Source: an optimization exercise on an open RTL-to-GDS flow (aim: small area and a short achievable clock period). Production flows keep margins and buffers that such runs may drop. In this exercise RTL edits were held to simulation tests only and were not proved equivalent to the original. Not every run is shown, and edits may drop behaviour that the tests do not exercise.

## flow/design.v in outline (module list and top-level ports)
// module Algorithmic_Multiplier: 4922 lines
// module Full_Adder: 4 lines
// module Half_Adder: 4 lines
// module Or_Gate: 3 lines
// module And_Gate: 3 lines
module Algorithmic_Multiplier(
    input signed [15:0] b0, b1, b2, b3,
    input signed [15:0] x0, x1, x2, x3,
    input clk,
    output signed [15:0] y0, y1, y2, y3
);
  // ...
==> flow/flow/run.sh <==
#!/bin/bash
# Standard ORFS layout, with the port buffers chosen here (flow/ports.tcl) and timing repair
# aimed at a period well below the design's, so that it sizes the critical paths.
set -euo pipefail
W=$PWD
export DONT_BUFFER_PORTS=1
export PRE_GLOBAL_PLACE_TCL=$W/flow/ports.tcl
export SKIP_BUFFER_REMOVAL=1
export SETUP_SLACK_MARGIN=15.8
export CTS_ARGS="-sink_clustering_enable -repair_clock_nets -sink_clustering_size 25 -sink_clustering_max_diameter 80 -dont_use_dummy_load"
bash standard.sh > $W/standard_make.log 2>&1
==> flow/flow/ports.tcl <==
# Buffer every input and output port (as the standard flow does), with small buffers on the
# inputs and a stronger one on the outputs, and keep those buffers through timing repair.
# Synthesis' pass-through buffers (flip-flop to output port) go first.
remove_buffers
buffer_ports -inputs -buffer_cell sky130_fd_sc_hd__buf_1
buffer_ports -outputs -buffer_cell sky130_fd_sc_hd__buf_4
# connect the new buffers to the power grid before they are marked don't-touch
global_connect
set kept 0
foreach bt [[ord::get_db_block] getBTerms] {
  set net [$bt getNet]
  if {[$net getSigType] eq "CLOCK" || [$bt getName] eq "clk"} { continue }
  foreach it [$net getITerms] {
    set inst [$it getInst]
    if {[string match "sky130_fd_sc_hd__buf_*" [[$inst getMaster] getName]]} {
      $inst setDoNotTouch 1
      incr kept
    }
  }
}
puts "port buffers kept: $kept"
==> flow/standard.sh <==
#!/bin/bash
# synth_recipe.tcl (not shown) runs the flow's synth.tcl, then flattens the netlist and writes it again
# the make line also repeats each setting of config.mk as NAME=value (left out here)
make -C /OpenROAD-flow-scripts/flow DESIGN_CONFIG=/design/flow/config.mk WORK_HOME=/design/flow/orfs CLKGATE_MAP_FILE= SYNTH_SCRIPT=/design/flow/synth_recipe.tcl "${@:-finish}"
==> flow/config.mk <==
export PLATFORM = sky130hd
export DESIGN_NAME = Algorithmic_Multiplier
export DESIGN_NICKNAME = Algorithmic_Multiplier
export VERILOG_FILES = /design/flow/design.v
export SDC_FILE = /design/flow/constraint.sdc
export NUM_CORES = 4
export LEC_CHECK = 0
export CAP_MARGIN = 20
export CORE_MARGIN = 2
export CORE_UTILIZATION = 80
export CTS_CLUSTER_DIAMETER = 80
export CTS_CLUSTER_SIZE = 25
export SLEW_MARGIN = 20
export SYNTH_HIERARCHICAL = 1
export SYNTH_MINIMUM_KEEP_SIZE = 0
==> flow/constraint.sdc <==
create_clock -name core_clock -period 21.0 [get_ports {clk}]
set_input_delay 4.2000 -clock core_clock [delete_from_list [all_inputs] [get_ports {clk}]]
set_output_delay 4.2000 -clock core_clock [all_outputs]
set_load 0.01 [all_outputs]
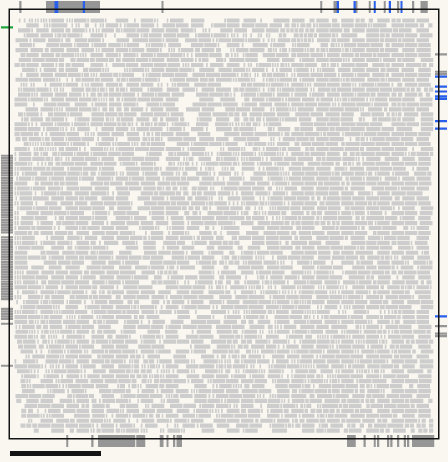
run_1/pinout.png
Bar = 50 um. Pins as bars across the die edge, other pins in gray.
clk -> green  # pins 1, direction input, edge left
y1 -> blue  # pins 16, direction output, edge 8 right, 8 top
Die Width: 236 um
die height: 236 um
I/O Buffers: 192

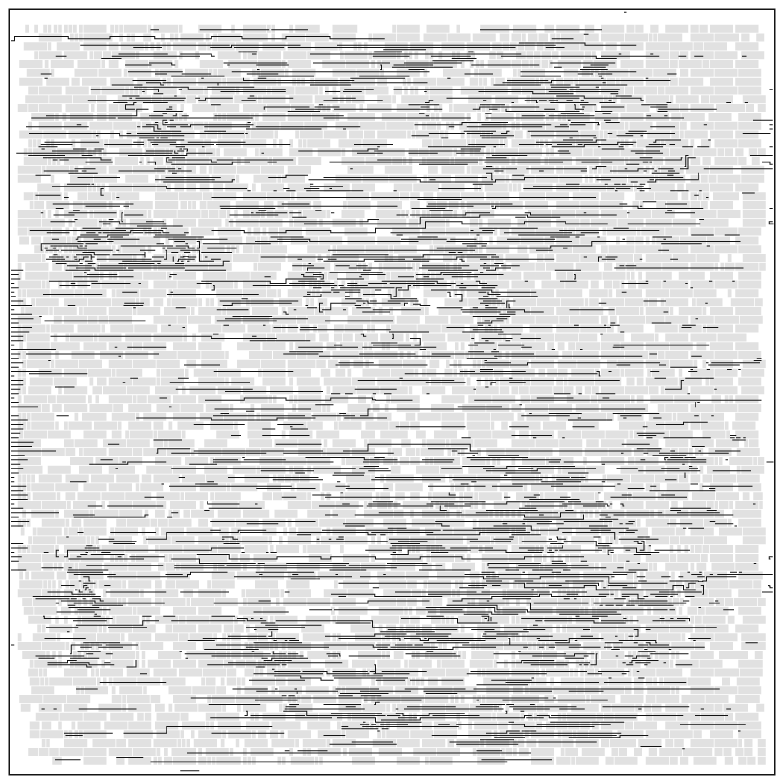
run_1/m3.png
nets with wire on the layer = 885
longest straight run = 118 um
share of all routed wire = 14%
main direction = horizontal
wire length on this layer = 18200 um
via count: 28362
Global Route met3 Usage: 13.4%
total wire length: 129 mm

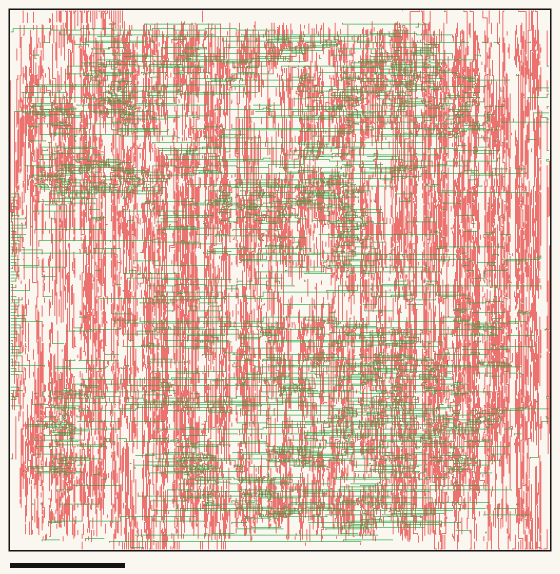
run_1/layers.png
Bar = 50 um. Two of the layers only.
M2 -> red  # wire length 58.4 mm
M3 -> green  # wire length 18200 um
routed len/inst: 29.7 um
aggregate global-route resource usage: 46.0%

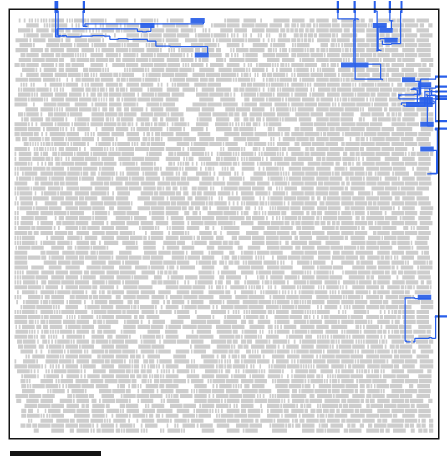
run_1/port_trees.png
Bar = 50 um.
y1 -> blue  # direction output, edge 8 right, 8 top, end cells 16, buffers 16, wire 804 um
# IOs: 193

==> flow_summary_export.csv, run 1 <==
group,metric,value,unit
logic_synthesis,synth_top_cell_area_share,49.0,%
sta,rsz0062_at_grt,"true",
sta,max_slew_margin,3.73,%
logic_synthesis,yosys.area_share.xor_xnor,8.04,%
setup_path,r2r_setup_slack,15.17,ns
global_route,antenna_found_initial,15,
clock_network,cts.sinks,590,
setup_path,cp.required,21.49,ns
clock_network,clockBufferDepth,3,
logic_synthesis,syn_area,42900,sq um
logic_synthesis,synth-simple-area-share,10.8,%
logic_synthesis,ys_types,21,
sta,holdWs,0.322,ns
finish,layout.nets,4848,
clock_network,cts_tree,"built",
finish,layout-drive-gt1-share,10.8,%
sta,final_critical_path_setup_slack,15.17,ns
setup_path,arrival,6.32,ns
sta,hold_viol,0,
die,core_area,52800,sq um
logic_synthesis,synth_top_family_by_area,"adder cells",
die,rows,84,
outcome,status,"no timing/DRC/antenna violations",
logic_synthesis,syn_area_per_cell,12.0,sq um
die,start_util,81.3,%
clock_network,cts_root_buf,"clkbuf_16",
flow_run,drv_cap,0,
sta,final-max-slew-violation-count,0,
logic_synthesis,synthAdderAreaFrac,49.4,%
global_route,grt_start_max_net_pins,60,
min_path,hold_class,"reg2reg",
place,place_area,43800,sq um
drt,drt_iter0_drc,3635,
sta,tightest_slew,1.43,ns
global_route,grt_pass1_vias,31523,
logic_synthesis,yosys_warnings,7,
setup_path,rr_worst_depth,10,
sta,max_freq,0.172,GHz
setup_path,worst_setup_path_start_kind,"flip-flop",
place,gp_congestion,1.02,
logic_synthesis,synthMuxAreaShare,0.187,%
clock_network,clkTransAtPathRegs,0.09,ns
die,die-area,55500,sq um
global_route,grt-ovfl-total,0,
sta,clock_skew,0.0587,ns
finish,seqCellArea,12000,sq um
drt,postRouteAntennaNets,0,
setup_path,setup.worst_path.end_class,"flip-flop",
sta,setup_violations,0,
finish,layout_common_cells,"1017 x nand2_1, 937 x fa_1, 498 x dfxtp_1, 258 x xnor2_1, 179 x inv_1",
drt,drt-pass1-iter-count,7,
logic_synthesis,ys_seq_area_share,27.5,%
finish,mostFrequentLayoutCell,"nand2_1",
logic_synthesis,synthTopCellsByArea,"fa_1 49%, dfxtp_1 28%, nand2_1 8.9%, xnor2_1 5.5%, xor2_1 2.0%",
place,hpwl,94.1,mm
setup_path,path_class,"reg2reg",
clock_network,clk_latency,0.63,ns
sta,finalCritPeriodShare,27.7,%
logic_synthesis,ys_ff_latch,590,
finish,final_area,45800,sq um
-- run 1: Yosys cell counts --
cell	instances
fa_1	1051
or2_1	121
xnor3_1	4
buf_1	7
buf_4	64
nand2_1	1018
ha_1	14
xnor2_2	2
inv_1	182
xnor3_2	4
xnor2_1	270
nor2b_1	2
mux2i_1	8
and3_1	1
clkbuf_1	141
and2_1	1
or3_1	3
xor2_1	99
nand3_1	3
nor3_1	1
dfxtp_1	590
-- run 1: through the flow --
stage | std cells | utilization (%)
6_report | 4342 | 86.8
5_1_grt | 4340 | 86.8
4_1_cts | 4306 | 85.4
3_5_place_dp | 4264 | 83.0
3_3_place_gp | 4264 | 83.0
2_1_floorplan | 3586 | -
-- run 1: routing by layer --
| layer | up-vias | part of all wire [%] | wire length (um) | global-route usage [%] |
|---|---|---|---|---|
| met2 | 2709 | 45 | 58400 | 71.3 |
| met1 | 14142 | 30 | 38200 | 54.5 |
| met5 | - | 0.10 | 129 | 0 |
| met3 | 918 | 14 | 18200 | 13.4 |
| li1 | 10573 | - | - | - |
| met4 | 20 | 11 | 13800 | 36.7 |
-- run 1: cell type report --
cell class / count / share of cell area [%]
Timing Repair Buffer: 241 / 2.96
Antenna cell: 2 / 0.0109
Clock buffer: 37 / 2.02
Inverter: 182 / 1.49
Sequential cell: 590 / 26.3
Tap cell: 688 / 1.88
Multi-Input combinational cell: 2602 / 65.4
-- run 1: repair_timing --
item                                    CTS  global route
gates resized for setup                 121           171
pin swaps                                12            70
endpoints found under the setup margin   83            89
setup buffers                             5            34
hold endpoints to repair                  0             0
-- run 1: worst max-delay path: stages (launching register included) --
cell and delay [ns]:
dfxtp_4 0.61, buf_6 0.39, nand2_1 0.17, fa_1 0.48, fa_1 0.42, fa_1 0.39
fa_1 0.48, xnor2_1 1.13, fa_1 0.65, fa_1 0.46, fa_1 0.51
## Run 2: what changed since run 1
--- a/flow/flow/run.sh
+++ b/flow/flow/run.sh
@@ -7,5 +7,5 @@
 export PRE_GLOBAL_PLACE_TCL=$W/flow/ports.tcl
 export SKIP_BUFFER_REMOVAL=1
-export SETUP_SLACK_MARGIN=15.8
+export SETUP_SLACK_MARGIN=15.75
 export CTS_ARGS="-sink_clustering_enable -repair_clock_nets -sink_clustering_size 25 -sink_clustering_max_diameter 80 -dont_use_dummy_load"
 bash standard.sh > $W/standard_make.log 2>&1
--- a/flow/config.mk
+++ b/flow/config.mk
@@ -8,5 +8,5 @@
 export CAP_MARGIN = 20
 export CORE_MARGIN = 2
-export CORE_UTILIZATION = 80
+export CORE_UTILIZATION = 65
 export CTS_CLUSTER_DIAMETER = 80
 export CTS_CLUSTER_SIZE = 25
==> run 2 against run 1 <==
Synthesized cell count unchanged. Hold slack worse by 0.0059 ns. Die area up 23%. Maximum frequency up 10%. Register-to-register slack better by 0.61 ns. Clock skew up 0.0024 ns. Critical path type is now reg2out. Largest cell class unchanged.
==> flow_summary_export.csv, run 2 <==
group,metric,value,unit
logic_synthesis,synth_commonest_cells,"1051 x fa_1, 1018 x nand2_1, 590 x dfxtp_1",
finish,mostFrequentLayoutCell,"nand2_1",
logic_synthesis,ys_types,21,
place,io_buffer_count,192,
logic_synthesis,synth_most_common_cell,"fa_1",
setup_path,arrival,1.10,ns
sta,hold_viol,0,
setup_path,crit_path_max_incr_delay,0.37,ns
sta,max_slew_margin,38.0,%
global_route,grt-ovfl-total,0,
clock_network,clk_latency,0.60,ns
flow_run,drv_cap,0,
setup_path,cp_num_buf_inv,1,
clock_network,cts_root_buf,"clkbuf_16",
sta,final-max-slew-violation-count,0,
global_route,grt_start_max_net_pins,58,
logic_synthesis,syn_area,42900,sq um
sta,setup_violations,0,
drt,drt_iter0_drc,2086,
die,rows,94,
setup_path,setup.worst_path.end_class,"primary output",
setup_path,crit_chain,"buf_4",
setup_path,worst_setup_path_start_kind,"flip-flop",
drt,postRouteAntennaNets,0,
drt,drt-pass1-iter-count,6,
setup_path,crit_cells,1,
sta,finalCritPeriodShare,25.2,%
logic_synthesis,ys_ff_latch,590,
logic_synthesis,async_flop_share,0,%
clock_network,cts_tree,"built",
place,gp_congestion,0.962,
outcome,status,"no timing/DRC/antenna violations",
die,die-area,68100,sq um
finish,layout_common_cells,"1015 x nand2_1, 935 x fa_1, 506 x dfxtp_1, 255 x xnor2_1, 181 x inv_1",
setup_path,path_class,"reg2out",
finish,layout-drive-gt1-share,10.0,%
sta,rsz0062_at_grt,"true",
die,ios,193,
logic_synthesis,synth_top_cell_area_share,49.0,%
place,hpwl,92.5,mm
clock_network,clockBufferDepth,3,
logic_synthesis,synth_edf_count,0,
die,core_area,65500,sq um
setup_path,cp.required,16.80,ns
logic_synthesis,ys.flop_type,"dfxtp_1",
logic_synthesis,syn_area_per_cell,12.0,sq um
sta,clock_skew,0.0612,ns
finish,layout.nets,4822,
drt,routedWlPerCell,24.9,um
logic_synthesis,synthTopCellsByArea,"fa_1 49%, dfxtp_1 28%, nand2_1 8.9%, xnor2_1 5.5%, xor2_1 2.0%",
setup_path,r2r_setup_slack,15.78,ns
logic_synthesis,yosysTopAreaCell,"fa_1",
setup_path,worst_path_max_delay_cell,"dfxtp_4",
setup_path,rr_worst_depth,12,
global_route,grt_pass1_vias,28747,
sta,tightest_slew,0.928,ns
finish,instances_no_fill,4491,
die,start_util,65.5,%
clock_network,cts.sinks,590,
global_route,antenna_found_initial,5,
clock_network,clkTransAtPathRegs,0.09,ns
logic_synthesis,ys_seq_area_share,27.5,%
place,dpl.cell_count,4439,
run 2: cell counts after synthesis:
Identical to the previous run, type by type.
run 2: area by class of cell:
class	instances	area [sq um]	area share, %
multi-input combinational	2602	30000	65.3
sequential	590	12000	26.2
timing repair buffer	212	1120	2.44
tap	864	1080	2.36
clock buffer	40	1000	2.18
inverter	182	683	1.49
antenna	1	2.50	0.00545
run 2: layer usage:
metal  up-vias  track usage (%)  part of all wire (%)
li1      10521                -                     -
met1     13280             44.2                    37
met2      1326             55.6                    47
met3       300             6.84                   8.9
met4         2             19.3                   6.9
met5         -                0                 0.012
run 2: what timing repair did:
item	in CTS	in global routing
hold buffers	0	0
resized for setup	104	177
buffers inserted	1	10
pin swaps	8	78
setup endpoints to repair	49	52
run 2: kinds of logic after synthesis:
| logic type | share of synthesized area, % |
|---|---|
| simple gates | 10.8 |
| mux | 0.187 |
| fa+ha+maj | 49.4 |
| buf+inv | 4.01 |
| xor+xnor | 8.04 |
| flops | 27.5 |
run 2: metrics by stage:
step	utilization (%)	hold slack [ns]	setup slack, ns	area [sq um]
after floorplan	-	0.310	15.96	42900
after global placement	67.2	0.310	15.34	44000
after detailed placement	67.2	0.312	15.31	44000
after CTS	69.1	0.317	15.66	45300
after global routing	70.0	0.327	15.64	45900
final	70.0	0.316	15.70	45900
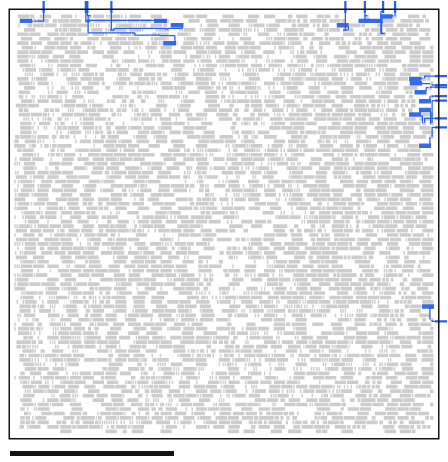
run_2/port_trees.png
Bar = 100 um.
y1 -> blue  # direction output, edge 8 right, 8 top, end cells 16, buffers 16, wire 364 um

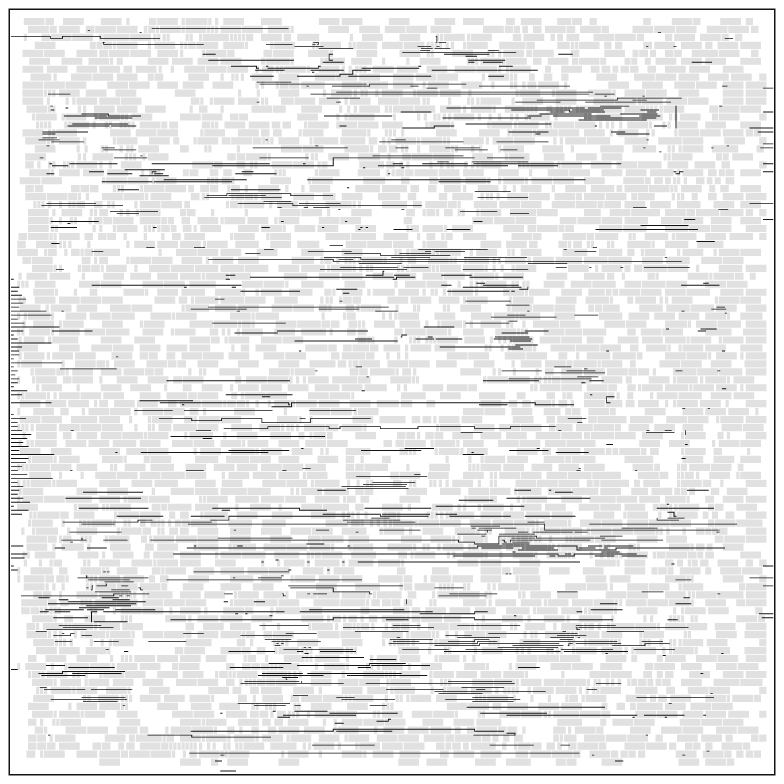
run_2/m3.png
wire length on this layer = 9980 um
nets with wire on the layer = 450
longest straight run = 133 um
share of all routed wire = 8.9%
Global Route met3 Usage: 6.84%
via count: 25429
total wire length: 112 mm

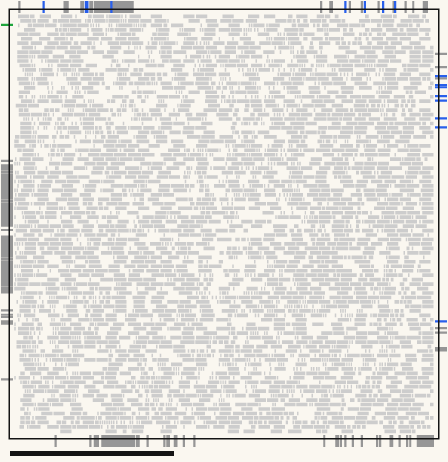
run_2/pinout.png
Bar = 100 um. Pins as bars across the die edge, other pins in gray.
clk -> green  # pins 1, direction input, edge left
y1 -> blue  # pins 16, direction output, edge 8 right, 8 top
die height: 261 um
Die Width: 261 um

## Run 3: what changed since run 2
--- a/flow/config.mk
+++ b/flow/config.mk
@@ -8,5 +8,5 @@
 export CAP_MARGIN = 20
 export CORE_MARGIN = 2
-export CORE_UTILIZATION = 65
+export CORE_UTILIZATION = 70
 export CTS_CLUSTER_DIAMETER = 80
 export CTS_CLUSTER_SIZE = 25
==> run 3 against run 2 <==
Final cell count is 1.5% lower. Global-route usage is 2.9 points higher. Register-to-register slack better by 0.04 ns. Flip-flop and latch count did not move. Worst setup slack better by 0.013 ns. Clock-buffer cell count shrank 2. Clock skew increased by 0.015 ns. Final area shrank 0.30%. Largest cell class unchanged.
==> flow_summary_export.csv, run 3 <==
group,metric,value,unit
outcome,status,"no timing/DRC/antenna violations",
sta,final-max-slew-violation-count,0,
clock_network,cts.sinks,590,
logic_synthesis,ys.flop_type,"dfxtp_1",
finish,final_util,75.6,%
logic_synthesis,synth-simple-area-share,10.8,%
setup_path,worst_setup_path_start_kind,"flip-flop",
logic_synthesis,ys_types,21,
sta,max_slew_margin,31.5,%
global_route,grt-ovfl-total,0,
sta,max_freq,0.189,GHz
setup_path,rr_worst_depth,14,
drt,met2WireLength,54.3,mm
setup_path,crit_cells,1,
setup_path,worst_path_max_delay_cell,"dfxtp_4",
min_path,hold_class,"reg2reg",
setup_path,path_class,"reg2out",
flow_run,drv_cap,0,
global_route,grt_start_max_net_pins,62,
setup_path,crit_path_max_incr_delay,0.36,ns
logic_synthesis,synth_top_cell_area_share,49.0,%
logic_synthesis,ys_seq_area_share,27.5,%
setup_path,crit_chain,"buf_4",
drt,wl_met1,38.2,mm
setup_path,arrival,1.08,ns
logic_synthesis,yosysTopAreaCell,"fa_1",
die,core_area,60500,sq um
logic_synthesis,synthTopCellsByArea,"fa_1 49%, dfxtp_1 28%, nand2_1 8.9%, xnor2_1 5.5%, xor2_1 2.0%",
logic_synthesis,yosys.area_share.xor_xnor,8.04,%
drt,met3WireLength,12.2,mm
sta,tightest_slew,1.03,ns
die,rows,90,
sta,rsz0062_at_grt,"true",
finish,mostFrequentLayoutCell,"nand2_1",
clock_network,cts_root_buf,"clkbuf_16",
clock_network,clockBufferDepth,3,
logic_synthesis,synth_commonest_cells,"1051 x fa_1, 1018 x nand2_1, 590 x dfxtp_1",
place,dpl.cell_count,4358,
logic_synthesis,synth_most_common_cell,"fa_1",
logic_synthesis,synthMuxAreaShare,0.187,%
logic_synthesis,synth_edf_count,0,
finish,instances_no_fill,4425,
logic_synthesis,async_flop_share,0,%
logic_synthesis,syn_area,42900,sq um
finish,layout-drive-gt1-share,9.69,%
clock_network,cts_tree,"built",
place,gp_congestion,0.959,
drt,top_layer_used,"met5",
sta,hold_viol,0,
clock_network,cts_hold_buffers,0,
setup_path,r2r_setup_slack,15.82,ns
logic_synthesis,syn_area_per_cell,12.0,sq um
die,ios,193,
drt,drt-pass1-iter-count,6,
logic_synthesis,synthAdderAreaFrac,49.4,%
logic_synthesis,synth_top_family_by_area,"adder cells",
setup_path,crit_family,"flip-flops",
die,start_util,71.0,%
finish,layout_common_cells,"1018 x nand2_1, 952 x fa_1, 510 x dfxtp_1, 257 x xnor2_1, 180 x inv_1",
place,hpwl,92.4,mm
clock_network,clk_latency,0.59,ns
setup_path,cp.required,16.80,ns
drt,postRouteAntennaNets,0,
sta,clock_skew,0.0764,ns
logic_synthesis,ys_ff_latch,590,
sta,finalCritPeriodShare,25.2,%
die,die-area,63300,sq um
setup_path,setup.worst_path.end_class,"primary output",
[run 3: cell families (layout without fill, tap and decap cells)]
family | after synthesis | in the layout
other | 0 | 1
flip-flops | 590 | 590
multiplexers | 8 | 8
XOR/XNOR | 379 | 379
buffers and inverters | 394 | 450
adder cells (fa/ha/maj) | 1065 | 1065
AND/OR/NAND/NOR | 1150 | 1150
[run 3: layout make-up]
class	instances	area [sq um]	share of cell area [%]
multi-input combinational	2602	29900	65.3
sequential	590	12000	26.3
timing repair buffer	230	1250	2.74
tap	782	978	2.14
clock buffer	38	951	2.08
inverter	182	683	1.49
antenna	1	2.50	0.00547
[run 3: timing repair]
action	CTS	global route
pin swaps	19	54
endpoints found under the setup margin	56	56
buffers inserted	5	23
endpoints found under the hold margin	0	0
gates resized for setup	107	144
gates cloned	0	0
[run 3: layer usage]
layer / vias up / GRT usage [%]
met5: - / 0
met4: 6 / 22.1
met3: 374 / 8.99
met2: 1651 / 60.4
met1: 13445 / 46.5
li1: 10542 / -
[run 3: worst register-to-register path: cells and delay by family (launching register included)]
kind	cells	cell delay (ns)
muxes	1	0.18
xor gates and xnor gates	2	0.36
buffers and inverters	2	0.32
DFF	1	0.37
adders and majority gates	9	3.84
[run 3: stage by stage]
| stage | worst slack, ns | area [sq um] |
|---|---|---|
| global placement | 15.46 | 43900 |
| detailed placement | 15.43 | 43900 |
| global route | 15.66 | 45700 |
| CTS | 15.69 | 45100 |
| floorplan | 15.96 | 42900 |
| finish | 15.72 | 45700 |
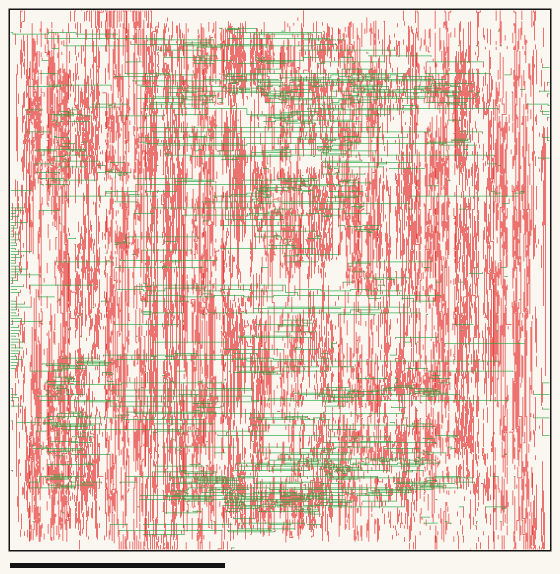
run_3/layers.png
Bar = 100 um. Two of the layers only.
M3 -> green  # wire length 12200 um
M2 -> red  # wire length 54.3 mm
aggregate global-route resource usage: 37.4%
routed len/inst: 25.5 um
total wire length: 113 mm
via count: 26018

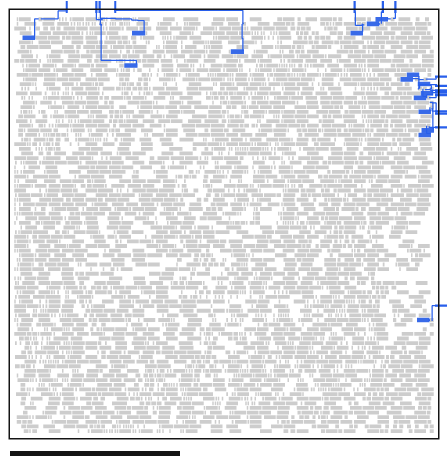
run_3/port_trees.png
Bar = 100 um.
y1 -> blue  # direction output, edge 9 right, 7 top, end cells 16, buffers 16, wire 400 um

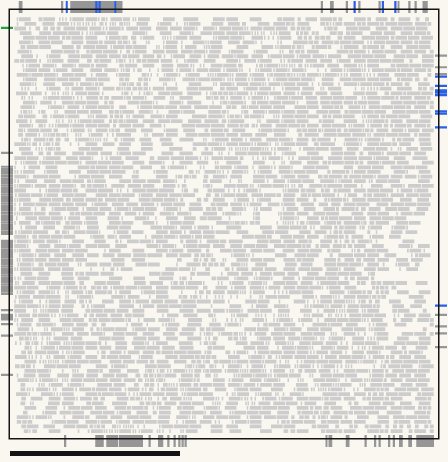
run_3/pinout.png
Bar = 100 um. Pins as bars across the die edge, other pins in gray.
clk -> green  # pins 1, direction input, edge left
y1 -> blue  # pins 16, direction output, edge 9 right, 7 top
all pins by edge = 63 left, 62 bottom, 52 top, 16 right
die height: 252 um
Die Width: 252 um

## Run 4: what changed since run 3
--- a/flow/flow/run.sh
+++ b/flow/flow/run.sh
@@ -8,4 +8,4 @@
 export SKIP_BUFFER_REMOVAL=1
 export SETUP_SLACK_MARGIN=15.75
-export CTS_ARGS="-sink_clustering_enable -repair_clock_nets -sink_clustering_size 25 -sink_clustering_max_diameter 80 -dont_use_dummy_load"
+export CTS_ARGS="-sink_clustering_enable -repair_clock_nets -sink_clustering_size 30 -sink_clustering_max_diameter 100 -dont_use_dummy_load"
 bash standard.sh > $W/standard_make.log 2>&1
==> run 4 against run 3 <==
Clock skew is 0.0078 ns higher. Critical path type unchanged. Critical path depth unchanged. Via count shrank 0.33%. Flip-flop and latch count is the same. Maximum frequency shrank 2.0%. Still clean on timing, DRC and antenna.
==> flow_summary_export.csv, run 4 <==
group,metric,value,unit
sta,final_critical_path_setup_slack,15.61,ns
drt,drt-pass1-iter-count,5,
clock_network,clkTransAtPathRegs,0.11,ns
setup_path,cp.required,16.80,ns
clock_network,clockBufferDepth,3,
sta,final-max-slew-violation-count,0,
setup_path,arrival,1.19,ns
die,core_area,60500,sq um
place,gp_congestion,0.959,
clock_network,clk_latency,0.67,ns
finish,layout.nets,4833,
sta,hold_viol,0,
place,dpl.cell_count,4358,
setup_path,crit_path_max_incr_delay,0.39,ns
setup_path,rr_worst_depth,13,
setup_path,cp_num_buf_inv,1,
die,dieHeight,252,um
setup_path,setup.worst_path.end_class,"primary output",
place,io_buffer_count,192,
global_route,grt_pass1_vias,29301,
global_route,antenna_found_initial,5,
logic_synthesis,yosysTopAreaCell,"fa_1",
finish,layout-drive-gt1-share,9.35,%
setup_path,crit_chain,"buf_4",
logic_synthesis,synth_commonest_cells,"1051 x fa_1, 1018 x nand2_1, 590 x dfxtp_1",
setup_path,path_class,"reg2out",
clock_network,cts.sinks,590,
sta,clock_skew,0.0842,ns
finish,diodes,0,
logic_synthesis,yosys_warnings,7,
sta,setup_violations,0,
logic_synthesis,syn_area_per_cell,12.0,sq um
sta,rsz0062_at_grt,"true",
setup_path,r2r_setup_slack,15.76,ns
drt,postRouteAntennaNets,0,
logic_synthesis,synthTopCellsByArea,"fa_1 49%, dfxtp_1 28%, nand2_1 8.9%, xnor2_1 5.5%, xor2_1 2.0%",
flow_run,drv_cap,0,
die,die-area,63300,sq um
die,start_util,71.0,%
sta,max_freq,0.185,GHz
outcome,status,"no timing/DRC/antenna violations",
run 4: cell counts after synthesis:
No cell type changed its count.
run 4: logic make-up (layout without fill, tap and decap cells):
| group | count (synthesis) | after routing | synth area share, % |
|---|---|---|---|
| XOR/XNOR | 379 | 379 | 8.04 |
| buffers and inverters | 394 | 445 | 4.01 |
| adder cells (fa/ha/maj) | 1065 | 1065 | 49.4 |
| AND/OR/NAND/NOR | 1150 | 1150 | 10.8 |
| multiplexers | 8 | 8 | 0.187 |
| flip-flops | 590 | 590 | 27.5 |
run 4: layout make-up:
type / count / area, sq um
clock buffers: 30 / 751
fillers: 3962 / 14900
inverters: 182 / 683
multi-input cells: 2602 / 29900
flip-flops and latches: 590 / 12000
well taps: 782 / 978
repair buffers: 233 / 1280
run 4: repair_timing:
item                                    CTS  global route
pin swaps                                21            48
gates resized for setup                 103           135
cloned                                    0             0
hold buffers                              0             0
endpoints found under the setup margin   78            85
buffers inserted                          5            26
run 4: metal layers:
layer / vias up / global-route usage, % / part of all wire, %
li1: 10533 / - / -
met1: 13536 / 47.6 / 35
met2: 1552 / 60.7 / 48
met3: 310 / 7.57 / 9.9
met4: 2 / 19.9 / 6.6
met5: - / 0 / 0.012
run 4: through the flow:
stage / hold slack (ns) / instance area [sq um] / util, %
global route: 0.293 / 45500 / 75.3
floorplan: 0.310 / 42900 / -
finish: 0.292 / 45500 / 75.3
global placement: 0.311 / 43900 / 72.6
detailed placement: 0.312 / 43900 / 72.6
CTS: 0.299 / 44900 / 74.3
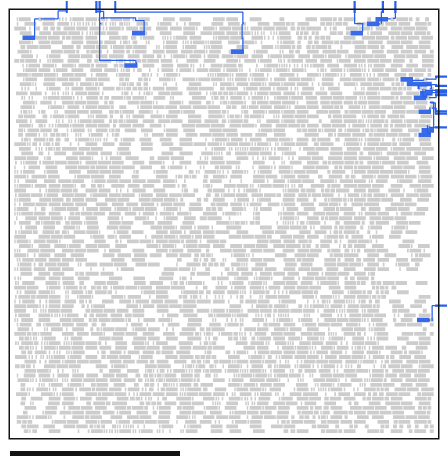
run_4/port_trees.png
Bar = 100 um.
y1 -> blue  # direction output, edge 9 right, 7 top, end cells 16, buffers 16, wire 392 um

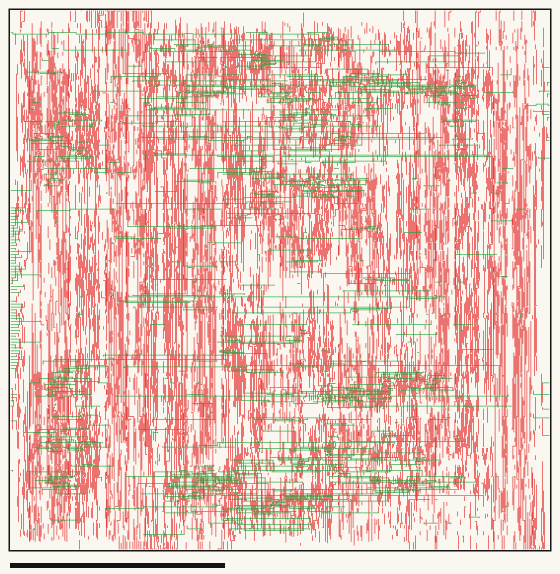
run_4/layers.png
Bar = 100 um. Two of the layers only.
M3 -> green  # wire length 11100 um
M2 -> red  # wire length 54.4 mm
total wire length: 112 mm
via count: 25933
routed len/inst: 25.4 um
aggregate global-route resource usage: 37.2%

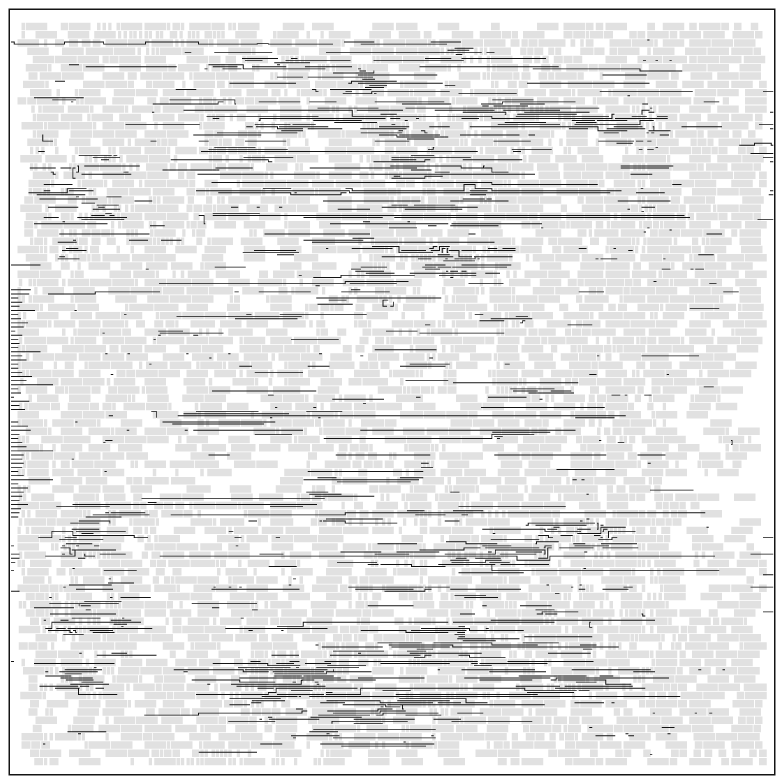
run_4/m3.png
share of all routed wire = 9.9%
longest straight run = 155 um
main direction = horizontal
nets with wire on the layer = 503
wire length on this layer = 11100 um
Global Route met3 Usage: 7.57%

## Run 5: what changed since run 4
--- a/flow/flow/run.sh
+++ b/flow/flow/run.sh
@@ -8,4 +8,4 @@
 export SKIP_BUFFER_REMOVAL=1
 export SETUP_SLACK_MARGIN=15.75
-export CTS_ARGS="-sink_clustering_enable -repair_clock_nets -sink_clustering_size 30 -sink_clustering_max_diameter 100 -dont_use_dummy_load"
+export CTS_ARGS="-sink_clustering_enable -repair_clock_nets -sink_clustering_size 25 -sink_clustering_max_diameter 80 -dont_use_dummy_load"
 bash standard.sh > $W/standard_make.log 2>&1
--- a/flow/flow/ports.tcl
+++ b/flow/flow/ports.tcl
@@ -1,8 +1,8 @@
 # Buffer every input and output port (as the standard flow does), with small buffers on the
-# inputs and a stronger one on the outputs, and keep those buffers through timing repair.
+# inputs and buf_2 on the outputs, and keep those buffers through timing repair.
 # Synthesis' pass-through buffers (flip-flop to output port) go first.
 remove_buffers
 buffer_ports -inputs -buffer_cell sky130_fd_sc_hd__buf_1
-buffer_ports -outputs -buffer_cell sky130_fd_sc_hd__buf_4
+buffer_ports -outputs -buffer_cell sky130_fd_sc_hd__buf_2
 # connect the new buffers to the power grid before they are marked don't-touch
 global_connect
==> run 5 against run 4 <==
Critical endpoint is now y3[14]. Critical path type unchanged. Non-clock buffer count rose by 11. Sequential share of layout area about the same. Global-route usage increased by 0.34 points. Still clean. Utilization up 0.53 points. Via count up 0.44%.
==> flow_summary_export.csv, run 5 <==
group,metric,value,unit
outcome,status,"no timing/DRC/antenna violations",
sta,rsz0062_at_grt,"true",
finish,multi_input_area,30000,sq um
die,core_area,60500,sq um
logic_synthesis,yosysTopAreaCell,"fa_1",
finish,mostFrequentLayoutCell,"nand2_1",
setup_path,cp.required,16.80,ns
die,die-area,63300,sq um
global_route,grt_busiest_layer,"met2",
die,die_w,252,um
global_route,use_met2,60.6,%
logic_synthesis,synth_edf_count,0,
clock_network,clockBufferDepth,3,
drt,drt-pass1-iter-count,5,
sta,setup_violations,0,
sta,finalCritPeriodShare,25.1,%
sta,max_slew_margin,35.9,%
place,dpl_worst_slack,15.40,ns
logic_synthesis,ys_seq_area_share,27.5,%
setup_path,rr_worst_depth,13,
global_route,grt_start_max_net_pins,60,
sta,clock_skew,0.0534,ns
place,dpl.cell_count,4356,
sta,max_freq,0.190,GHz
place,hpwl,92.9,mm
setup_path,crit_cells,1,
drt,finalWirelength,113,mm
clock_network,cts_root_buf,"clkbuf_16",
logic_synthesis,syn_area,42900,sq um
global_route,grt-ovfl-total,0,
finish,layout.nets,4852,
setup_path,worst_path_max_delay_cell,"dfxtp_4",
sta,hold_viol,0,
clock_network,cts.sinks,590,
global_route,met1_usage,47.4,%
setup_path,worst_setup_path_start_kind,"flip-flop",
logic_synthesis,synth_commonest_cells,"1051 x fa_1, 1018 x nand2_1, 590 x dfxtp_1",
finish,seqCellArea,12100,sq um
logic_synthesis,syn_area_per_cell,12.0,sq um
flow_run,drv_cap,0,
setup_path,cp_num_buf_inv,1,
global_route,antenna_found_initial,3,
min_path,hold_class,"reg2reg",
logic_synthesis,synth_top_cell_area_share,49.0,%
setup_path,r2r_setup_slack,15.85,ns
setup_path,path_class,"reg2out",
logic_synthesis,synth_most_common_cell,"fa_1",
clock_network,clk_latency,0.59,ns
finish,layout_common_cells,"1017 x nand2_1, 932 x fa_1, 491 x dfxtp_1, 252 x xnor2_1, 180 x inv_1",
finish,final_util,75.8,%
die,ios,193,
place,gp_congestion,0.998,
drt,postRouteAntennaNets,0,
setup_path,crit_path_max_incr_delay,0.38,ns
die,rows,90,
finish,instances_no_fill,4438,
clock_network,clkTransAtPathRegs,0.08,ns
logic_synthesis,synthTopCellsByArea,"fa_1 49%, dfxtp_1 28%, nand2_1 8.9%, xnor2_1 5.5%, xor2_1 2.0%",
finish,nFillCells,3876,
sta,tightest_slew,0.959,ns
run 5: final cells by class:
| cell class | count | share of cell area, % |
|---|---|---|
| clock buffers | 38 | 2.07 |
| inverters | 182 | 1.49 |
| multi-input cells | 2602 | 65.4 |
| flip-flops and latches | 590 | 26.3 |
| well taps | 782 | 2.13 |
| repair buffers | 244 | 2.61 |
run 5: kinds of logic (layout without fill, tap and decap cells):
kind of cell / after synthesis / after routing / share of synthesized area (%)
xor+xnor: 379 / 379 / 8.04
mux: 8 / 8 / 0.187
simple gates: 1150 / 1150 / 10.8
buf+inv: 394 / 464 / 4.01
flops: 590 / 590 / 27.5
fa+ha+maj: 1065 / 1065 / 49.4
run 5: through the flow:
stage                     instance area [sq um]  hold slack, ns
after floorplan                           42900           0.310
after global placement                    43700           0.310
after detailed placement                  43700           0.312
after CTS                                 45000           0.318
after global routing                      45900           0.324
final                                     45900           0.314
run 5: worst reg2reg max path, stage by stage, from the launching register on:
cell     delay [ns]
dfxtp_2        0.34
fa_2           0.39
fa_2           0.51
buf_4          0.16
fa_1           0.64
fa_1           0.46
fa_1           0.38
fa_1           0.40
fa_1           0.41
fa_1           0.40
fa_2           0.37
ha_1           0.20
mux2i_2        0.20
xor2_1         0.19
run 5: repair_timing:
action / 4_1_cts / 5_1_grt
hold endpoints to repair: 0 / 0
buffers inserted: 3 / 41
pin swaps: 15 / 71
resized for setup: 115 / 200
endpoints found under the setup margin: 45 / 64
hold buffers: 0 / 0
run 5: metal layers:
layer / vias up / wire, um
li1: 10569 / -
met1: 13603 / 39300
met2: 1556 / 55100
met3: 316 / 11500
met4: 2 / 7360
met5: - / 15
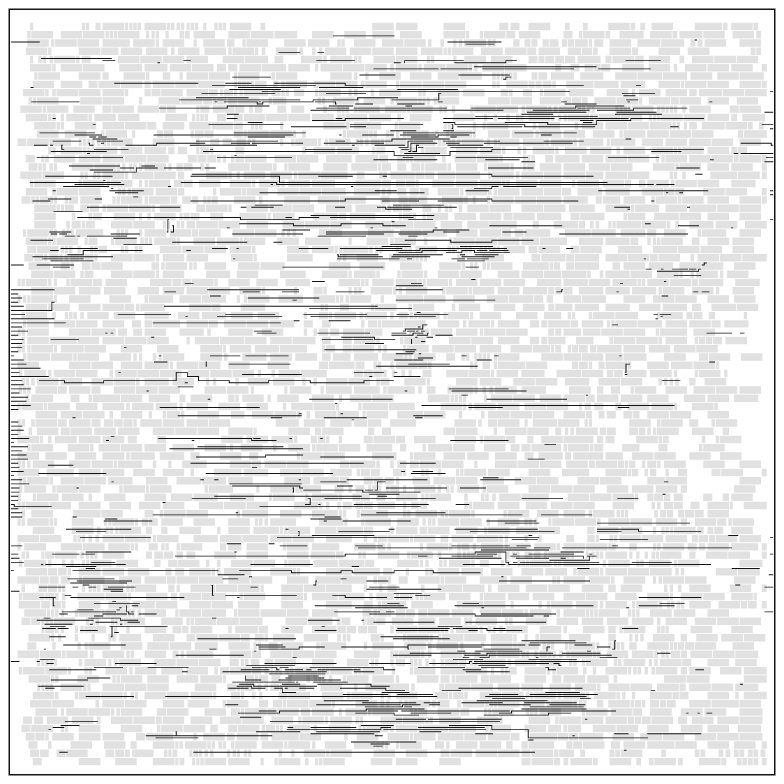
run_5/m3.png
main direction = horizontal
wire length on this layer = 11500 um
via count: 26046
Global Route met3 Usage: 8.87%

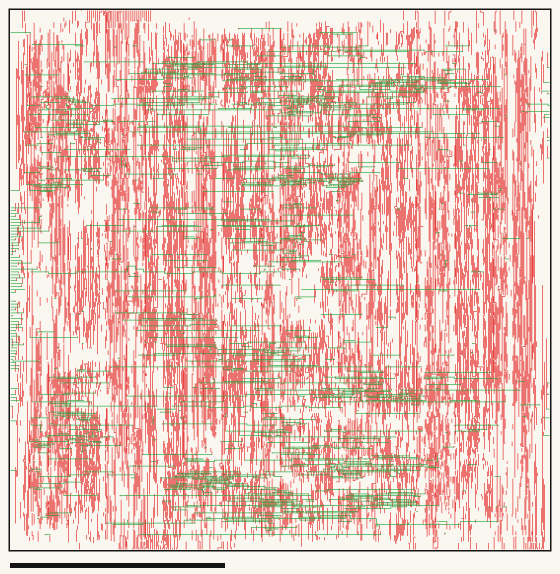
run_5/layers.png
Bar = 100 um. Two of the layers only.
M2 -> red  # wire length 55.1 mm
M3 -> green  # wire length 11500 um
routed len/inst: 25.5 um
aggregate global-route resource usage: 37.5%

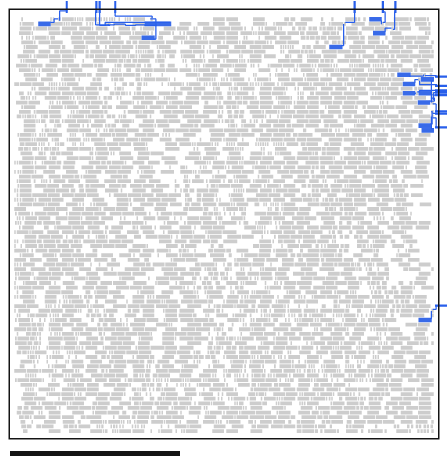
run_5/port_trees.png
Bar = 100 um.
y1 -> blue  # direction output, edge 9 right, 7 top, end cells 16, buffers 16, wire 338 um

==> run 6: too many edits to list; what changed since run 5 <==
flow/design.v: 4936 -> 4880 lines; modules unchanged: 4
  Algorithmic_Multiplier: edited, 4922 -> 4866 lines
--- a/flow/flow/run.sh
+++ b/flow/flow/run.sh
@@ -7,5 +7,5 @@
 export PRE_GLOBAL_PLACE_TCL=$W/flow/ports.tcl
 export SKIP_BUFFER_REMOVAL=1
-export SETUP_SLACK_MARGIN=15.75
+export SETUP_SLACK_MARGIN=15.7
 export CTS_ARGS="-sink_clustering_enable -repair_clock_nets -sink_clustering_size 25 -sink_clustering_max_diameter 80 -dont_use_dummy_load"
 bash standard.sh > $W/standard_make.log 2>&1
--- a/flow/flow/ports.tcl
+++ b/flow/flow/ports.tcl
@@ -1,8 +1,8 @@
 # Buffer every input and output port (as the standard flow does), with small buffers on the
-# inputs and buf_2 on the outputs, and keep those buffers through timing repair.
+# inputs and a stronger one on the outputs, and keep those buffers through timing repair.
 # Synthesis' pass-through buffers (flip-flop to output port) go first.
 remove_buffers
 buffer_ports -inputs -buffer_cell sky130_fd_sc_hd__buf_1
-buffer_ports -outputs -buffer_cell sky130_fd_sc_hd__buf_2
+buffer_ports -outputs -buffer_cell sky130_fd_sc_hd__buf_4
 # connect the new buffers to the power grid before they are marked don't-touch
 global_connect
==> run 6 against run 5 <==
Maximum frequency fell by 1.0%. Area after synthesis decreased by 1.2%. Hold slack got worse by 0.00077 ns. Still clean. Flip-flop and latch count fell by 28. Critical path depth unchanged. Register-to-register slack got worse by 0.09 ns. Critical endpoint is now y3[15]. Global-route usage is 0.077 points lower.
==> flow_summary_export.csv, run 6 <==
group,metric,value,unit
clock_network,cts_made_buffers,37,
sta,rsz0062_at_grt,"true",
logic_synthesis,async_flop_share,0,%
drt,viasPerCell,5.84,
global_route,grt_pass1_wl,170,mm
die,core_area,60100,sq um
setup_path,worst_setup_path_start_kind,"flip-flop",
setup_path,cp_num_buf_inv,1,
global_route,grt-ovfl-total,0,
logic_synthesis,yosysTopAreaCell,"fa_1",
setup_path,crit_path_max_incr_delay,0.41,ns
die,ios,193,
drt,postRouteAntennaNets,0,
global_route,grt_start_max_net_pins,58,
logic_synthesis,ys_types,20,
drt,routedWlPerCell,25.3,um
logic_synthesis,syn_inst,3570,
logic_synthesis,synth_commonest_cells,"1051 x fa_1, 1019 x nand2_1, 562 x dfxtp_1",
min_path,hold_class,"reg2reg",
finish,layout_common_cells,"1018 x nand2_1, 977 x fa_1, 491 x dfxtp_1, 269 x xnor2_1, 194 x inv_1",
setup_path,path_class,"reg2out",
clock_network,cts.sinks,562,
logic_synthesis,syn_area,42400,sq um
finish,layout-drive-gt1-share,8.72,%
drt,drt-pass1-iter-count,7,
place,hpwl,91.7,mm
logic_synthesis,ys_seq_area_share,26.5,%
setup_path,crit_cells,1,
logic_synthesis,synthTopCellsByArea,"fa_1 50%, dfxtp_1 27%, nand2_1 9.0%, xnor2_1 5.8%, or2_1 1.8%",
setup_path,path_max_fanout,1,
die,die-area,62600,sq um
sta,min_period,5.33,ns
setup_path,r2r_setup_slack,15.76,ns
logic_synthesis,yosys_warnings,7,
sta,max_freq,0.188,GHz
setup_path,setup.worst_path.end_class,"primary output",
drt,drt_iter0_drc,2314,
sta,setup_tns,0,ns
logic_synthesis,ys_ff_latch,562,
setup_path,rr_worst_depth,15,
sta,tightest_slew,0.900,ns
logic_synthesis,ys.flop_type,"dfxtp_1",
global_route,antenna_found_initial,11,
setup_path,crit_family,"flip-flops",
clock_network,cts_max_level,2,
finish,mostFrequentLayoutCell,"nand2_1",
clock_network,clockBufferDepth,3,
finish,areaGrowthSynthToFinish,6.39,%
sta,setup_violations,0,
clock_network,clk_latency,0.60,ns
logic_synthesis,synth_top_cell_area_share,49.6,%
die,rows,90,
setup_path,crit_chain,"buf_4",
logic_synthesis,syn_area_per_cell,11.9,sq um
logic_synthesis,synth_most_common_cell,"fa_1",
die,start_util,70.5,%
outcome,status,"no timing/DRC/antenna violations",
clock_network,clkTransAtPathRegs,0.09,ns
finish,layout.nets,4820,
flow_run,drv_cap,0,
logic_synthesis,syn-num-nets,4764,
clock_network,cts_root_buf,"clkbuf_16",
drt,drc,0,
setup_path,cp.required,16.80,ns
logic_synthesis,synth_edf_count,0,
setup_path,worst_path_max_delay_cell,"dfxtp_4",
sta,final-max-slew-violation-count,0,
setup_path,arrival,1.13,ns
place,gp_congestion,0.953,
sta,max_slew_margin,39.9,%
sta,clock_skew,0.0650,ns
finish,final_util,75.0,%
place,io_buffer_count,192,
sta,finalCritPeriodShare,25.4,%
clock_network,cts_tree,"built",
global_route,grt_pass1_vias,29238,
sta,hold_viol,0,
min_path,holdPathStages,0,
## run 6: cell types whose count changed in the layout (fill, tap and decap cells not counted), sizes merged, moves of 4 or more
cell,change
dfxtp,-28
buf,-14
xnor2,+13
xor2,-13
inv,+12
diode,+4
## run 6: metal layers
layer / part of all wire (%) / vias to the layer above / track usage [%]
met5: 0.036 / - / 0
li1: - / 10492 / -
met2: 47 / 1552 / 59.6
met1: 35 / 13302 / 46.5
met4: 8.4 / 6 / 25.6
met3: 9.4 / 384 / 8.19
## run 6: kinds of logic after synthesis
logic type                 Yosys count  share of synthesized area, %
muxes                                8                         0.189
adders and majority gates         1065                          50.0
DFF                                562                          26.5
buffers and inverters              406                          4.16
and+or+nand+nor                   1150                          10.9
xor gates and xnor gates           379                          8.14
## run 6: cell type report
class / count / area [sq um]
sequential: 562 / 11400
fill: 4014 / 15000
clock buffer: 37 / 926
antenna: 4 / 10.0
multi-input combinational: 2602 / 29800
timing repair buffer: 229 / 1270
inverter: 194 / 728
tap: 782 / 978
## run 6: timing repair
action | in CTS | in global routing
hold buffers | 0 | 0
pin swaps | 3 | 29
setup buffers | 2 | 25
resized for setup | 66 | 143
setup endpoints to repair | 13 | 19
## run 6: through the flow
| stage | area [sq um] | hold WS, ns | cells | setup slack [ns] |
|---|---|---|---|---|
| CTS | 44500 | 0.318 | 4381 | 15.62 |
| floorplan | 42400 | 0.310 | 3570 | 15.92 |
| global route | 45100 | 0.321 | 4407 | 15.62 |
| detailed placement | 43400 | 0.312 | 4342 | 15.47 |
| finish | 45100 | 0.314 | 4410 | 15.67 |
| global placement | 43400 | 0.312 | 4342 | 15.55 |
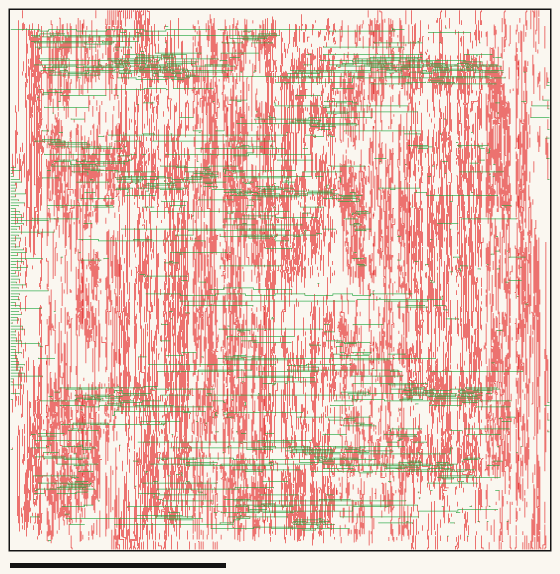
run_6/layers.png
Bar = 100 um. Two of the layers only.
M2 -> red  # wire length 53.0 mm
M3 -> green  # wire length 10600 um
via count: 25736
aggregate global-route resource usage: 37.5%
total wire length: 112 mm

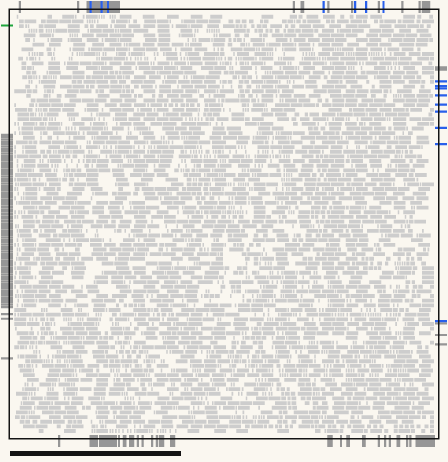
run_6/pinout.png
Bar = 100 um. Pins as bars across the die edge, other pins in gray.
clk -> green  # pins 1, direction input, edge left
y1 -> blue  # pins 16, direction output, edge 9 right, 7 top
all pins by edge = 79 left, 60 bottom, 40 top, 14 right
Die Width: 250 um
die height: 250 um

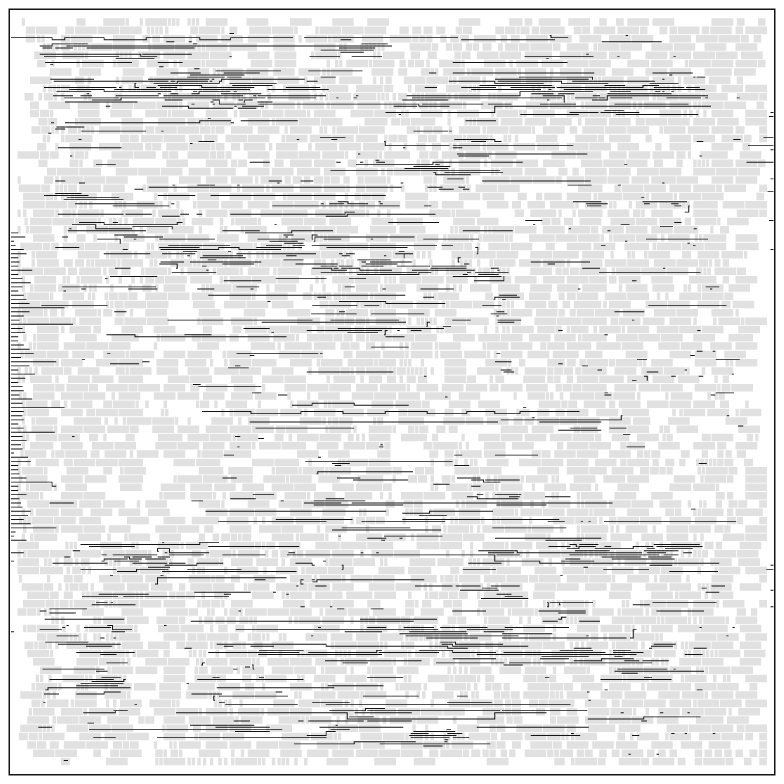
run_6/m3.png
nets with wire on the layer = 510
longest straight run = 106 um
main direction = horizontal
Global Route met3 Usage: 8.19%

## Run 7: what changed since run 6
--- a/flow/flow/run.sh
+++ b/flow/flow/run.sh
@@ -7,5 +7,5 @@
 export PRE_GLOBAL_PLACE_TCL=$W/flow/ports.tcl
 export SKIP_BUFFER_REMOVAL=1
-export SETUP_SLACK_MARGIN=15.7
+export SETUP_SLACK_MARGIN=15.75
 export CTS_ARGS="-sink_clustering_enable -repair_clock_nets -sink_clustering_size 25 -sink_clustering_max_diameter 80 -dont_use_dummy_load"
 bash standard.sh > $W/standard_make.log 2>&1
==> run 7 against run 6 <==
Register-to-register slack about the same. Die area unchanged. Critical path depth unchanged. Critical path type unchanged. Largest cell class unchanged. Highest routed layer unchanged.
==> flow_summary_export.csv, run 7 <==
group,metric,value,unit
outcome,status,"no timing/DRC/antenna violations",
finish,final_util,75.3,%
min_path,hold_class,"reg2reg",
sta,setup_tns,0,ns
logic_synthesis,synth_top_cell_area_share,49.6,%
setup_path,arrival,1.12,ns
setup_path,crit_path_max_incr_delay,0.40,ns
setup_path,cp_num_buf_inv,1,
logic_synthesis,syn_inst,3570,
finish,seqCellArea,11400,sq um
finish,areaGrowthSynthToFinish,6.83,%
sta,rsz0062_at_grt,"true",
finish,multi_input_area,29900,sq um
global_route,grt_pass1_wl,170,mm
sta,setup_violations,0,
flow_run,drv_cap,0,
sta,tightest_slew,0.918,ns
clock_network,cts_hold_buffers,0,
logic_synthesis,synth_edf_count,0,
logic_synthesis,yosys_warnings,7,
global_route,grt_start_max_net_pins,58,
clock_network,clockBufferDepth,3,
die,ios,193,
drt,drt-pass1-iter-count,6,
setup_path,cp.required,16.80,ns
sta,hold_viol,0,
setup_path,setup.worst_path.end_class,"primary output",
drt,drc,0,
die,dieHeight,250,um
clock_network,clk_latency,0.60,ns
place,io_buffer_count,192,
drt,postRouteAntennaNets,0,
logic_synthesis,ys_ff_latch,562,
setup_path,crit_cells,1,
sta,clock_skew,0.0629,ns
setup_path,path_class,"reg2out",
logic_synthesis,syn-num-nets,4764,
logic_synthesis,synth_commonest_cells,"1051 x fa_1, 1019 x nand2_1, 562 x dfxtp_1",
finish,nFillCells,3991,
logic_synthesis,ys.flop_type,"dfxtp_1",
min_path,holdPathStages,0,
setup_path,path_max_fanout,1,
drt,viasPerCell,5.87,
finish,instances_no_fill,4419,
logic_synthesis,async_flop_share,0,%
place,hpwl,91.7,mm
clock_network,cts_max_level,2,
clock_network,cts_made_buffers,37,
die,start_util,70.5,%
setup_path,crit_chain,"buf_4",
finish,layout-drive-gt1-share,10.0,%
place,dpl.cell_count,4342,
global_route,antenna_found_initial,7,
die,die-area,62600,sq um
clock_network,cts.sinks,562,
sta,final-max-slew-violation-count,0,
logic_synthesis,synthTopCellsByArea,"fa_1 50%, dfxtp_1 27%, nand2_1 9.0%, xnor2_1 5.8%, or2_1 1.8%",
setup_path,worst_setup_path_start_kind,"flip-flop",
clock_network,clkTransAtPathRegs,0.09,ns
setup_path,worst_path_max_delay_cell,"dfxtp_4",
finish,layout_common_cells,"1017 x nand2_1, 954 x fa_1, 483 x dfxtp_1, 267 x xnor2_1, 192 x inv_1",
setup_path,crit_family,"flip-flops",
clock_network,cts_tree,"built",
global_route,grt_pass1_vias,29304,
die,rows,90,
logic_synthesis,ys_seq_area_share,26.5,%
global_route,grt-ovfl-total,0,
logic_synthesis,yosysTopAreaCell,"fa_1",
setup_path,rr_worst_depth,14,
finish,layout.nets,4831,
place,gp_congestion,0.953,
clock_network,cts_root_buf,"clkbuf_16",
drt,drt_iter0_drc,2432,
sta,finalCritPeriodShare,25.3,%
logic_synthesis,ys_types,20,
logic_synthesis,synth_most_common_cell,"fa_1",
-- run 7: area by class of cell --
type | instances | area share (%)
Clock buffer | 37 | 2.04
Tap cell | 782 | 2.16
Inverter | 194 | 1.61
Sequential cell | 562 | 25.3
Timing Repair Buffer | 240 | 2.99
Multi-Input combinational cell | 2602 | 65.9
Antenna cell | 2 | 0.0110
-- run 7: logic make-up (layout without fill, tap and decap cells) --
| family | Yosys count | count (layout) | share of synthesized area, % |
|---|---|---|---|
| other cells | 0 | 2 | 0 |
| flops | 562 | 562 | 26.5 |
| simple gates | 1150 | 1150 | 10.9 |
| buf+inv | 406 | 471 | 4.16 |
| mux | 8 | 8 | 0.189 |
| fa+ha+maj | 1065 | 1065 | 50.0 |
| xor+xnor | 379 | 379 | 8.14 |
-- run 7: timing repair --
action / CTS / global route
endpoints found under the setup margin: 44 / 45
pin swaps: 10 / 45
resized for setup: 93 / 156
setup buffers: 5 / 33
-- run 7: metal layers --
metal	up-vias	track usage (%)	part of all wire (%)
li1	10500	-	-
met2	1593	60.0	48
met3	390	7.75	9.4
met4	2	25.1	8.1
met5	-	0	0.0098
met1	13456	46.7	35
-- run 7: per-stage QoR --
step	worst slack, ns	hold slack, ns
after detailed placement	15.47	0.312
final	15.68	0.313
after global placement	15.55	0.312
after CTS	15.64	0.312
after floorplan	15.92	0.310
after global routing	15.62	0.314
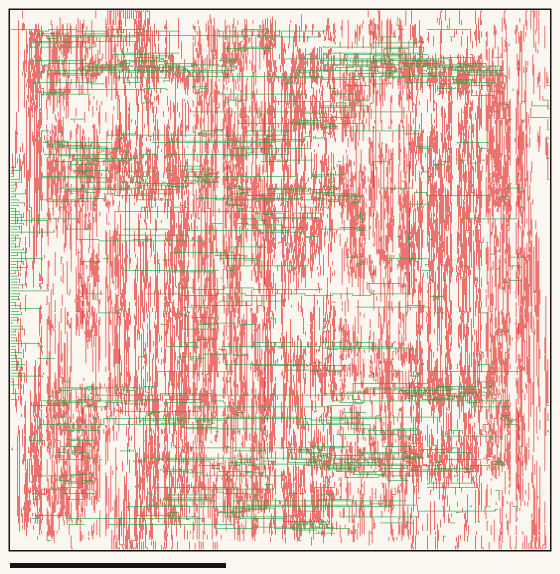
run_7/layers.png
Bar = 100 um. Two of the layers only.
M2 -> red  # wire length 53.7 mm
M3 -> green  # wire length 10600 um
routed len/inst: 25.4 um
via count: 25941
total wire length: 112 mm
aggregate global-route resource usage: 37.5%

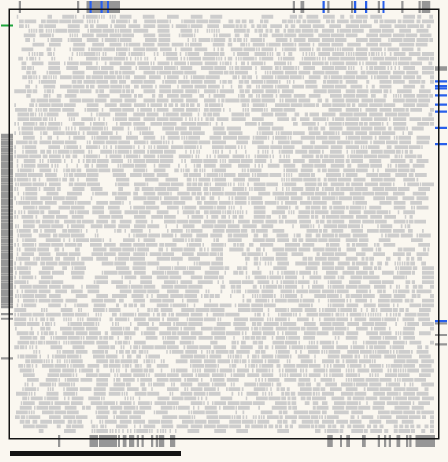
run_7/pinout.png
Bar = 100 um. Pins as bars across the die edge, other pins in gray.
y1 -> blue  # pins 16, direction output, edge 9 right, 7 top
clk -> green  # pins 1, direction input, edge left
all pins by edge = 79 left, 60 bottom, 40 top, 14 right

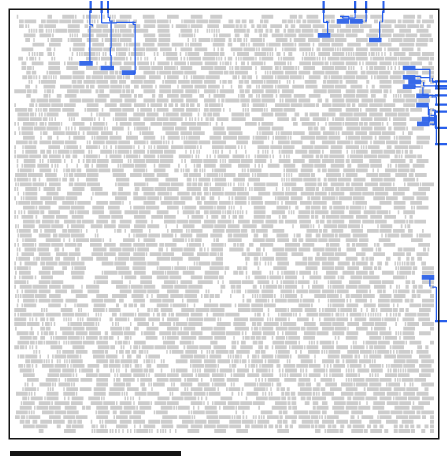
run_7/port_trees.png
Bar = 100 um.
y1 -> blue  # direction output, edge 9 right, 7 top, end cells 16, buffers 16, wire 362 um

## Run 8: what changed since run 7
--- a/flow/flow/run.sh
+++ b/flow/flow/run.sh
@@ -8,4 +8,4 @@
 export SKIP_BUFFER_REMOVAL=1
 export SETUP_SLACK_MARGIN=15.75
-export CTS_ARGS="-sink_clustering_enable -repair_clock_nets -sink_clustering_size 25 -sink_clustering_max_diameter 80 -dont_use_dummy_load"
+export CTS_ARGS="-sink_clustering_enable -repair_clock_nets -sink_clustering_size 20 -sink_clustering_max_diameter 60 -dont_use_dummy_load -sink_clustering_buffer sky130_fd_sc_hd__clkbuf_8"
 bash standard.sh > $W/standard_make.log 2>&1
==> run 8 against run 7 <==
Hold slack improved by 0.0052 ns. Sequential share of layout area increased by 0.11 points. Synthesized cell count is the same. Final area is 0.41% lower. Critical path depth unchanged. Critical path type unchanged. Final cell count grew 0.32%. Non-clock buffer count is 2 higher. Register-to-register slack is essentially flat.
==> flow_summary_export.csv, run 8 <==
group,metric,value,unit
outcome,status,"no timing/DRC/antenna violations",
global_route,grt_pass1_wl,170,mm
die,dieHeight,250,um
logic_synthesis,yosys_warnings,7,
clock_network,cts_hold_buffers,0,
setup_path,cp_num_buf_inv,1,
clock_network,clockBufferDepth,3,
place,io_buffer_count,192,
drt,drt_iter0_drc,2249,
die,ios,193,
sta,finalCritPeriodShare,25.3,%
logic_synthesis,ys_seq_area_share,26.5,%
setup_path,r2r_setup_slack,15.76,ns
clock_network,cts_max_level,2,
finish,layout-drive-gt1-share,10.6,%
sta,max_freq,0.188,GHz
clock_network,cts_root_buf,"clkbuf_16",
die,rows,90,
setup_path,worst_setup_path_start_kind,"flip-flop",
drt,viasPerCell,5.86,
global_route,grt_start_max_net_pins,58,
global_route,grt_pass1_vias,29316,
drt,routedWlPerCell,25.3,um
logic_synthesis,ys_types,20,
place,hpwl,91.7,mm
logic_synthesis,synth_most_common_cell,"fa_1",
logic_synthesis,synthTopCellsByArea,"fa_1 50%, dfxtp_1 27%, nand2_1 9.0%, xnor2_1 5.8%, or2_1 1.8%",
setup_path,path_class,"reg2out",
setup_path,path_max_fanout,1,
sta,setup_violations,0,
sta,clock_skew,0.0834,ns
logic_synthesis,async_flop_share,0,%
logic_synthesis,syn_area,42400,sq um
min_path,hold_class,"reg2reg",
sta,setup_tns,0,ns
setup_path,crit_path_max_incr_delay,0.41,ns
finish,layout_common_cells,"1017 x nand2_1, 948 x fa_1, 474 x dfxtp_1, 268 x xnor2_1, 194 x inv_1",
die,die-area,62600,sq um
die,start_util,70.5,%
setup_path,rr_worst_depth,15,
setup_path,setup.worst_path.end_class,"primary output",
sta,final-max-slew-violation-count,0,
min_path,holdPathStages,0,
logic_synthesis,syn-num-nets,4764,
==> run 8: cell types whose count changed in the layout (fill, tap and decap cells not counted), sizes merged <==
cell	before	now
clkbuf	37	48
diode	2	4
buf	240	241
==> run 8: layout make-up <==
type,count,area share (%)
clock buffers,47,1.56
flip-flops and latches,562,25.4
diodes,4,0.0222
inverters,194,1.61
repair buffers,242,3.03
well taps,782,2.17
multi-input cells,2602,66.2
==> run 8: cells by family (layout without fill, tap and decap cells) <==
group         after synthesis  count (layout)  synth area share, %
simple gates             1150            1150                 10.9
mux                         8               8                0.189
flops                     562             562                 26.5
buf+inv                   406             483                 4.16
other cells                 0               4                    0
xor+xnor                  379             379                 8.14
fa+ha+maj                1065            1065                 50.0
==> run 8: repair_timing <==
action | CTS | global route
buffers inserted | 1 | 39
endpoints found under the hold margin | 0 | 0
pin swaps | 10 | 50
setup endpoints to repair | 67 | 72
resized for setup | 117 | 141
==> run 8: worst reg2reg max path, stage by stage (launching register included) <==
cell and delay, ns:
dfxtp_2 0.57, nand2_1 0.16, fa_1 0.46, fa_1 0.45, fa_1 0.46, fa_1 0.47, fa_1 0.39, fa_1 0.40
fa_1 0.40, fa_1 0.39, xnor2_1 0.21, xnor2_1 0.16, xnor2_1 0.11, xnor2_1 0.27, xnor2_2 0.16, xnor2_1 0.08
==> run 8: metrics by stage <==
step | hold WS, ns | std cells
2_1_floorplan | 0.310 | 3570
3_3_place_gp | 0.312 | 4342
3_5_place_dp | 0.312 | 4342
4_1_cts | 0.319 | 4390
5_1_grt | 0.325 | 4429
6_report | 0.318 | 4433
==> run 8: metal layers <==
| layer | vias up | part of all wire, % | global-route usage [%] |
|---|---|---|---|
| met5 | - | 0.053 | 0 |
| met3 | 406 | 10 | 8.90 |
| met2 | 1630 | 47 | 59.2 |
| met1 | 13412 | 34 | 46.0 |
| met4 | 10 | 8.6 | 25.8 |
| li1 | 10527 | - | - |
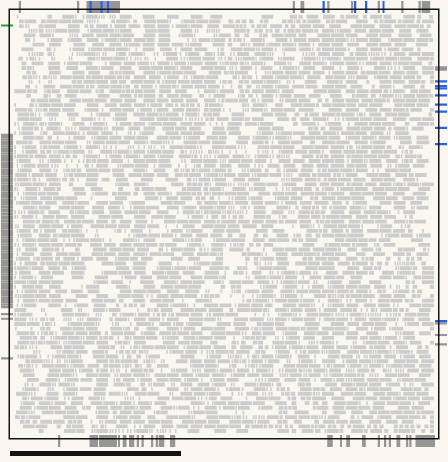
run_8/pinout.png
Bar = 100 um. Pins as bars across the die edge, other pins in gray.
clk -> green  # pins 1, direction input, edge left
y1 -> blue  # pins 16, direction output, edge 9 right, 7 top

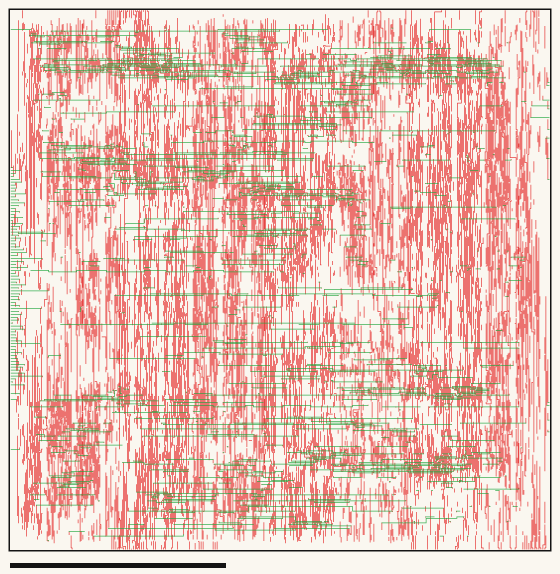
run_8/layers.png
Bar = 100 um. Two of the layers only.
M3 -> green  # wire length 11400 um
M2 -> red  # wire length 52.8 mm
via count: 25985
total wire length: 112 mm

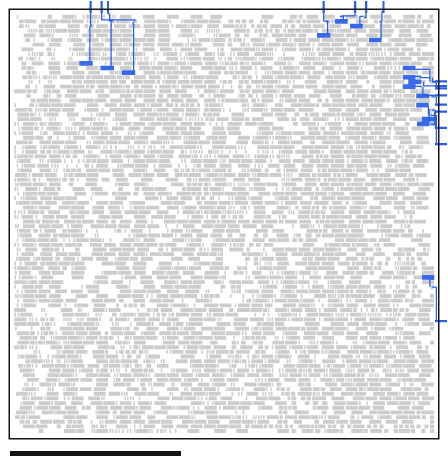
run_8/port_trees.png
Bar = 100 um.
y1 -> blue  # direction output, edge 9 right, 7 top, end cells 16, buffers 16, wire 358 um

## Run 9: what changed since run 8
--- a/flow/flow/run.sh
+++ b/flow/flow/run.sh
@@ -7,5 +7,5 @@
 export PRE_GLOBAL_PLACE_TCL=$W/flow/ports.tcl
 export SKIP_BUFFER_REMOVAL=1
-export SETUP_SLACK_MARGIN=15.75
+export SETUP_SLACK_MARGIN=15.7
 export CTS_ARGS="-sink_clustering_enable -repair_clock_nets -sink_clustering_size 20 -sink_clustering_max_diameter 60 -dont_use_dummy_load -sink_clustering_buffer sky130_fd_sc_hd__clkbuf_8"
 bash standard.sh > $W/standard_make.log 2>&1
==> run 9 against run 8 <==
Clock-buffer cell count unchanged. Die area unchanged. Highest routed layer unchanged. First-iteration DRC count rose by 4.1%. Still clean on timing, DRC and antenna. Synthesized cell count unchanged. Critical path depth did not move. Flip-flop and latch count unchanged. Area after synthesis stayed put.
==> flow_summary_export.csv, run 9 <==
group,metric,value,unit
outcome,status,"no timing/DRC/antenna violations",
global_route,grt-ovfl-total,0,
sta,hold_viol,0,
sta,tightest_slew,0.921,ns
global_route,grtUsageTotal,37.3,%
die,ios,193,
clock_network,clk_latency,0.60,ns
logic_synthesis,syn-num-nets,4764,
drt,drt-pass1-iter-count,6,
setup_path,rr_worst_depth,15,
drt,postRouteAntennaNets,0,
clock_network,cts_max_level,2,
logic_synthesis,syn_area,42400,sq um
sta,min_period,5.32,ns
sta,clock_skew,0.0828,ns
die,dieHeight,250,um
setup_path,crit_cells,1,
global_route,grt_start_max_net_pins,58,
sta,finalCritPeriodShare,25.3,%
global_route,grt_pass1_vias,29250,
clock_network,clkTransAtPathRegs,0.11,ns
clock_network,cts_root_buf,"clkbuf_16",
drt,drt_iter0_drc,2341,
setup_path,cp_num_buf_inv,1,
logic_synthesis,ys_ff_latch,562,
place,gp_congestion,0.953,
logic_synthesis,syn_inst,3570,
flow_run,drv_cap,0,
global_route,grt_pass1_wl,170,mm
setup_path,worst_setup_path_start_kind,"flip-flop",
die,die_w,250,um
logic_synthesis,yosysTopAreaCell,"fa_1",
place,io_buffer_count,192,
logic_synthesis,ys_types,20,
logic_synthesis,synthTopCellsByArea,"fa_1 50%, dfxtp_1 27%, nand2_1 9.0%, xnor2_1 5.8%, or2_1 1.8%",
die,core_area,60100,sq um
sta,final_critical_path_setup_slack,15.68,ns
sta,max_slew_margin,38.5,%
die,die-area,62600,sq um
place,hpwl,91.7,mm
setup_path,path_class,"reg2out",
finish,layout.nets,4834,
finish,layout-drive-gt1-share,9.40,%
die,start_util,70.5,%
place,place_area,43400,sq um
logic_synthesis,ys_seq_area_share,26.5,%
clock_network,clockBufferDepth,3,
drt,viasPerCell,5.85,
sta,setup_violations,0,
setup_path,path_max_fanout,1,
logic_synthesis,synth_top_cell_area_share,49.6,%
clock_network,cts_made_buffers,47,
logic_synthesis,synth_commonest_cells,"1051 x fa_1, 1019 x nand2_1, 562 x dfxtp_1",
setup_path,crit_chain,"buf_4",
setup_path,worst_path_max_delay_cell,"dfxtp_4",
drt,met3WireLength,10.8,mm
drt,top_layer_used,"met5",
finish,mostFrequentLayoutCell,"nand2_1",
setup_path,r2r_setup_slack,15.74,ns
place,dpl_worst_slack,15.47,ns
clock_network,cts.sinks,562,
finish,final_area,44900,sq um
min_path,holdPathStages,0,
die,rows,90,
setup_path,setup.worst_path.end_class,"primary output",
drt,wl_met1,38.5,mm
sta,setup_tns,0,ns
clock_network,cts_hold_buffers,0,
logic_synthesis,async_flop_share,0,%
logic_synthesis,synth_edf_count,0,
min_path,hold_class,"reg2reg",
drt,drc,0,
global_route,antenna_found_initial,8,
finish,final_util,74.7,%
setup_path,cp.required,16.80,ns
[run 9: cell types whose count changed in the layout (fill, tap and decap cells not counted), moves of 4 or more]
| cell | delta |
|---|---|
| buf_4 | -7 |
| dfxtp_4 | -4 |
| fa_1 | +21 |
| fa_2 | -21 |
| dfxtp_2 | -10 |
| dfxtp_1 | +14 |
[run 9: timing repair]
item,CTS,global route
gates resized for setup,77,137
setup endpoints to repair,16,17
pin swaps,3,49
buffers inserted,1,30
gates cloned,0,0
endpoints found under the hold margin,0,0
[run 9: cell families (layout without fill, tap and decap cells)]
kind of cell  Yosys count  count (layout)  synth area share [%]
xor+xnor              379             379                  8.14
other cells             0               1                     0
mux                     8               8                 0.189
fa+ha+maj            1065            1065                  50.0
simple gates         1150            1150                  10.9
buf+inv               406             474                  4.16
flops                 562             562                  26.5
[run 9: worst register-to-register path: stages (launching register included)]
cell and delay (ns):
dfxtp_1 0.34, fa_2 0.78, nand2_1 0.13, fa_1 0.49, fa_1 0.41, fa_1 0.41, fa_1 0.39, fa_1 0.39
fa_1 0.40, fa_1 0.39, xnor2_1 0.20, xnor2_1 0.16, xnor2_1 0.11, xnor2_1 0.26, xnor2_2 0.16, xnor2_1 0.08
[run 9: metrics by stage]
step	hold WS, ns	cells
2_1_floorplan	0.310	3570
3_3_place_gp	0.312	4342
3_5_place_dp	0.312	4342
4_1_cts	0.319	4390
5_1_grt	0.327	4420
6_report	0.316	4421
[run 9: layout make-up]
type	instances	area (sq um)
antenna	1	2.50
clock buffer	47	703
fill	4068	15200
inverter	194	728
multi-input combinational	2602	29800
sequential	562	11400
tap	782	978
timing repair buffer	233	1300
[run 9: metal layers]
metal  up-vias  global-route usage [%]
met5         -                       0
met4        10                    25.6
met3       390                    8.27
met2      1549                    59.1
met1     13400                    46.5
li1      10511                       -
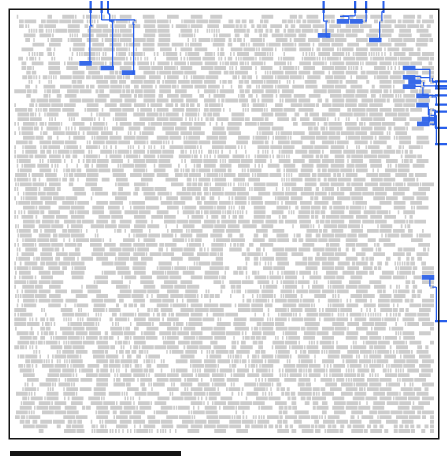
run_9/port_trees.png
Bar = 100 um.
y1 -> blue  # direction output, edge 9 right, 7 top, end cells 16, buffers 16, wire 355 um

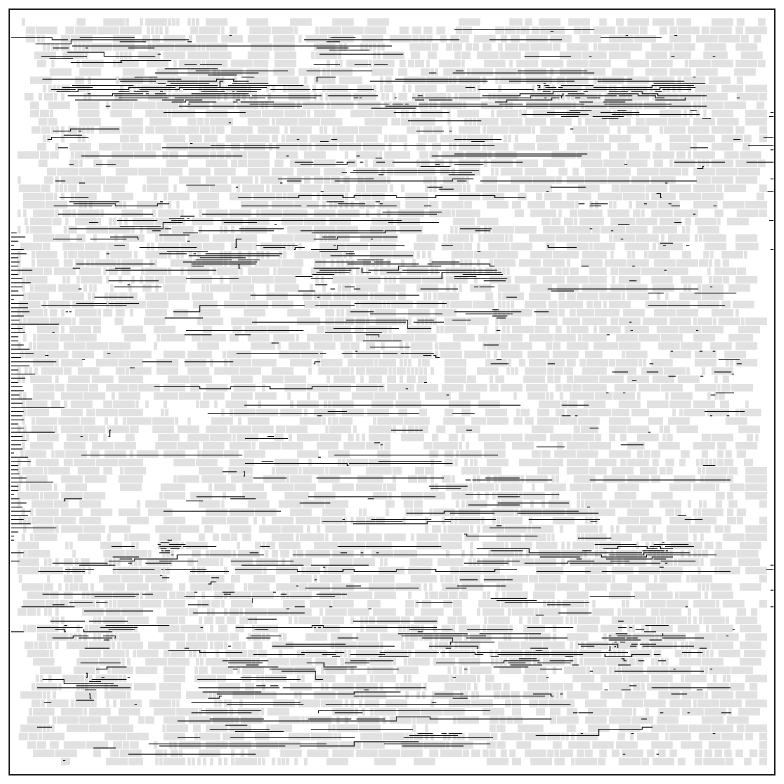
run_9/m3.png
share of all routed wire = 9.7%
longest straight run = 105 um
main direction = horizontal
total wire length: 112 mm
Global Route met3 Usage: 8.27%
via count: 25860

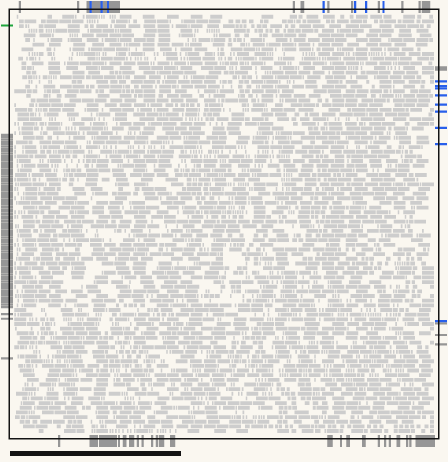
run_9/pinout.png
Bar = 100 um. Pins as bars across the die edge, other pins in gray.
y1 -> blue  # pins 16, direction output, edge 9 right, 7 top
clk -> green  # pins 1, direction input, edge left
all pins by edge = 79 left, 60 bottom, 40 top, 14 right

## Run 10: what changed since run 9
--- a/flow/flow/run.sh
+++ b/flow/flow/run.sh
@@ -8,4 +8,4 @@
 export SKIP_BUFFER_REMOVAL=1
 export SETUP_SLACK_MARGIN=15.7
-export CTS_ARGS="-sink_clustering_enable -repair_clock_nets -sink_clustering_size 20 -sink_clustering_max_diameter 60 -dont_use_dummy_load -sink_clustering_buffer sky130_fd_sc_hd__clkbuf_8"
+export CTS_ARGS="-sink_clustering_enable -repair_clock_nets -sink_clustering_size 18 -sink_clustering_max_diameter 55 -dont_use_dummy_load -sink_clustering_buffer sky130_fd_sc_hd__clkbuf_8"
 bash standard.sh > $W/standard_make.log 2>&1
--- a/flow/config.mk
+++ b/flow/config.mk
@@ -11,4 +11,5 @@
 export CTS_CLUSTER_DIAMETER = 80
 export CTS_CLUSTER_SIZE = 25
+export PLACE_DENSITY = 0.75
 export SLEW_MARGIN = 20
 export SYNTH_HIERARCHICAL = 1
==> run 10 against run 9 <==
First-iteration DRC count down 8.4%. Via count up 0.32%. Area after synthesis unchanged. Utilization down 0.19 points. Critical path depth unchanged. Global-route usage about the same. Critical path type unchanged. Critical endpoint is now y3[13].
==> flow_summary_export.csv, run 10 <==
group,metric,value,unit
sta,rsz0062_at_grt,"true",
logic_synthesis,ys_types,20,
place,place_area,43400,sq um
clock_network,cts_root_buf,"clkbuf_16",
drt,drc,0,
setup_path,cp_num_buf_inv,1,
logic_synthesis,synthTopCellsByArea,"fa_1 50%, dfxtp_1 27%, nand2_1 9.0%, xnor2_1 5.8%, or2_1 1.8%",
finish,layout_common_cells,"1018 x nand2_1, 987 x fa_1, 499 x dfxtp_1, 271 x xnor2_1, 194 x inv_1",
logic_synthesis,syn_area_per_cell,11.9,sq um
finish,final_area,44800,sq um
die,core_area,60100,sq um
logic_synthesis,yosys_warnings,7,
logic_synthesis,async_flop_share,0,%
sta,holdWs,0.295,ns
clock_network,clk_latency,0.61,ns
finish,layout.nets,4827,
die,start_util,70.5,%
clock_network,cts.sinks,562,
sta,min_period,5.33,ns
logic_synthesis,syn-num-nets,4764,
sta,setup_violations,0,
finish,areaGrowthSynthToFinish,5.68,%
setup_path,worst_path_max_delay_cell,"dfxtp_4",
logic_synthesis,ys.flop_type,"dfxtp_1",
sta,max_slew_margin,33.4,%
clock_network,clockBufferDepth,3,
finish,mostFrequentLayoutCell,"nand2_1",
sta,final-max-slew-violation-count,0,
die,dieHeight,250,um
logic_synthesis,ys_ff_latch,562,
finish,instances_no_fill,4420,
global_route,grt_start_max_net_pins,57,
setup_path,rr_worst_depth,14,
die,die-area,62600,sq um
place,gp_congestion,0.960,
clock_network,cts_max_level,2,
logic_synthesis,yosysTopAreaCell,"fa_1",
drt,postRouteAntennaNets,0,
global_route,grt_pass1_vias,29664,
place,io_buffer_count,192,
sta,tightest_slew,0.998,ns
sta,hold_viol,0,
logic_synthesis,syn_area,42400,sq um
clock_network,cts_made_buffers,56,
outcome,status,"no timing/DRC/antenna violations",
setup_path,crit_path_max_incr_delay,0.38,ns
place,hpwl,90.2,mm
flow_run,drv_cap,0,
sta,final_critical_path_setup_slack,15.67,ns
min_path,holdPathStages,0,
setup_path,arrival,1.13,ns
finish,layout-drive-gt1-share,8.32,%
global_route,antenna_found_initial,12,
sta,clock_skew,0.0573,ns
clock_network,cts_tree,"built",
setup_path,setup.worst_path.end_class,"primary output",
place,dpl.cell_count,4349,
sta,setup_tns,0,ns
logic_synthesis,synth_commonest_cells,"1051 x fa_1, 1019 x nand2_1, 562 x dfxtp_1",
logic_synthesis,synth_top_cell_area_share,49.6,%
logic_synthesis,synth_most_common_cell,"fa_1",
finish,nFillCells,4047,
sta,finalCritPeriodShare,25.4,%
setup_path,path_max_fanout,1,
min_path,hold_class,"reg2reg",
setup_path,crit_cells,1,
die,die_w,250,um
finish,final_util,74.5,%
global_route,grt_pass1_wl,170,mm
drt,viasPerCell,5.87,
setup_path,worst_setup_path_start_kind,"flip-flop",
die,rows,90,
drt,drt_iter0_drc,2144,
global_route,grt-ovfl-total,0,
clock_network,clkTransAtPathRegs,0.11,ns
logic_synthesis,syn_inst,3570,
setup_path,crit_chain,"buf_4",
sta,max_freq,0.188,GHz
setup_path,path_class,"reg2out",
drt,drt-pass1-iter-count,8,
setup_path,cp.required,16.80,ns
setup_path,crit_family,"flip-flops",
setup_path,r2r_setup_slack,15.83,ns
clock_network,cts_hold_buffers,0,
logic_synthesis,ys_seq_area_share,26.5,%
place,dpl_worst_slack,15.54,ns
logic_synthesis,synth_edf_count,0,
die,ios,193,
-- run 10: cell families after synthesis --
kind of cell | after synthesis | share of synthesized area [%]
xor gates and xnor gates | 379 | 8.14
and+or+nand+nor | 1150 | 10.9
adders and majority gates | 1065 | 50.0
muxes | 8 | 0.189
DFF | 562 | 26.5
buffers and inverters | 406 | 4.16
-- run 10: area by class of cell --
cell class              instances  area, sq um  share of cell area (%)
flip-flops and latches        562        11400                    25.4
repair buffers                217         1160                    2.58
multi-input cells            2602        29700                    66.3
diodes                          7         17.5                  0.0391
well taps                     782          978                    2.18
clock buffers                  56          827                    1.85
inverters                     194          728                    1.63
-- run 10: what timing repair did --
| item | 4_1_cts | 5_1_grt |
|---|---|---|
| pin swaps | 7 | 30 |
| hold endpoints to repair | 0 | 0 |
| buffers inserted | 3 | 5 |
| resized for setup | 54 | 118 |
| setup endpoints to repair | 13 | 22 |
-- run 10: routing by layer --
| metal | track usage, % | vias up | wire [um] |
|---|---|---|---|
| li1 | - | 10485 | - |
| met1 | 46.4 | 13406 | 38000 |
| met2 | 58.8 | 1635 | 51900 |
| met3 | 8.68 | 414 | 11100 |
| met4 | 25.4 | 2 | 9160 |
| met5 | 0 | - | 13 |
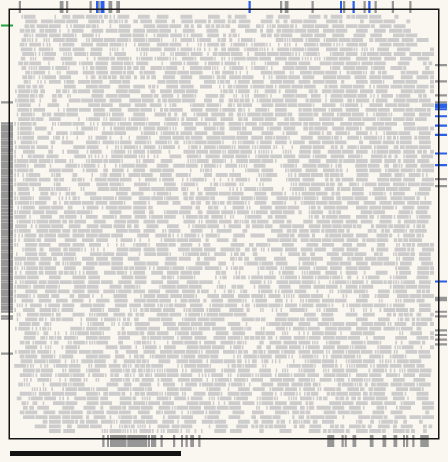
run_10/pinout.png
Bar = 100 um. Pins as bars across the die edge, other pins in gray.
clk -> green  # pins 1, direction input, edge left
y1 -> blue  # pins 16, direction output, edge 9 right, 7 top
all pins by edge = 87 left, 57 bottom, 26 top, 23 right

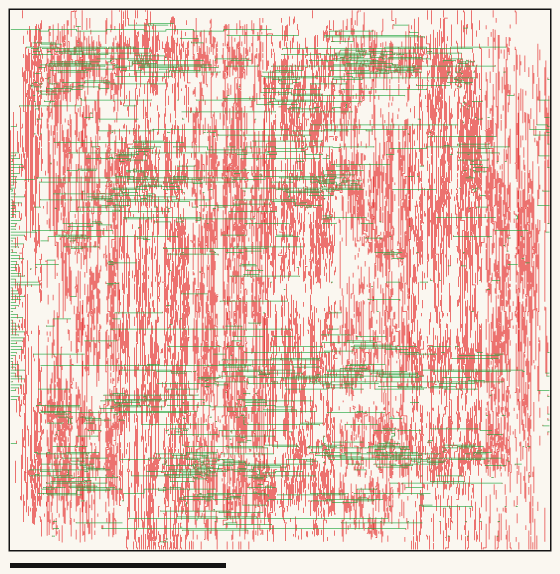
run_10/layers.png
Bar = 100 um. Two of the layers only.
M2 -> red  # wire length 51.9 mm
M3 -> green  # wire length 11100 um
aggregate global-route resource usage: 37.3%
total wire length: 110 mm
via count: 25942
routed len/inst: 24.9 um

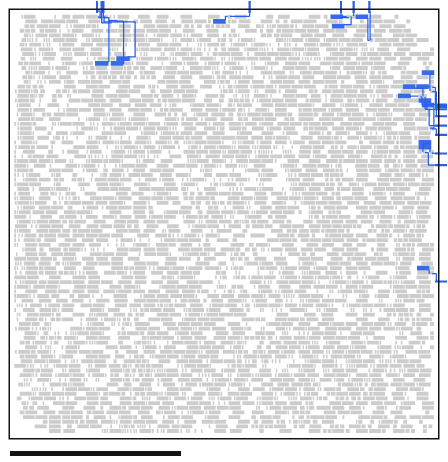
run_10/port_trees.png
Bar = 100 um.
y1 -> blue  # direction output, edge 9 right, 7 top, end cells 16, buffers 16, wire 384 um

## Run 11: what changed since run 10
--- a/flow/config.mk
+++ b/flow/config.mk
@@ -11,5 +11,4 @@
 export CTS_CLUSTER_DIAMETER = 80
 export CTS_CLUSTER_SIZE = 25
-export PLACE_DENSITY = 0.75
 export SLEW_MARGIN = 20
 export SYNTH_HIERARCHICAL = 1
==> run 11 against run 10 <==
Register-to-register slack lost 0.03 ns. Largest cell class unchanged. Critical path type unchanged. Routed wire length increased by 1.5%. Highest routed layer unchanged. Final area is 0.93% higher.
==> flow_summary_export.csv, run 11 <==
group,metric,value,unit
outcome,status,"no timing/DRC/antenna violations",
finish,mostFrequentLayoutCell,"nand2_1",
sta,max_slew_margin,40.7,%
finish,multi_input_area,29800,sq um
logic_synthesis,syn_inst,3570,
sta,setup_tns,0,ns
global_route,grt_start_max_net_pins,58,
logic_synthesis,ys_ff_latch,562,
setup_path,cp.required,16.80,ns
logic_synthesis,synth_top_cell_area_share,49.6,%
sta,tightest_slew,0.889,ns
setup_path,setup.worst_path.end_class,"primary output",
global_route,grt-ovfl-total,0,
place,io_buffer_count,192,
setup_path,path_class,"reg2out",
clock_network,clk_latency,0.60,ns
setup_path,path_max_fanout,1,
die,rows,90,
die,core_area,60100,sq um
sta,final-max-slew-violation-count,0,
setup_path,crit_chain,"buf_4",
logic_synthesis,synth_edf_count,0,
drt,drt_iter0_drc,2488,
flow_run,drv_cap,0,
finish,layout-drive-gt1-share,10.0,%
finish,final_area,45200,sq um
sta,rsz0062_at_grt,"true",
finish,diodes,0,
place,gp_congestion,0.953,
clock_network,cts_root_buf,"clkbuf_16",
min_path,hold_class,"reg2reg",
sta,clock_skew,0.0705,ns
global_route,grt_pass1_vias,29383,
logic_synthesis,syn-num-nets,4764,
clock_network,cts_made_buffers,56,
clock_network,clkTransAtPathRegs,0.10,ns
clock_network,cts_max_level,2,
sta,holdWs,0.310,ns
setup_path,crit_cells,1,
clock_network,cts.sinks,562,
logic_synthesis,synth_most_common_cell,"fa_1",
sta,hold_viol,0,
setup_path,arrival,1.08,ns
drt,drc,0,
finish,layout_common_cells,"1016 x nand2_1, 974 x fa_1, 489 x dfxtp_1, 265 x xnor2_1, 194 x inv_1",
sta,min_period,5.28,ns
finish,areaGrowthSynthToFinish,6.67,%
place,dpl_worst_slack,15.47,ns
die,start_util,70.5,%
drt,drt-pass1-iter-count,6,
sta,max_freq,0.189,GHz
drt,postRouteAntennaNets,0,
clock_network,clockBufferDepth,3,
logic_synthesis,ys_seq_area_share,26.5,%
setup_path,r2r_setup_slack,15.80,ns
finish,nFillCells,4034,
logic_synthesis,synth_commonest_cells,"1051 x fa_1, 1019 x nand2_1, 562 x dfxtp_1",
logic_synthesis,ys_types,20,
logic_synthesis,syn_area_per_cell,11.9,sq um
setup_path,crit_family,"flip-flops",
drt,viasPerCell,5.84,
die,dieHeight,250,um
finish,seqCellArea,11400,sq um
setup_path,worst_path_max_delay_cell,"dfxtp_4",
die,die-area,62600,sq um
logic_synthesis,synthTopCellsByArea,"fa_1 50%, dfxtp_1 27%, nand2_1 9.0%, xnor2_1 5.8%, or2_1 1.8%",
setup_path,worst_setup_path_start_kind,"flip-flop",
logic_synthesis,yosysTopAreaCell,"fa_1",
logic_synthesis,syn_area,42400,sq um
sta,finalCritPeriodShare,25.1,%
finish,final_util,75.2,%
place,place_area,43400,sq um
setup_path,rr_worst_depth,12,
logic_synthesis,yosys_warnings,7,
global_route,antenna_found_initial,10,
min_path,holdPathStages,0,
die,die_w,250,um
global_route,grt_pass1_wl,170,mm
clock_network,cts_hold_buffers,0,
clock_network,cts_tree,"built",
sta,setup_violations,0,
finish,layout.nets,4861,
sta,final_critical_path_setup_slack,15.72,ns
die,ios,193,
setup_path,crit_path_max_incr_delay,0.37,ns
place,hpwl,91.7,mm
logic_synthesis,async_flop_share,0,%
logic_synthesis,ys.flop_type,"dfxtp_1",
-- run 11: cell types whose count changed in the layout (fill, tap and decap cells not counted), moves of 3 or more --
cell	change
buf_12	+3
buf_4	+31
dfxtp_1	-10
dfxtp_2	-10
dfxtp_4	+20
diode_2	-7
fa_1	-13
fa_2	+13
xnor2_1	-6
xnor2_2	+6
-- run 11: logic make-up after synthesis --
family,count (synthesis),synth area share [%]
buffers and inverters,406,4.16
xor gates and xnor gates,379,8.14
adders and majority gates,1065,50.0
and+or+nand+nor,1150,10.9
DFF,562,26.5
muxes,8,0.189
-- run 11: final cells by class --
| type | count | share of cell area (%) |
|---|---|---|
| multi-input combinational | 2602 | 65.9 |
| tap | 782 | 2.16 |
| clock buffer | 56 | 1.83 |
| timing repair buffer | 251 | 3.19 |
| inverter | 194 | 1.61 |
| sequential | 562 | 25.3 |
-- run 11: metrics by stage --
| step | std cells |
|---|---|
| after floorplan | 3570 |
| after global placement | 4342 |
| after detailed placement | 4342 |
| after CTS | 4400 |
| after global routing | 4447 |
| final | 4447 |
-- run 11: per-layer routing --
| layer | global-route usage (%) | share of wire [%] |
|---|---|---|
| met5 | 0 | 0.051 |
| met4 | 24.7 | 7.9 |
| met3 | 8.19 | 9.8 |
| met2 | 60.0 | 48 |
| met1 | 46.3 | 34 |
-- run 11: what timing repair did --
| item | 4_1_cts | 5_1_grt |
|---|---|---|
| buffers inserted | 2 | 47 |
| pin swaps | 3 | 38 |
| gates resized for setup | 72 | 151 |
| endpoints found under the hold margin | 0 | 0 |
| endpoints found under the setup margin | 16 | 18 |
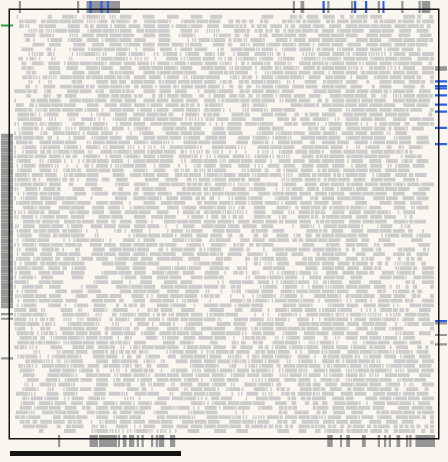
run_11/pinout.png
Bar = 100 um. Pins as bars across the die edge, other pins in gray.
clk -> green  # pins 1, direction input, edge left
y1 -> blue  # pins 16, direction output, edge 9 right, 7 top
all pins by edge = 79 left, 60 bottom, 40 top, 14 right

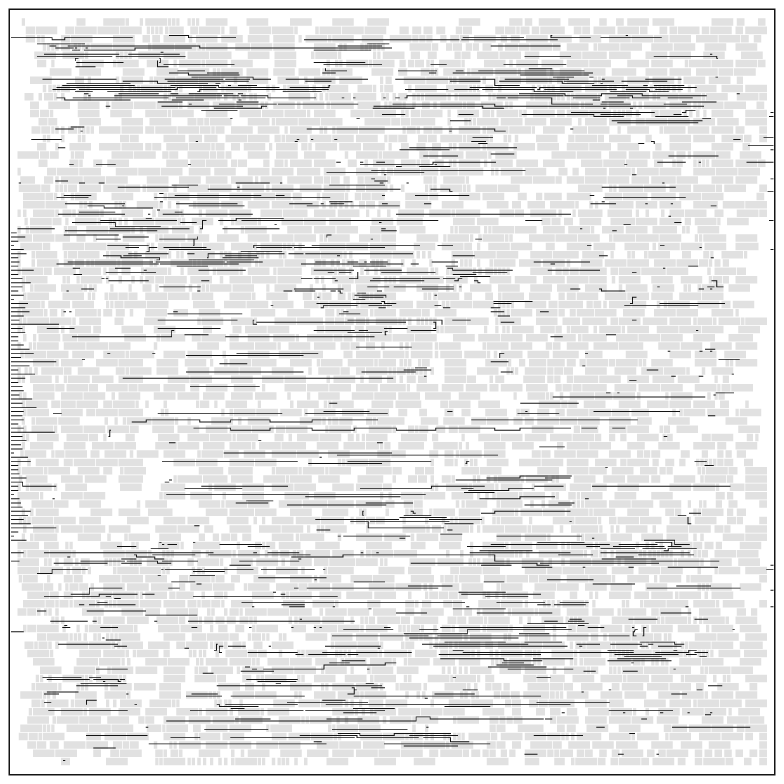
run_11/m3.png
wire length on this layer = 11000 um
main direction = horizontal
longest straight run = 88.3 um
share of all routed wire = 9.8%
nets with wire on the layer = 504
Global Route met3 Usage: 8.19%
via count: 25992
total wire length: 112 mm

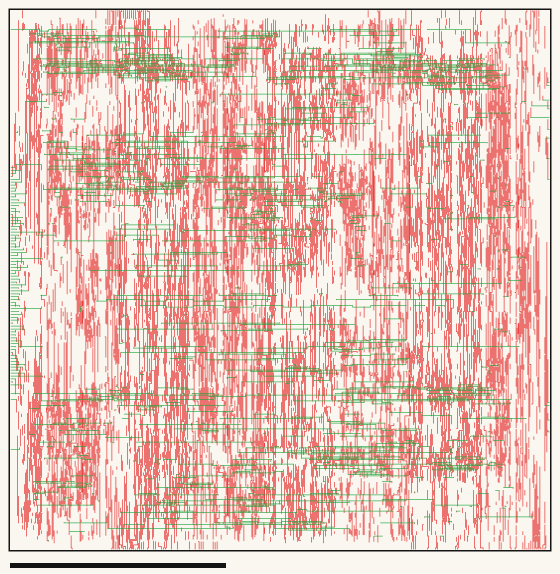
run_11/layers.png
Bar = 100 um. Two of the layers only.
M3 -> green  # wire length 11000 um
M2 -> red  # wire length 53.6 mm
routed len/inst: 25.2 um
aggregate global-route resource usage: 37.4%

## Run 12: what changed since run 11
--- a/flow/flow/run.sh
+++ b/flow/flow/run.sh
@@ -6,4 +6,5 @@
 export DONT_BUFFER_PORTS=1
 export PRE_GLOBAL_PLACE_TCL=$W/flow/ports.tcl
+export POST_GLOBAL_PLACE_TCL=$W/flow/outflops.tcl
 export SKIP_BUFFER_REMOVAL=1
 export SETUP_SLACK_MARGIN=15.7
==> flow/flow/outflops.tcl (new file) <==
# Move each output flip-flop next to its output port buffer, so that the flip-flop drives a short
# wire; detailed placement legalizes the moved cells afterwards.
set block [ord::get_db_block]
set moved 0
foreach bt [$block getBTerms] {
  if {[$bt getIoType] ne "OUTPUT"} { continue }
  set pnet [$bt getNet]
  set buf ""
  foreach it [$pnet getITerms] { if {[$it isOutputSignal]} { set buf [$it getInst] } }
  if {$buf eq ""} { continue }
  set inet [[$buf findITerm A] getNet]
  foreach it [$inet getITerms] {
    if {[$it isOutputSignal]} {
      set ff [$it getInst]
      if {[string match "*dfxtp*" [[$ff getMaster] getName]]} {
        set loc [$buf getLocation]
        $ff setLocation [lindex $loc 0] [lindex $loc 1]
        incr moved
      }
    }
  }
}
puts "output flip-flops moved: $moved"
==> run 12 against run 11 <==
Critical path depth is the same. Maximum frequency increased by 0.27%. Hold slack got worse by 0.018 ns. Non-clock buffer count is 27 lower. Clock-buffer cell count unchanged. Die area did not move. Sequential share of layout area hardly changed. Final cell count decreased by 0.56%. Area after synthesis is the same. Routed wire length is 0.31% lower. Flip-flop and latch count did not move.
==> flow_summary_export.csv, run 12 <==
group,metric,value,unit
sta,finalCritPeriodShare,25.1,%
drt,drt-pass1-iter-count,9,
drt,met3WireLength,11.1,mm
logic_synthesis,async_flop_share,0,%
setup_path,worst_setup_path_start_kind,"flip-flop",
die,core_area,60100,sq um
outcome,status,"no timing/DRC/antenna violations",
die,rows,90,
sta,hold_viol,0,
global_route,antenna_found_initial,8,
sta,rsz0062_at_grt,"true",
clock_network,cts.sinks,562,
die,dieHeight,250,um
logic_synthesis,synthMuxAreaShare,0.189,%
finish,areaGrowthSynthToFinish,6.46,%
drt,met2WireLength,53.7,mm
setup_path,cp_num_buf_inv,1,
logic_synthesis,synthAdderAreaFrac,50.0,%
sta,max_slew_margin,37.5,%
setup_path,crit_cells,1,
clock_network,clockBufferDepth,3,
drt,top_layer_used,"met5",
drt,drt_iter0_drc,2267,
drt,routedWlPerCell,25.2,um
drt,postRouteAntennaNets,0,
logic_synthesis,synth-simple-area-share,10.9,%
drt,viasPerCell,5.85,
place,io_buffer_count,192,
setup_path,path_class,"reg2out",
sta,holdWs,0.292,ns
logic_synthesis,yosys_warnings,7,
drt,drc,0,
die,ios,193,
clock_network,clk_latency,0.60,ns
setup_path,cp.required,16.80,ns
finish,layout.nets,4834,
drt,wl_met1,38.3,mm
finish,nFillCells,3979,
clock_network,cts_root_buf,"clkbuf_16",
logic_synthesis,synth_top_family_by_area,"adder cells",
setup_path,worst_path_max_delay_cell,"dfxtp_2",
logic_synthesis,ys_types,20,
place,hpwl,91.9,mm
setup_path,r2r_setup_slack,15.79,ns
clock_network,clkTransAtPathRegs,0.10,ns
logic_synthesis,synth_top_cell_area_share,49.6,%
logic_synthesis,yosys.area_share.xor_xnor,8.14,%
clock_network,cts_tree,"built",
setup_path,arrival,1.07,ns
place,place_area,43400,sq um
finish,mostFrequentLayoutCell,"nand2_1",
setup_path,rr_worst_depth,13,
global_route,grt_pass1_vias,29855,
global_route,grt-ovfl-total,0,
sta,setup_violations,0,
die,die-area,62600,sq um
logic_synthesis,syn_area_per_cell,11.9,sq um
logic_synthesis,ys_seq_area_share,26.5,%
finish,layout-drive-gt1-share,10.0,%
setup_path,crit_family,"flip-flops",
logic_synthesis,synth_edf_count,0,
logic_synthesis,synth_compound_area_share,0,%
logic_synthesis,syn_area,42400,sq um
min_path,hold_class,"reg2reg",
sta,final-max-slew-violation-count,0,
drt,finalWirelength,112,mm
setup_path,crit_path_max_incr_delay,0.33,ns
logic_synthesis,ys.flop_type,"dfxtp_1",
setup_path,crit_chain,"buf_4",
clock_network,cts_hold_buffers,0,
die,die_w,250,um
logic_synthesis,synth_commonest_cells,"1051 x fa_1, 1019 x nand2_1, 562 x dfxtp_1",
min_path,holdPathStages,0,
sta,tightest_slew,0.936,ns
logic_synthesis,yosysTopAreaCell,"fa_1",
setup_path,path_max_fanout,1,
sta,max_freq,0.190,GHz
finish,layout_common_cells,"1019 x nand2_1, 944 x fa_1, 495 x dfxtp_1, 264 x xnor2_1, 194 x inv_1",
global_route,grt_pass1_wl,172,mm
sta,setup_tns,0,ns
clock_network,cts_max_level,2,
logic_synthesis,synth_most_common_cell,"fa_1",
logic_synthesis,syn-num-nets,4764,
logic_synthesis,ys_ff_latch,562,
die,start_util,70.5,%
flow_run,drv_cap,0,
## run 12: changes by cell type in the layout (fill, tap and decap cells not counted), sizes merged
cell / delta
clkbuf: -1
diode: +2
buf: -26
## run 12: metal layers
metal	global-route usage, %	vias up
li1	-	10496
met1	46.5	13419
met2	60.7	1583
met3	8.76	357
met4	24.0	2
met5	0	-
## run 12: layout make-up
cell class	instances	area (sq um)	share of cell area (%)
multi-input cells	2602	30000	66.4
flip-flops and latches	562	11400	25.3
repair buffers	224	1220	2.70
well taps	782	978	2.17
clock buffers	56	827	1.83
inverters	194	728	1.61
diodes	2	5.00	0.0111
## run 12: kinds of logic after synthesis
| family | count (synthesis) |
|---|---|
| adder cells (fa/ha/maj) | 1065 |
| buffers and inverters | 406 |
| multiplexers | 8 |
| XOR/XNOR | 379 |
| AND/OR/NAND/NOR | 1150 |
| flip-flops | 562 |
## run 12: through the flow
stage,setup WS [ns],std cells,utilization [%]
3_5_place_dp,15.27,4342,72.1
2_1_floorplan,15.92,3570,-
4_1_cts,15.66,4403,74.1
6_report,15.73,4422,75.1
5_1_grt,15.65,4421,75.1
3_3_place_gp,15.55,4342,72.1
## run 12: repair_timing
action	CTS	global route
pin swaps	20	49
setup buffers	5	17
endpoints found under the setup margin	14	16
gates resized for setup	99	143
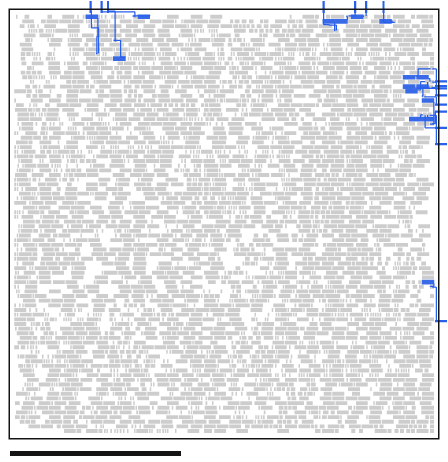
run_12/port_trees.png
Bar = 100 um.
y1 -> blue  # direction output, edge 9 right, 7 top, end cells 16, buffers 16, wire 360 um

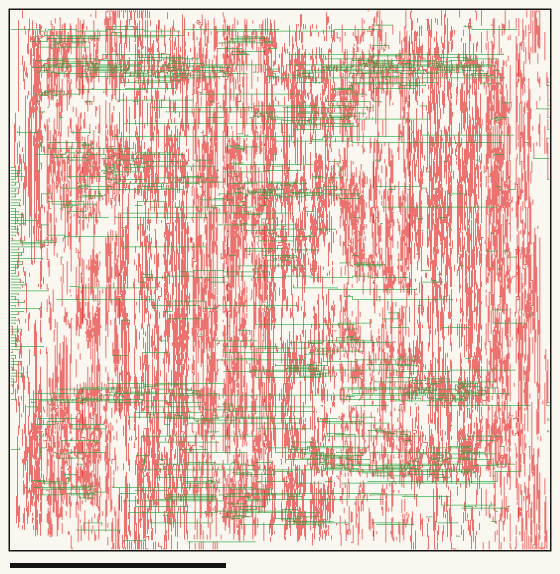
run_12/layers.png
Bar = 100 um. Two of the layers only.
M2 -> red  # wire length 53.7 mm
M3 -> green  # wire length 11100 um
aggregate global-route resource usage: 37.7%
via count: 25857

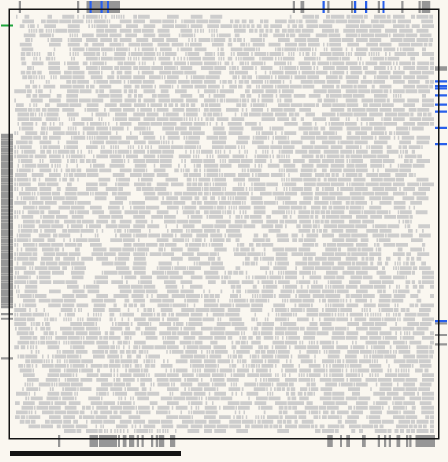
run_12/pinout.png
Bar = 100 um. Pins as bars across the die edge, other pins in gray.
clk -> green  # pins 1, direction input, edge left
y1 -> blue  # pins 16, direction output, edge 9 right, 7 top
all pins by edge = 79 left, 60 bottom, 40 top, 14 right

## Run 13: what changed since run 12
--- a/flow/flow/run.sh
+++ b/flow/flow/run.sh
@@ -1,5 +1,6 @@
 #!/bin/bash
 # Standard ORFS layout, with the port buffers chosen here (flow/ports.tcl) and timing repair
-# aimed at a period well below the design's, so that it sizes the critical paths.
+# aimed at a period well below the design's, so that it sizes the critical paths; the output
+# flip-flops are moved next to their port buffers after global placement (flow/outflops.tcl).
 set -euo pipefail
 W=$PWD
==> run 13 against run 12 <==
Critical path depth unchanged. Area after synthesis unchanged. Critical endpoint unchanged. Highest routed layer unchanged. Sequential share of layout area unchanged. Routed wire length unchanged. Maximum frequency unchanged. Hold slack unchanged. Final area unchanged. Still clean. Via count unchanged.
==> flow_summary_export.csv, run 13 <==
group,metric,value,unit
sta,max_freq,0.190,GHz
finish,layout-drive-gt1-share,10.0,%
logic_synthesis,synth_commonest_cells,"1051 x fa_1, 1019 x nand2_1, 562 x dfxtp_1",
drt,postRouteAntennaNets,0,
logic_synthesis,syn_area,42400,sq um
flow_run,drv_cap,0,
setup_path,setup.worst_path.end_class,"primary output",
min_path,holdPathStages,0,
logic_synthesis,yosysTopAreaCell,"fa_1",
sta,final-max-slew-violation-count,0,
finish,seqCellArea,11400,sq um
setup_path,crit_cells,1,
drt,drt-pass1-iter-count,9,
sta,setup_tns,0,ns
die,core_area,60100,sq um
sta,finalCritPeriodShare,25.1,%
setup_path,crit_path_max_incr_delay,0.33,ns
logic_synthesis,syn_area_per_cell,11.9,sq um
finish,layout.nets,4834,
setup_path,crit_family,"flip-flops",
sta,min_period,5.27,ns
sta,setup_violations,0,
setup_path,worst_setup_path_start_kind,"flip-flop",
drt,vias,25857,
clock_network,cts_hold_buffers,0,
setup_path,path_class,"reg2out",
sta,hold_viol,0,
die,ios,193,
global_route,grt_start_max_net_pins,58,
logic_synthesis,synth_compound_area_share,0,%
setup_path,arrival,1.07,ns
logic_synthesis,synthMuxAreaShare,0.189,%
logic_synthesis,synth_top_cell_area_share,49.6,%
logic_synthesis,ys.flop_type,"dfxtp_1",
die,dieHeight,250,um
clock_network,cts_max_level,2,
logic_synthesis,synthTopCellsByArea,"fa_1 50%, dfxtp_1 27%, nand2_1 9.0%, xnor2_1 5.8%, or2_1 1.8%",
global_route,met1_usage,46.5,%
finish,multi_input_area,30000,sq um
die,die_w,250,um
drt,drt_iter0_drc,2267,
place,hpwl,91.9,mm
logic_synthesis,yosys_warnings,7,
logic_synthesis,syn_inst,3570,
drt,routedWlPerCell,25.2,um
logic_synthesis,synth_most_common_cell,"fa_1",
global_route,grt-ovfl-total,0,
finish,mostFrequentLayoutCell,"nand2_1",
place,io_buffer_count,192,
global_route,grt_pass1_vias,29855,
global_route,grtUsageTotal,37.7,%
clock_network,cts.sinks,562,
place,dpl.cell_count,4342,
setup_path,cp_num_buf_inv,1,
setup_path,path_max_fanout,1,
logic_synthesis,async_flop_share,0,%
finish,instances_no_fill,4422,
setup_path,worst_path_max_delay_cell,"dfxtp_2",
setup_path,r2r_setup_slack,15.79,ns
finish,layout_common_cells,"1019 x nand2_1, 944 x fa_1, 495 x dfxtp_1, 264 x xnor2_1, 194 x inv_1",
drt,drc,0,
die,rows,90,
clock_network,clk_latency,0.60,ns
clock_network,clockBufferDepth,3,
min_path,hold_class,"reg2reg",
logic_synthesis,synth-simple-area-share,10.9,%
global_route,antenna_found_initial,8,
logic_synthesis,synth_top_family_by_area,"adder cells",
logic_synthesis,synth_edf_count,0,
die,start_util,70.5,%
sta,rsz0062_at_grt,"true",
outcome,status,"no timing/DRC/antenna violations",
die,die-area,62600,sq um
logic_synthesis,synthAdderAreaFrac,50.0,%
setup_path,rr_worst_depth,13,
sta,max_slew_margin,37.5,%
clock_network,clkTransAtPathRegs,0.10,ns
clock_network,cts_tree,"built",
sta,clock_skew,0.0700,ns
clock_network,cts_made_buffers,56,
drt,viasPerCell,5.85,
clock_network,cts_root_buf,"clkbuf_16",
logic_synthesis,yosys.area_share.xor_xnor,8.14,%
setup_path,cp.required,16.80,ns
global_route,grt_pass1_wl,172,mm
logic_synthesis,syn-num-nets,4764,
finish,areaGrowthSynthToFinish,6.46,%
global_route,grt_busiest_layer,"met2",
sta,tightest_slew,0.936,ns
logic_synthesis,ys_seq_area_share,26.5,%
logic_synthesis,ys_types,20,
logic_synthesis,ys_ff_latch,562,
global_route,use_met2,60.7,%
finish,nFillCells,3979,
setup_path,crit_chain,"buf_4",
==> run 13: metal layers <==
layer  share of wire, %  vias to the layer above
met5              0.011                        -
met4                7.6                        2
met3                 10                      357
met2                 48                     1583
met1                 34                    13419
li1                   -                    10496
==> run 13: cells by family after synthesis <==
logic type | after synthesis
buffers and inverters | 406
xor gates and xnor gates | 379
and+or+nand+nor | 1150
adders and majority gates | 1065
muxes | 8
DFF | 562
==> run 13: through the flow <==
step	setup WS (ns)	cell area, sq um	util [%]	hold WS, ns
floorplan	15.92	42400	-	0.310
global placement	15.55	43400	72.1	0.312
detailed placement	15.27	43400	72.1	0.312
CTS	15.66	44600	74.1	0.292
global route	15.65	45100	75.1	0.290
finish	15.73	45100	75.1	0.292
==> run 13: final cells by class <==
| class | count | share of cell area (%) |
|---|---|---|
| antenna | 2 | 0.0111 |
| clock buffer | 56 | 1.83 |
| inverter | 194 | 1.61 |
| multi-input combinational | 2602 | 66.4 |
| sequential | 562 | 25.3 |
| tap | 782 | 2.17 |
| timing repair buffer | 224 | 2.70 |
==> run 13: worst register-to-register path, cell delays in order, from the launching register on <==
cell and delay [ns]:
dfxtp_2 0.35, fa_2 0.40, fa_1 0.53, fa_1 0.43, fa_1 0.39, fa_1 0.39, fa_1 0.40, fa_1 0.39
fa_2 0.36, fa_2 0.34, fa_2 0.43, or3_1 0.34, mux2i_1 0.21, xnor2_1 0.17
==> run 13: timing repair <==
action | CTS | global route
pin swaps | 20 | 49
buffers inserted | 5 | 17
gates resized for setup | 99 | 143
endpoints found under the setup margin | 14 | 16
cloned | 0 | 0
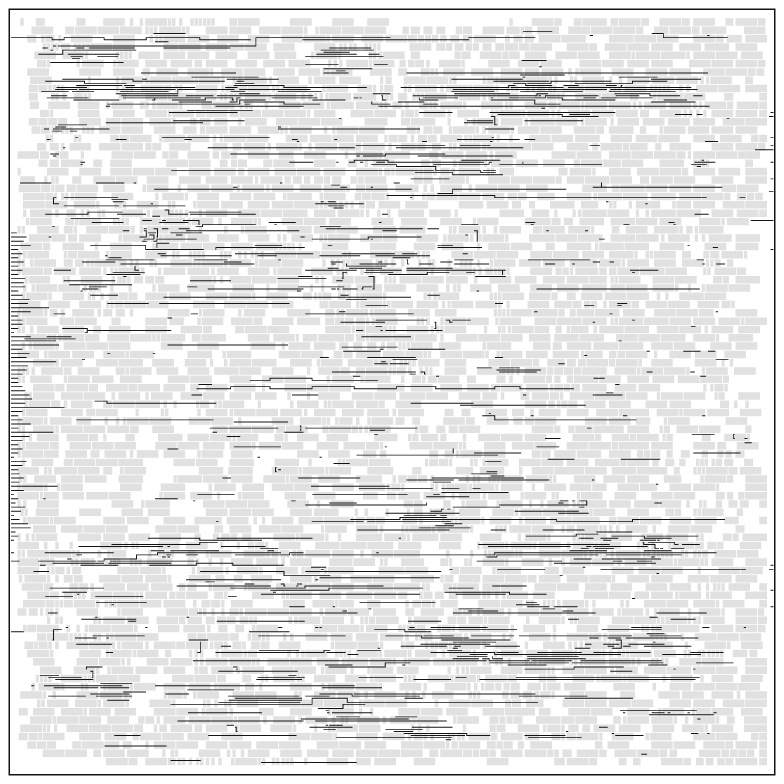
run_13/m3.png
nets with wire on the layer = 516
share of all routed wire = 10%
longest straight run = 108 um
wire length on this layer = 11100 um
main direction = horizontal
total wire length: 112 mm
Global Route met3 Usage: 8.76%


==> gallery <==
The metal 3 layer.
shot_01.png
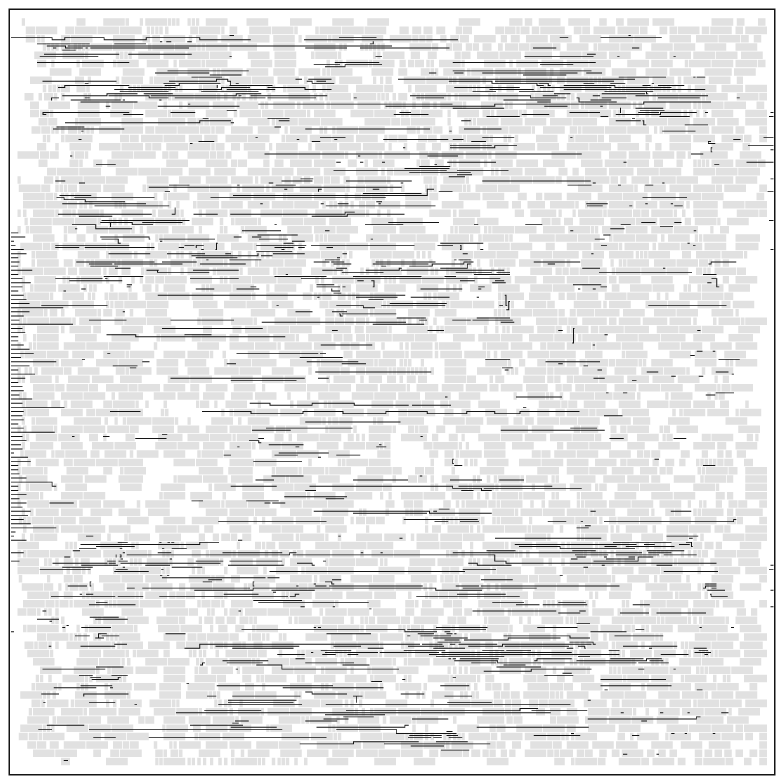
shot_02.png
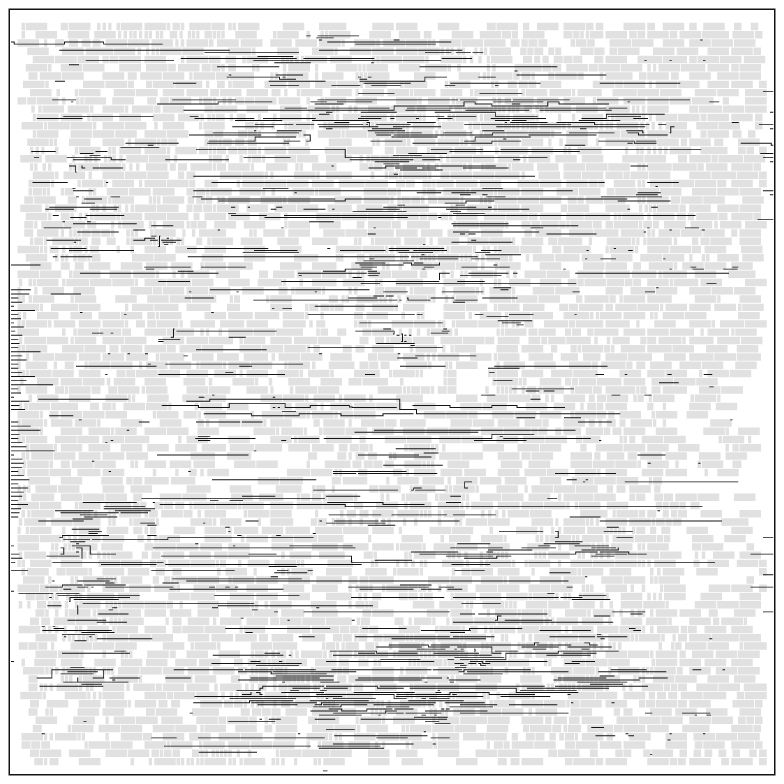
For run 7, see shot_01.png.
For run 3, see shot_02.png.

Key to shot_02.png:
nets with wire on the layer = 540
main direction = horizontal

==> static timing again, ports no longer ideal <==
How much do the figures lean on ideal ports? The routed layouts below were timed once more, with nothing changed but the port constraints.
Step 1, drivers: a clkbuf_16 drives clk and a buf_2 each remaining input, both assumed.
Step 2 adds t to the input delays and takes it off the output delays; t is the mean of the earliest and latest rising clock arrival at the registers after step 1. Input paths then give back, and output paths get back, about the clock's delay inside the block.
Slacks: ideal / step 1 / step 2; pairs: ideal / step 1.
run	t (ns)	setup slack, ns	hold slack, ns	slew at the worst register clock pin (ns)	cell pins on the clock port's net
run 1	0.660	15.175 / 15.175 / 15.175	0.322 / 0.322 / 0.322	0.10 / 0.10	1
run 2	0.639	15.704 / 15.635 / 15.778	0.316 / 0.316 / 0.316	0.10 / 0.10	1
run 3	0.624	15.717 / 15.649 / 15.815	0.291 / 0.291 / 0.291	0.10 / 0.10	1
run 4	0.693	15.609 / 15.543 / 15.759	0.292 / 0.292 / 0.292	0.12 / 0.12	1
run 5	0.631	15.729 / 15.663 / 15.855	0.314 / 0.314 / 0.314	0.10 / 0.10	1
run 6	0.635	15.674 / 15.606 / 15.756	0.314 / 0.314 / 0.314	0.10 / 0.10	1
run 7	0.635	15.678 / 15.610 / 15.752	0.313 / 0.313 / 0.313	0.10 / 0.10	1
run 8	0.629	15.681 / 15.613 / 15.763	0.318 / 0.318 / 0.318	0.12 / 0.12	1
run 9	0.631	15.677 / 15.609 / 15.737	0.316 / 0.316 / 0.316	0.12 / 0.12	1
run 10	0.643	15.670 / 15.604 / 15.826	0.295 / 0.295 / 0.295	0.11 / 0.11	1
run 11	0.635	15.719 / 15.654 / 15.798	0.310 / 0.310 / 0.310	0.10 / 0.10	1
run 12	0.632	15.734 / 15.668 / 15.785	0.292 / 0.292 / 0.292	0.11 / 0.11	1
run 13	0.632	15.734 / 15.668 / 15.785	0.292 / 0.292 / 0.292	0.11 / 0.11	1
After both steps setup and hold are still met in every run listed.
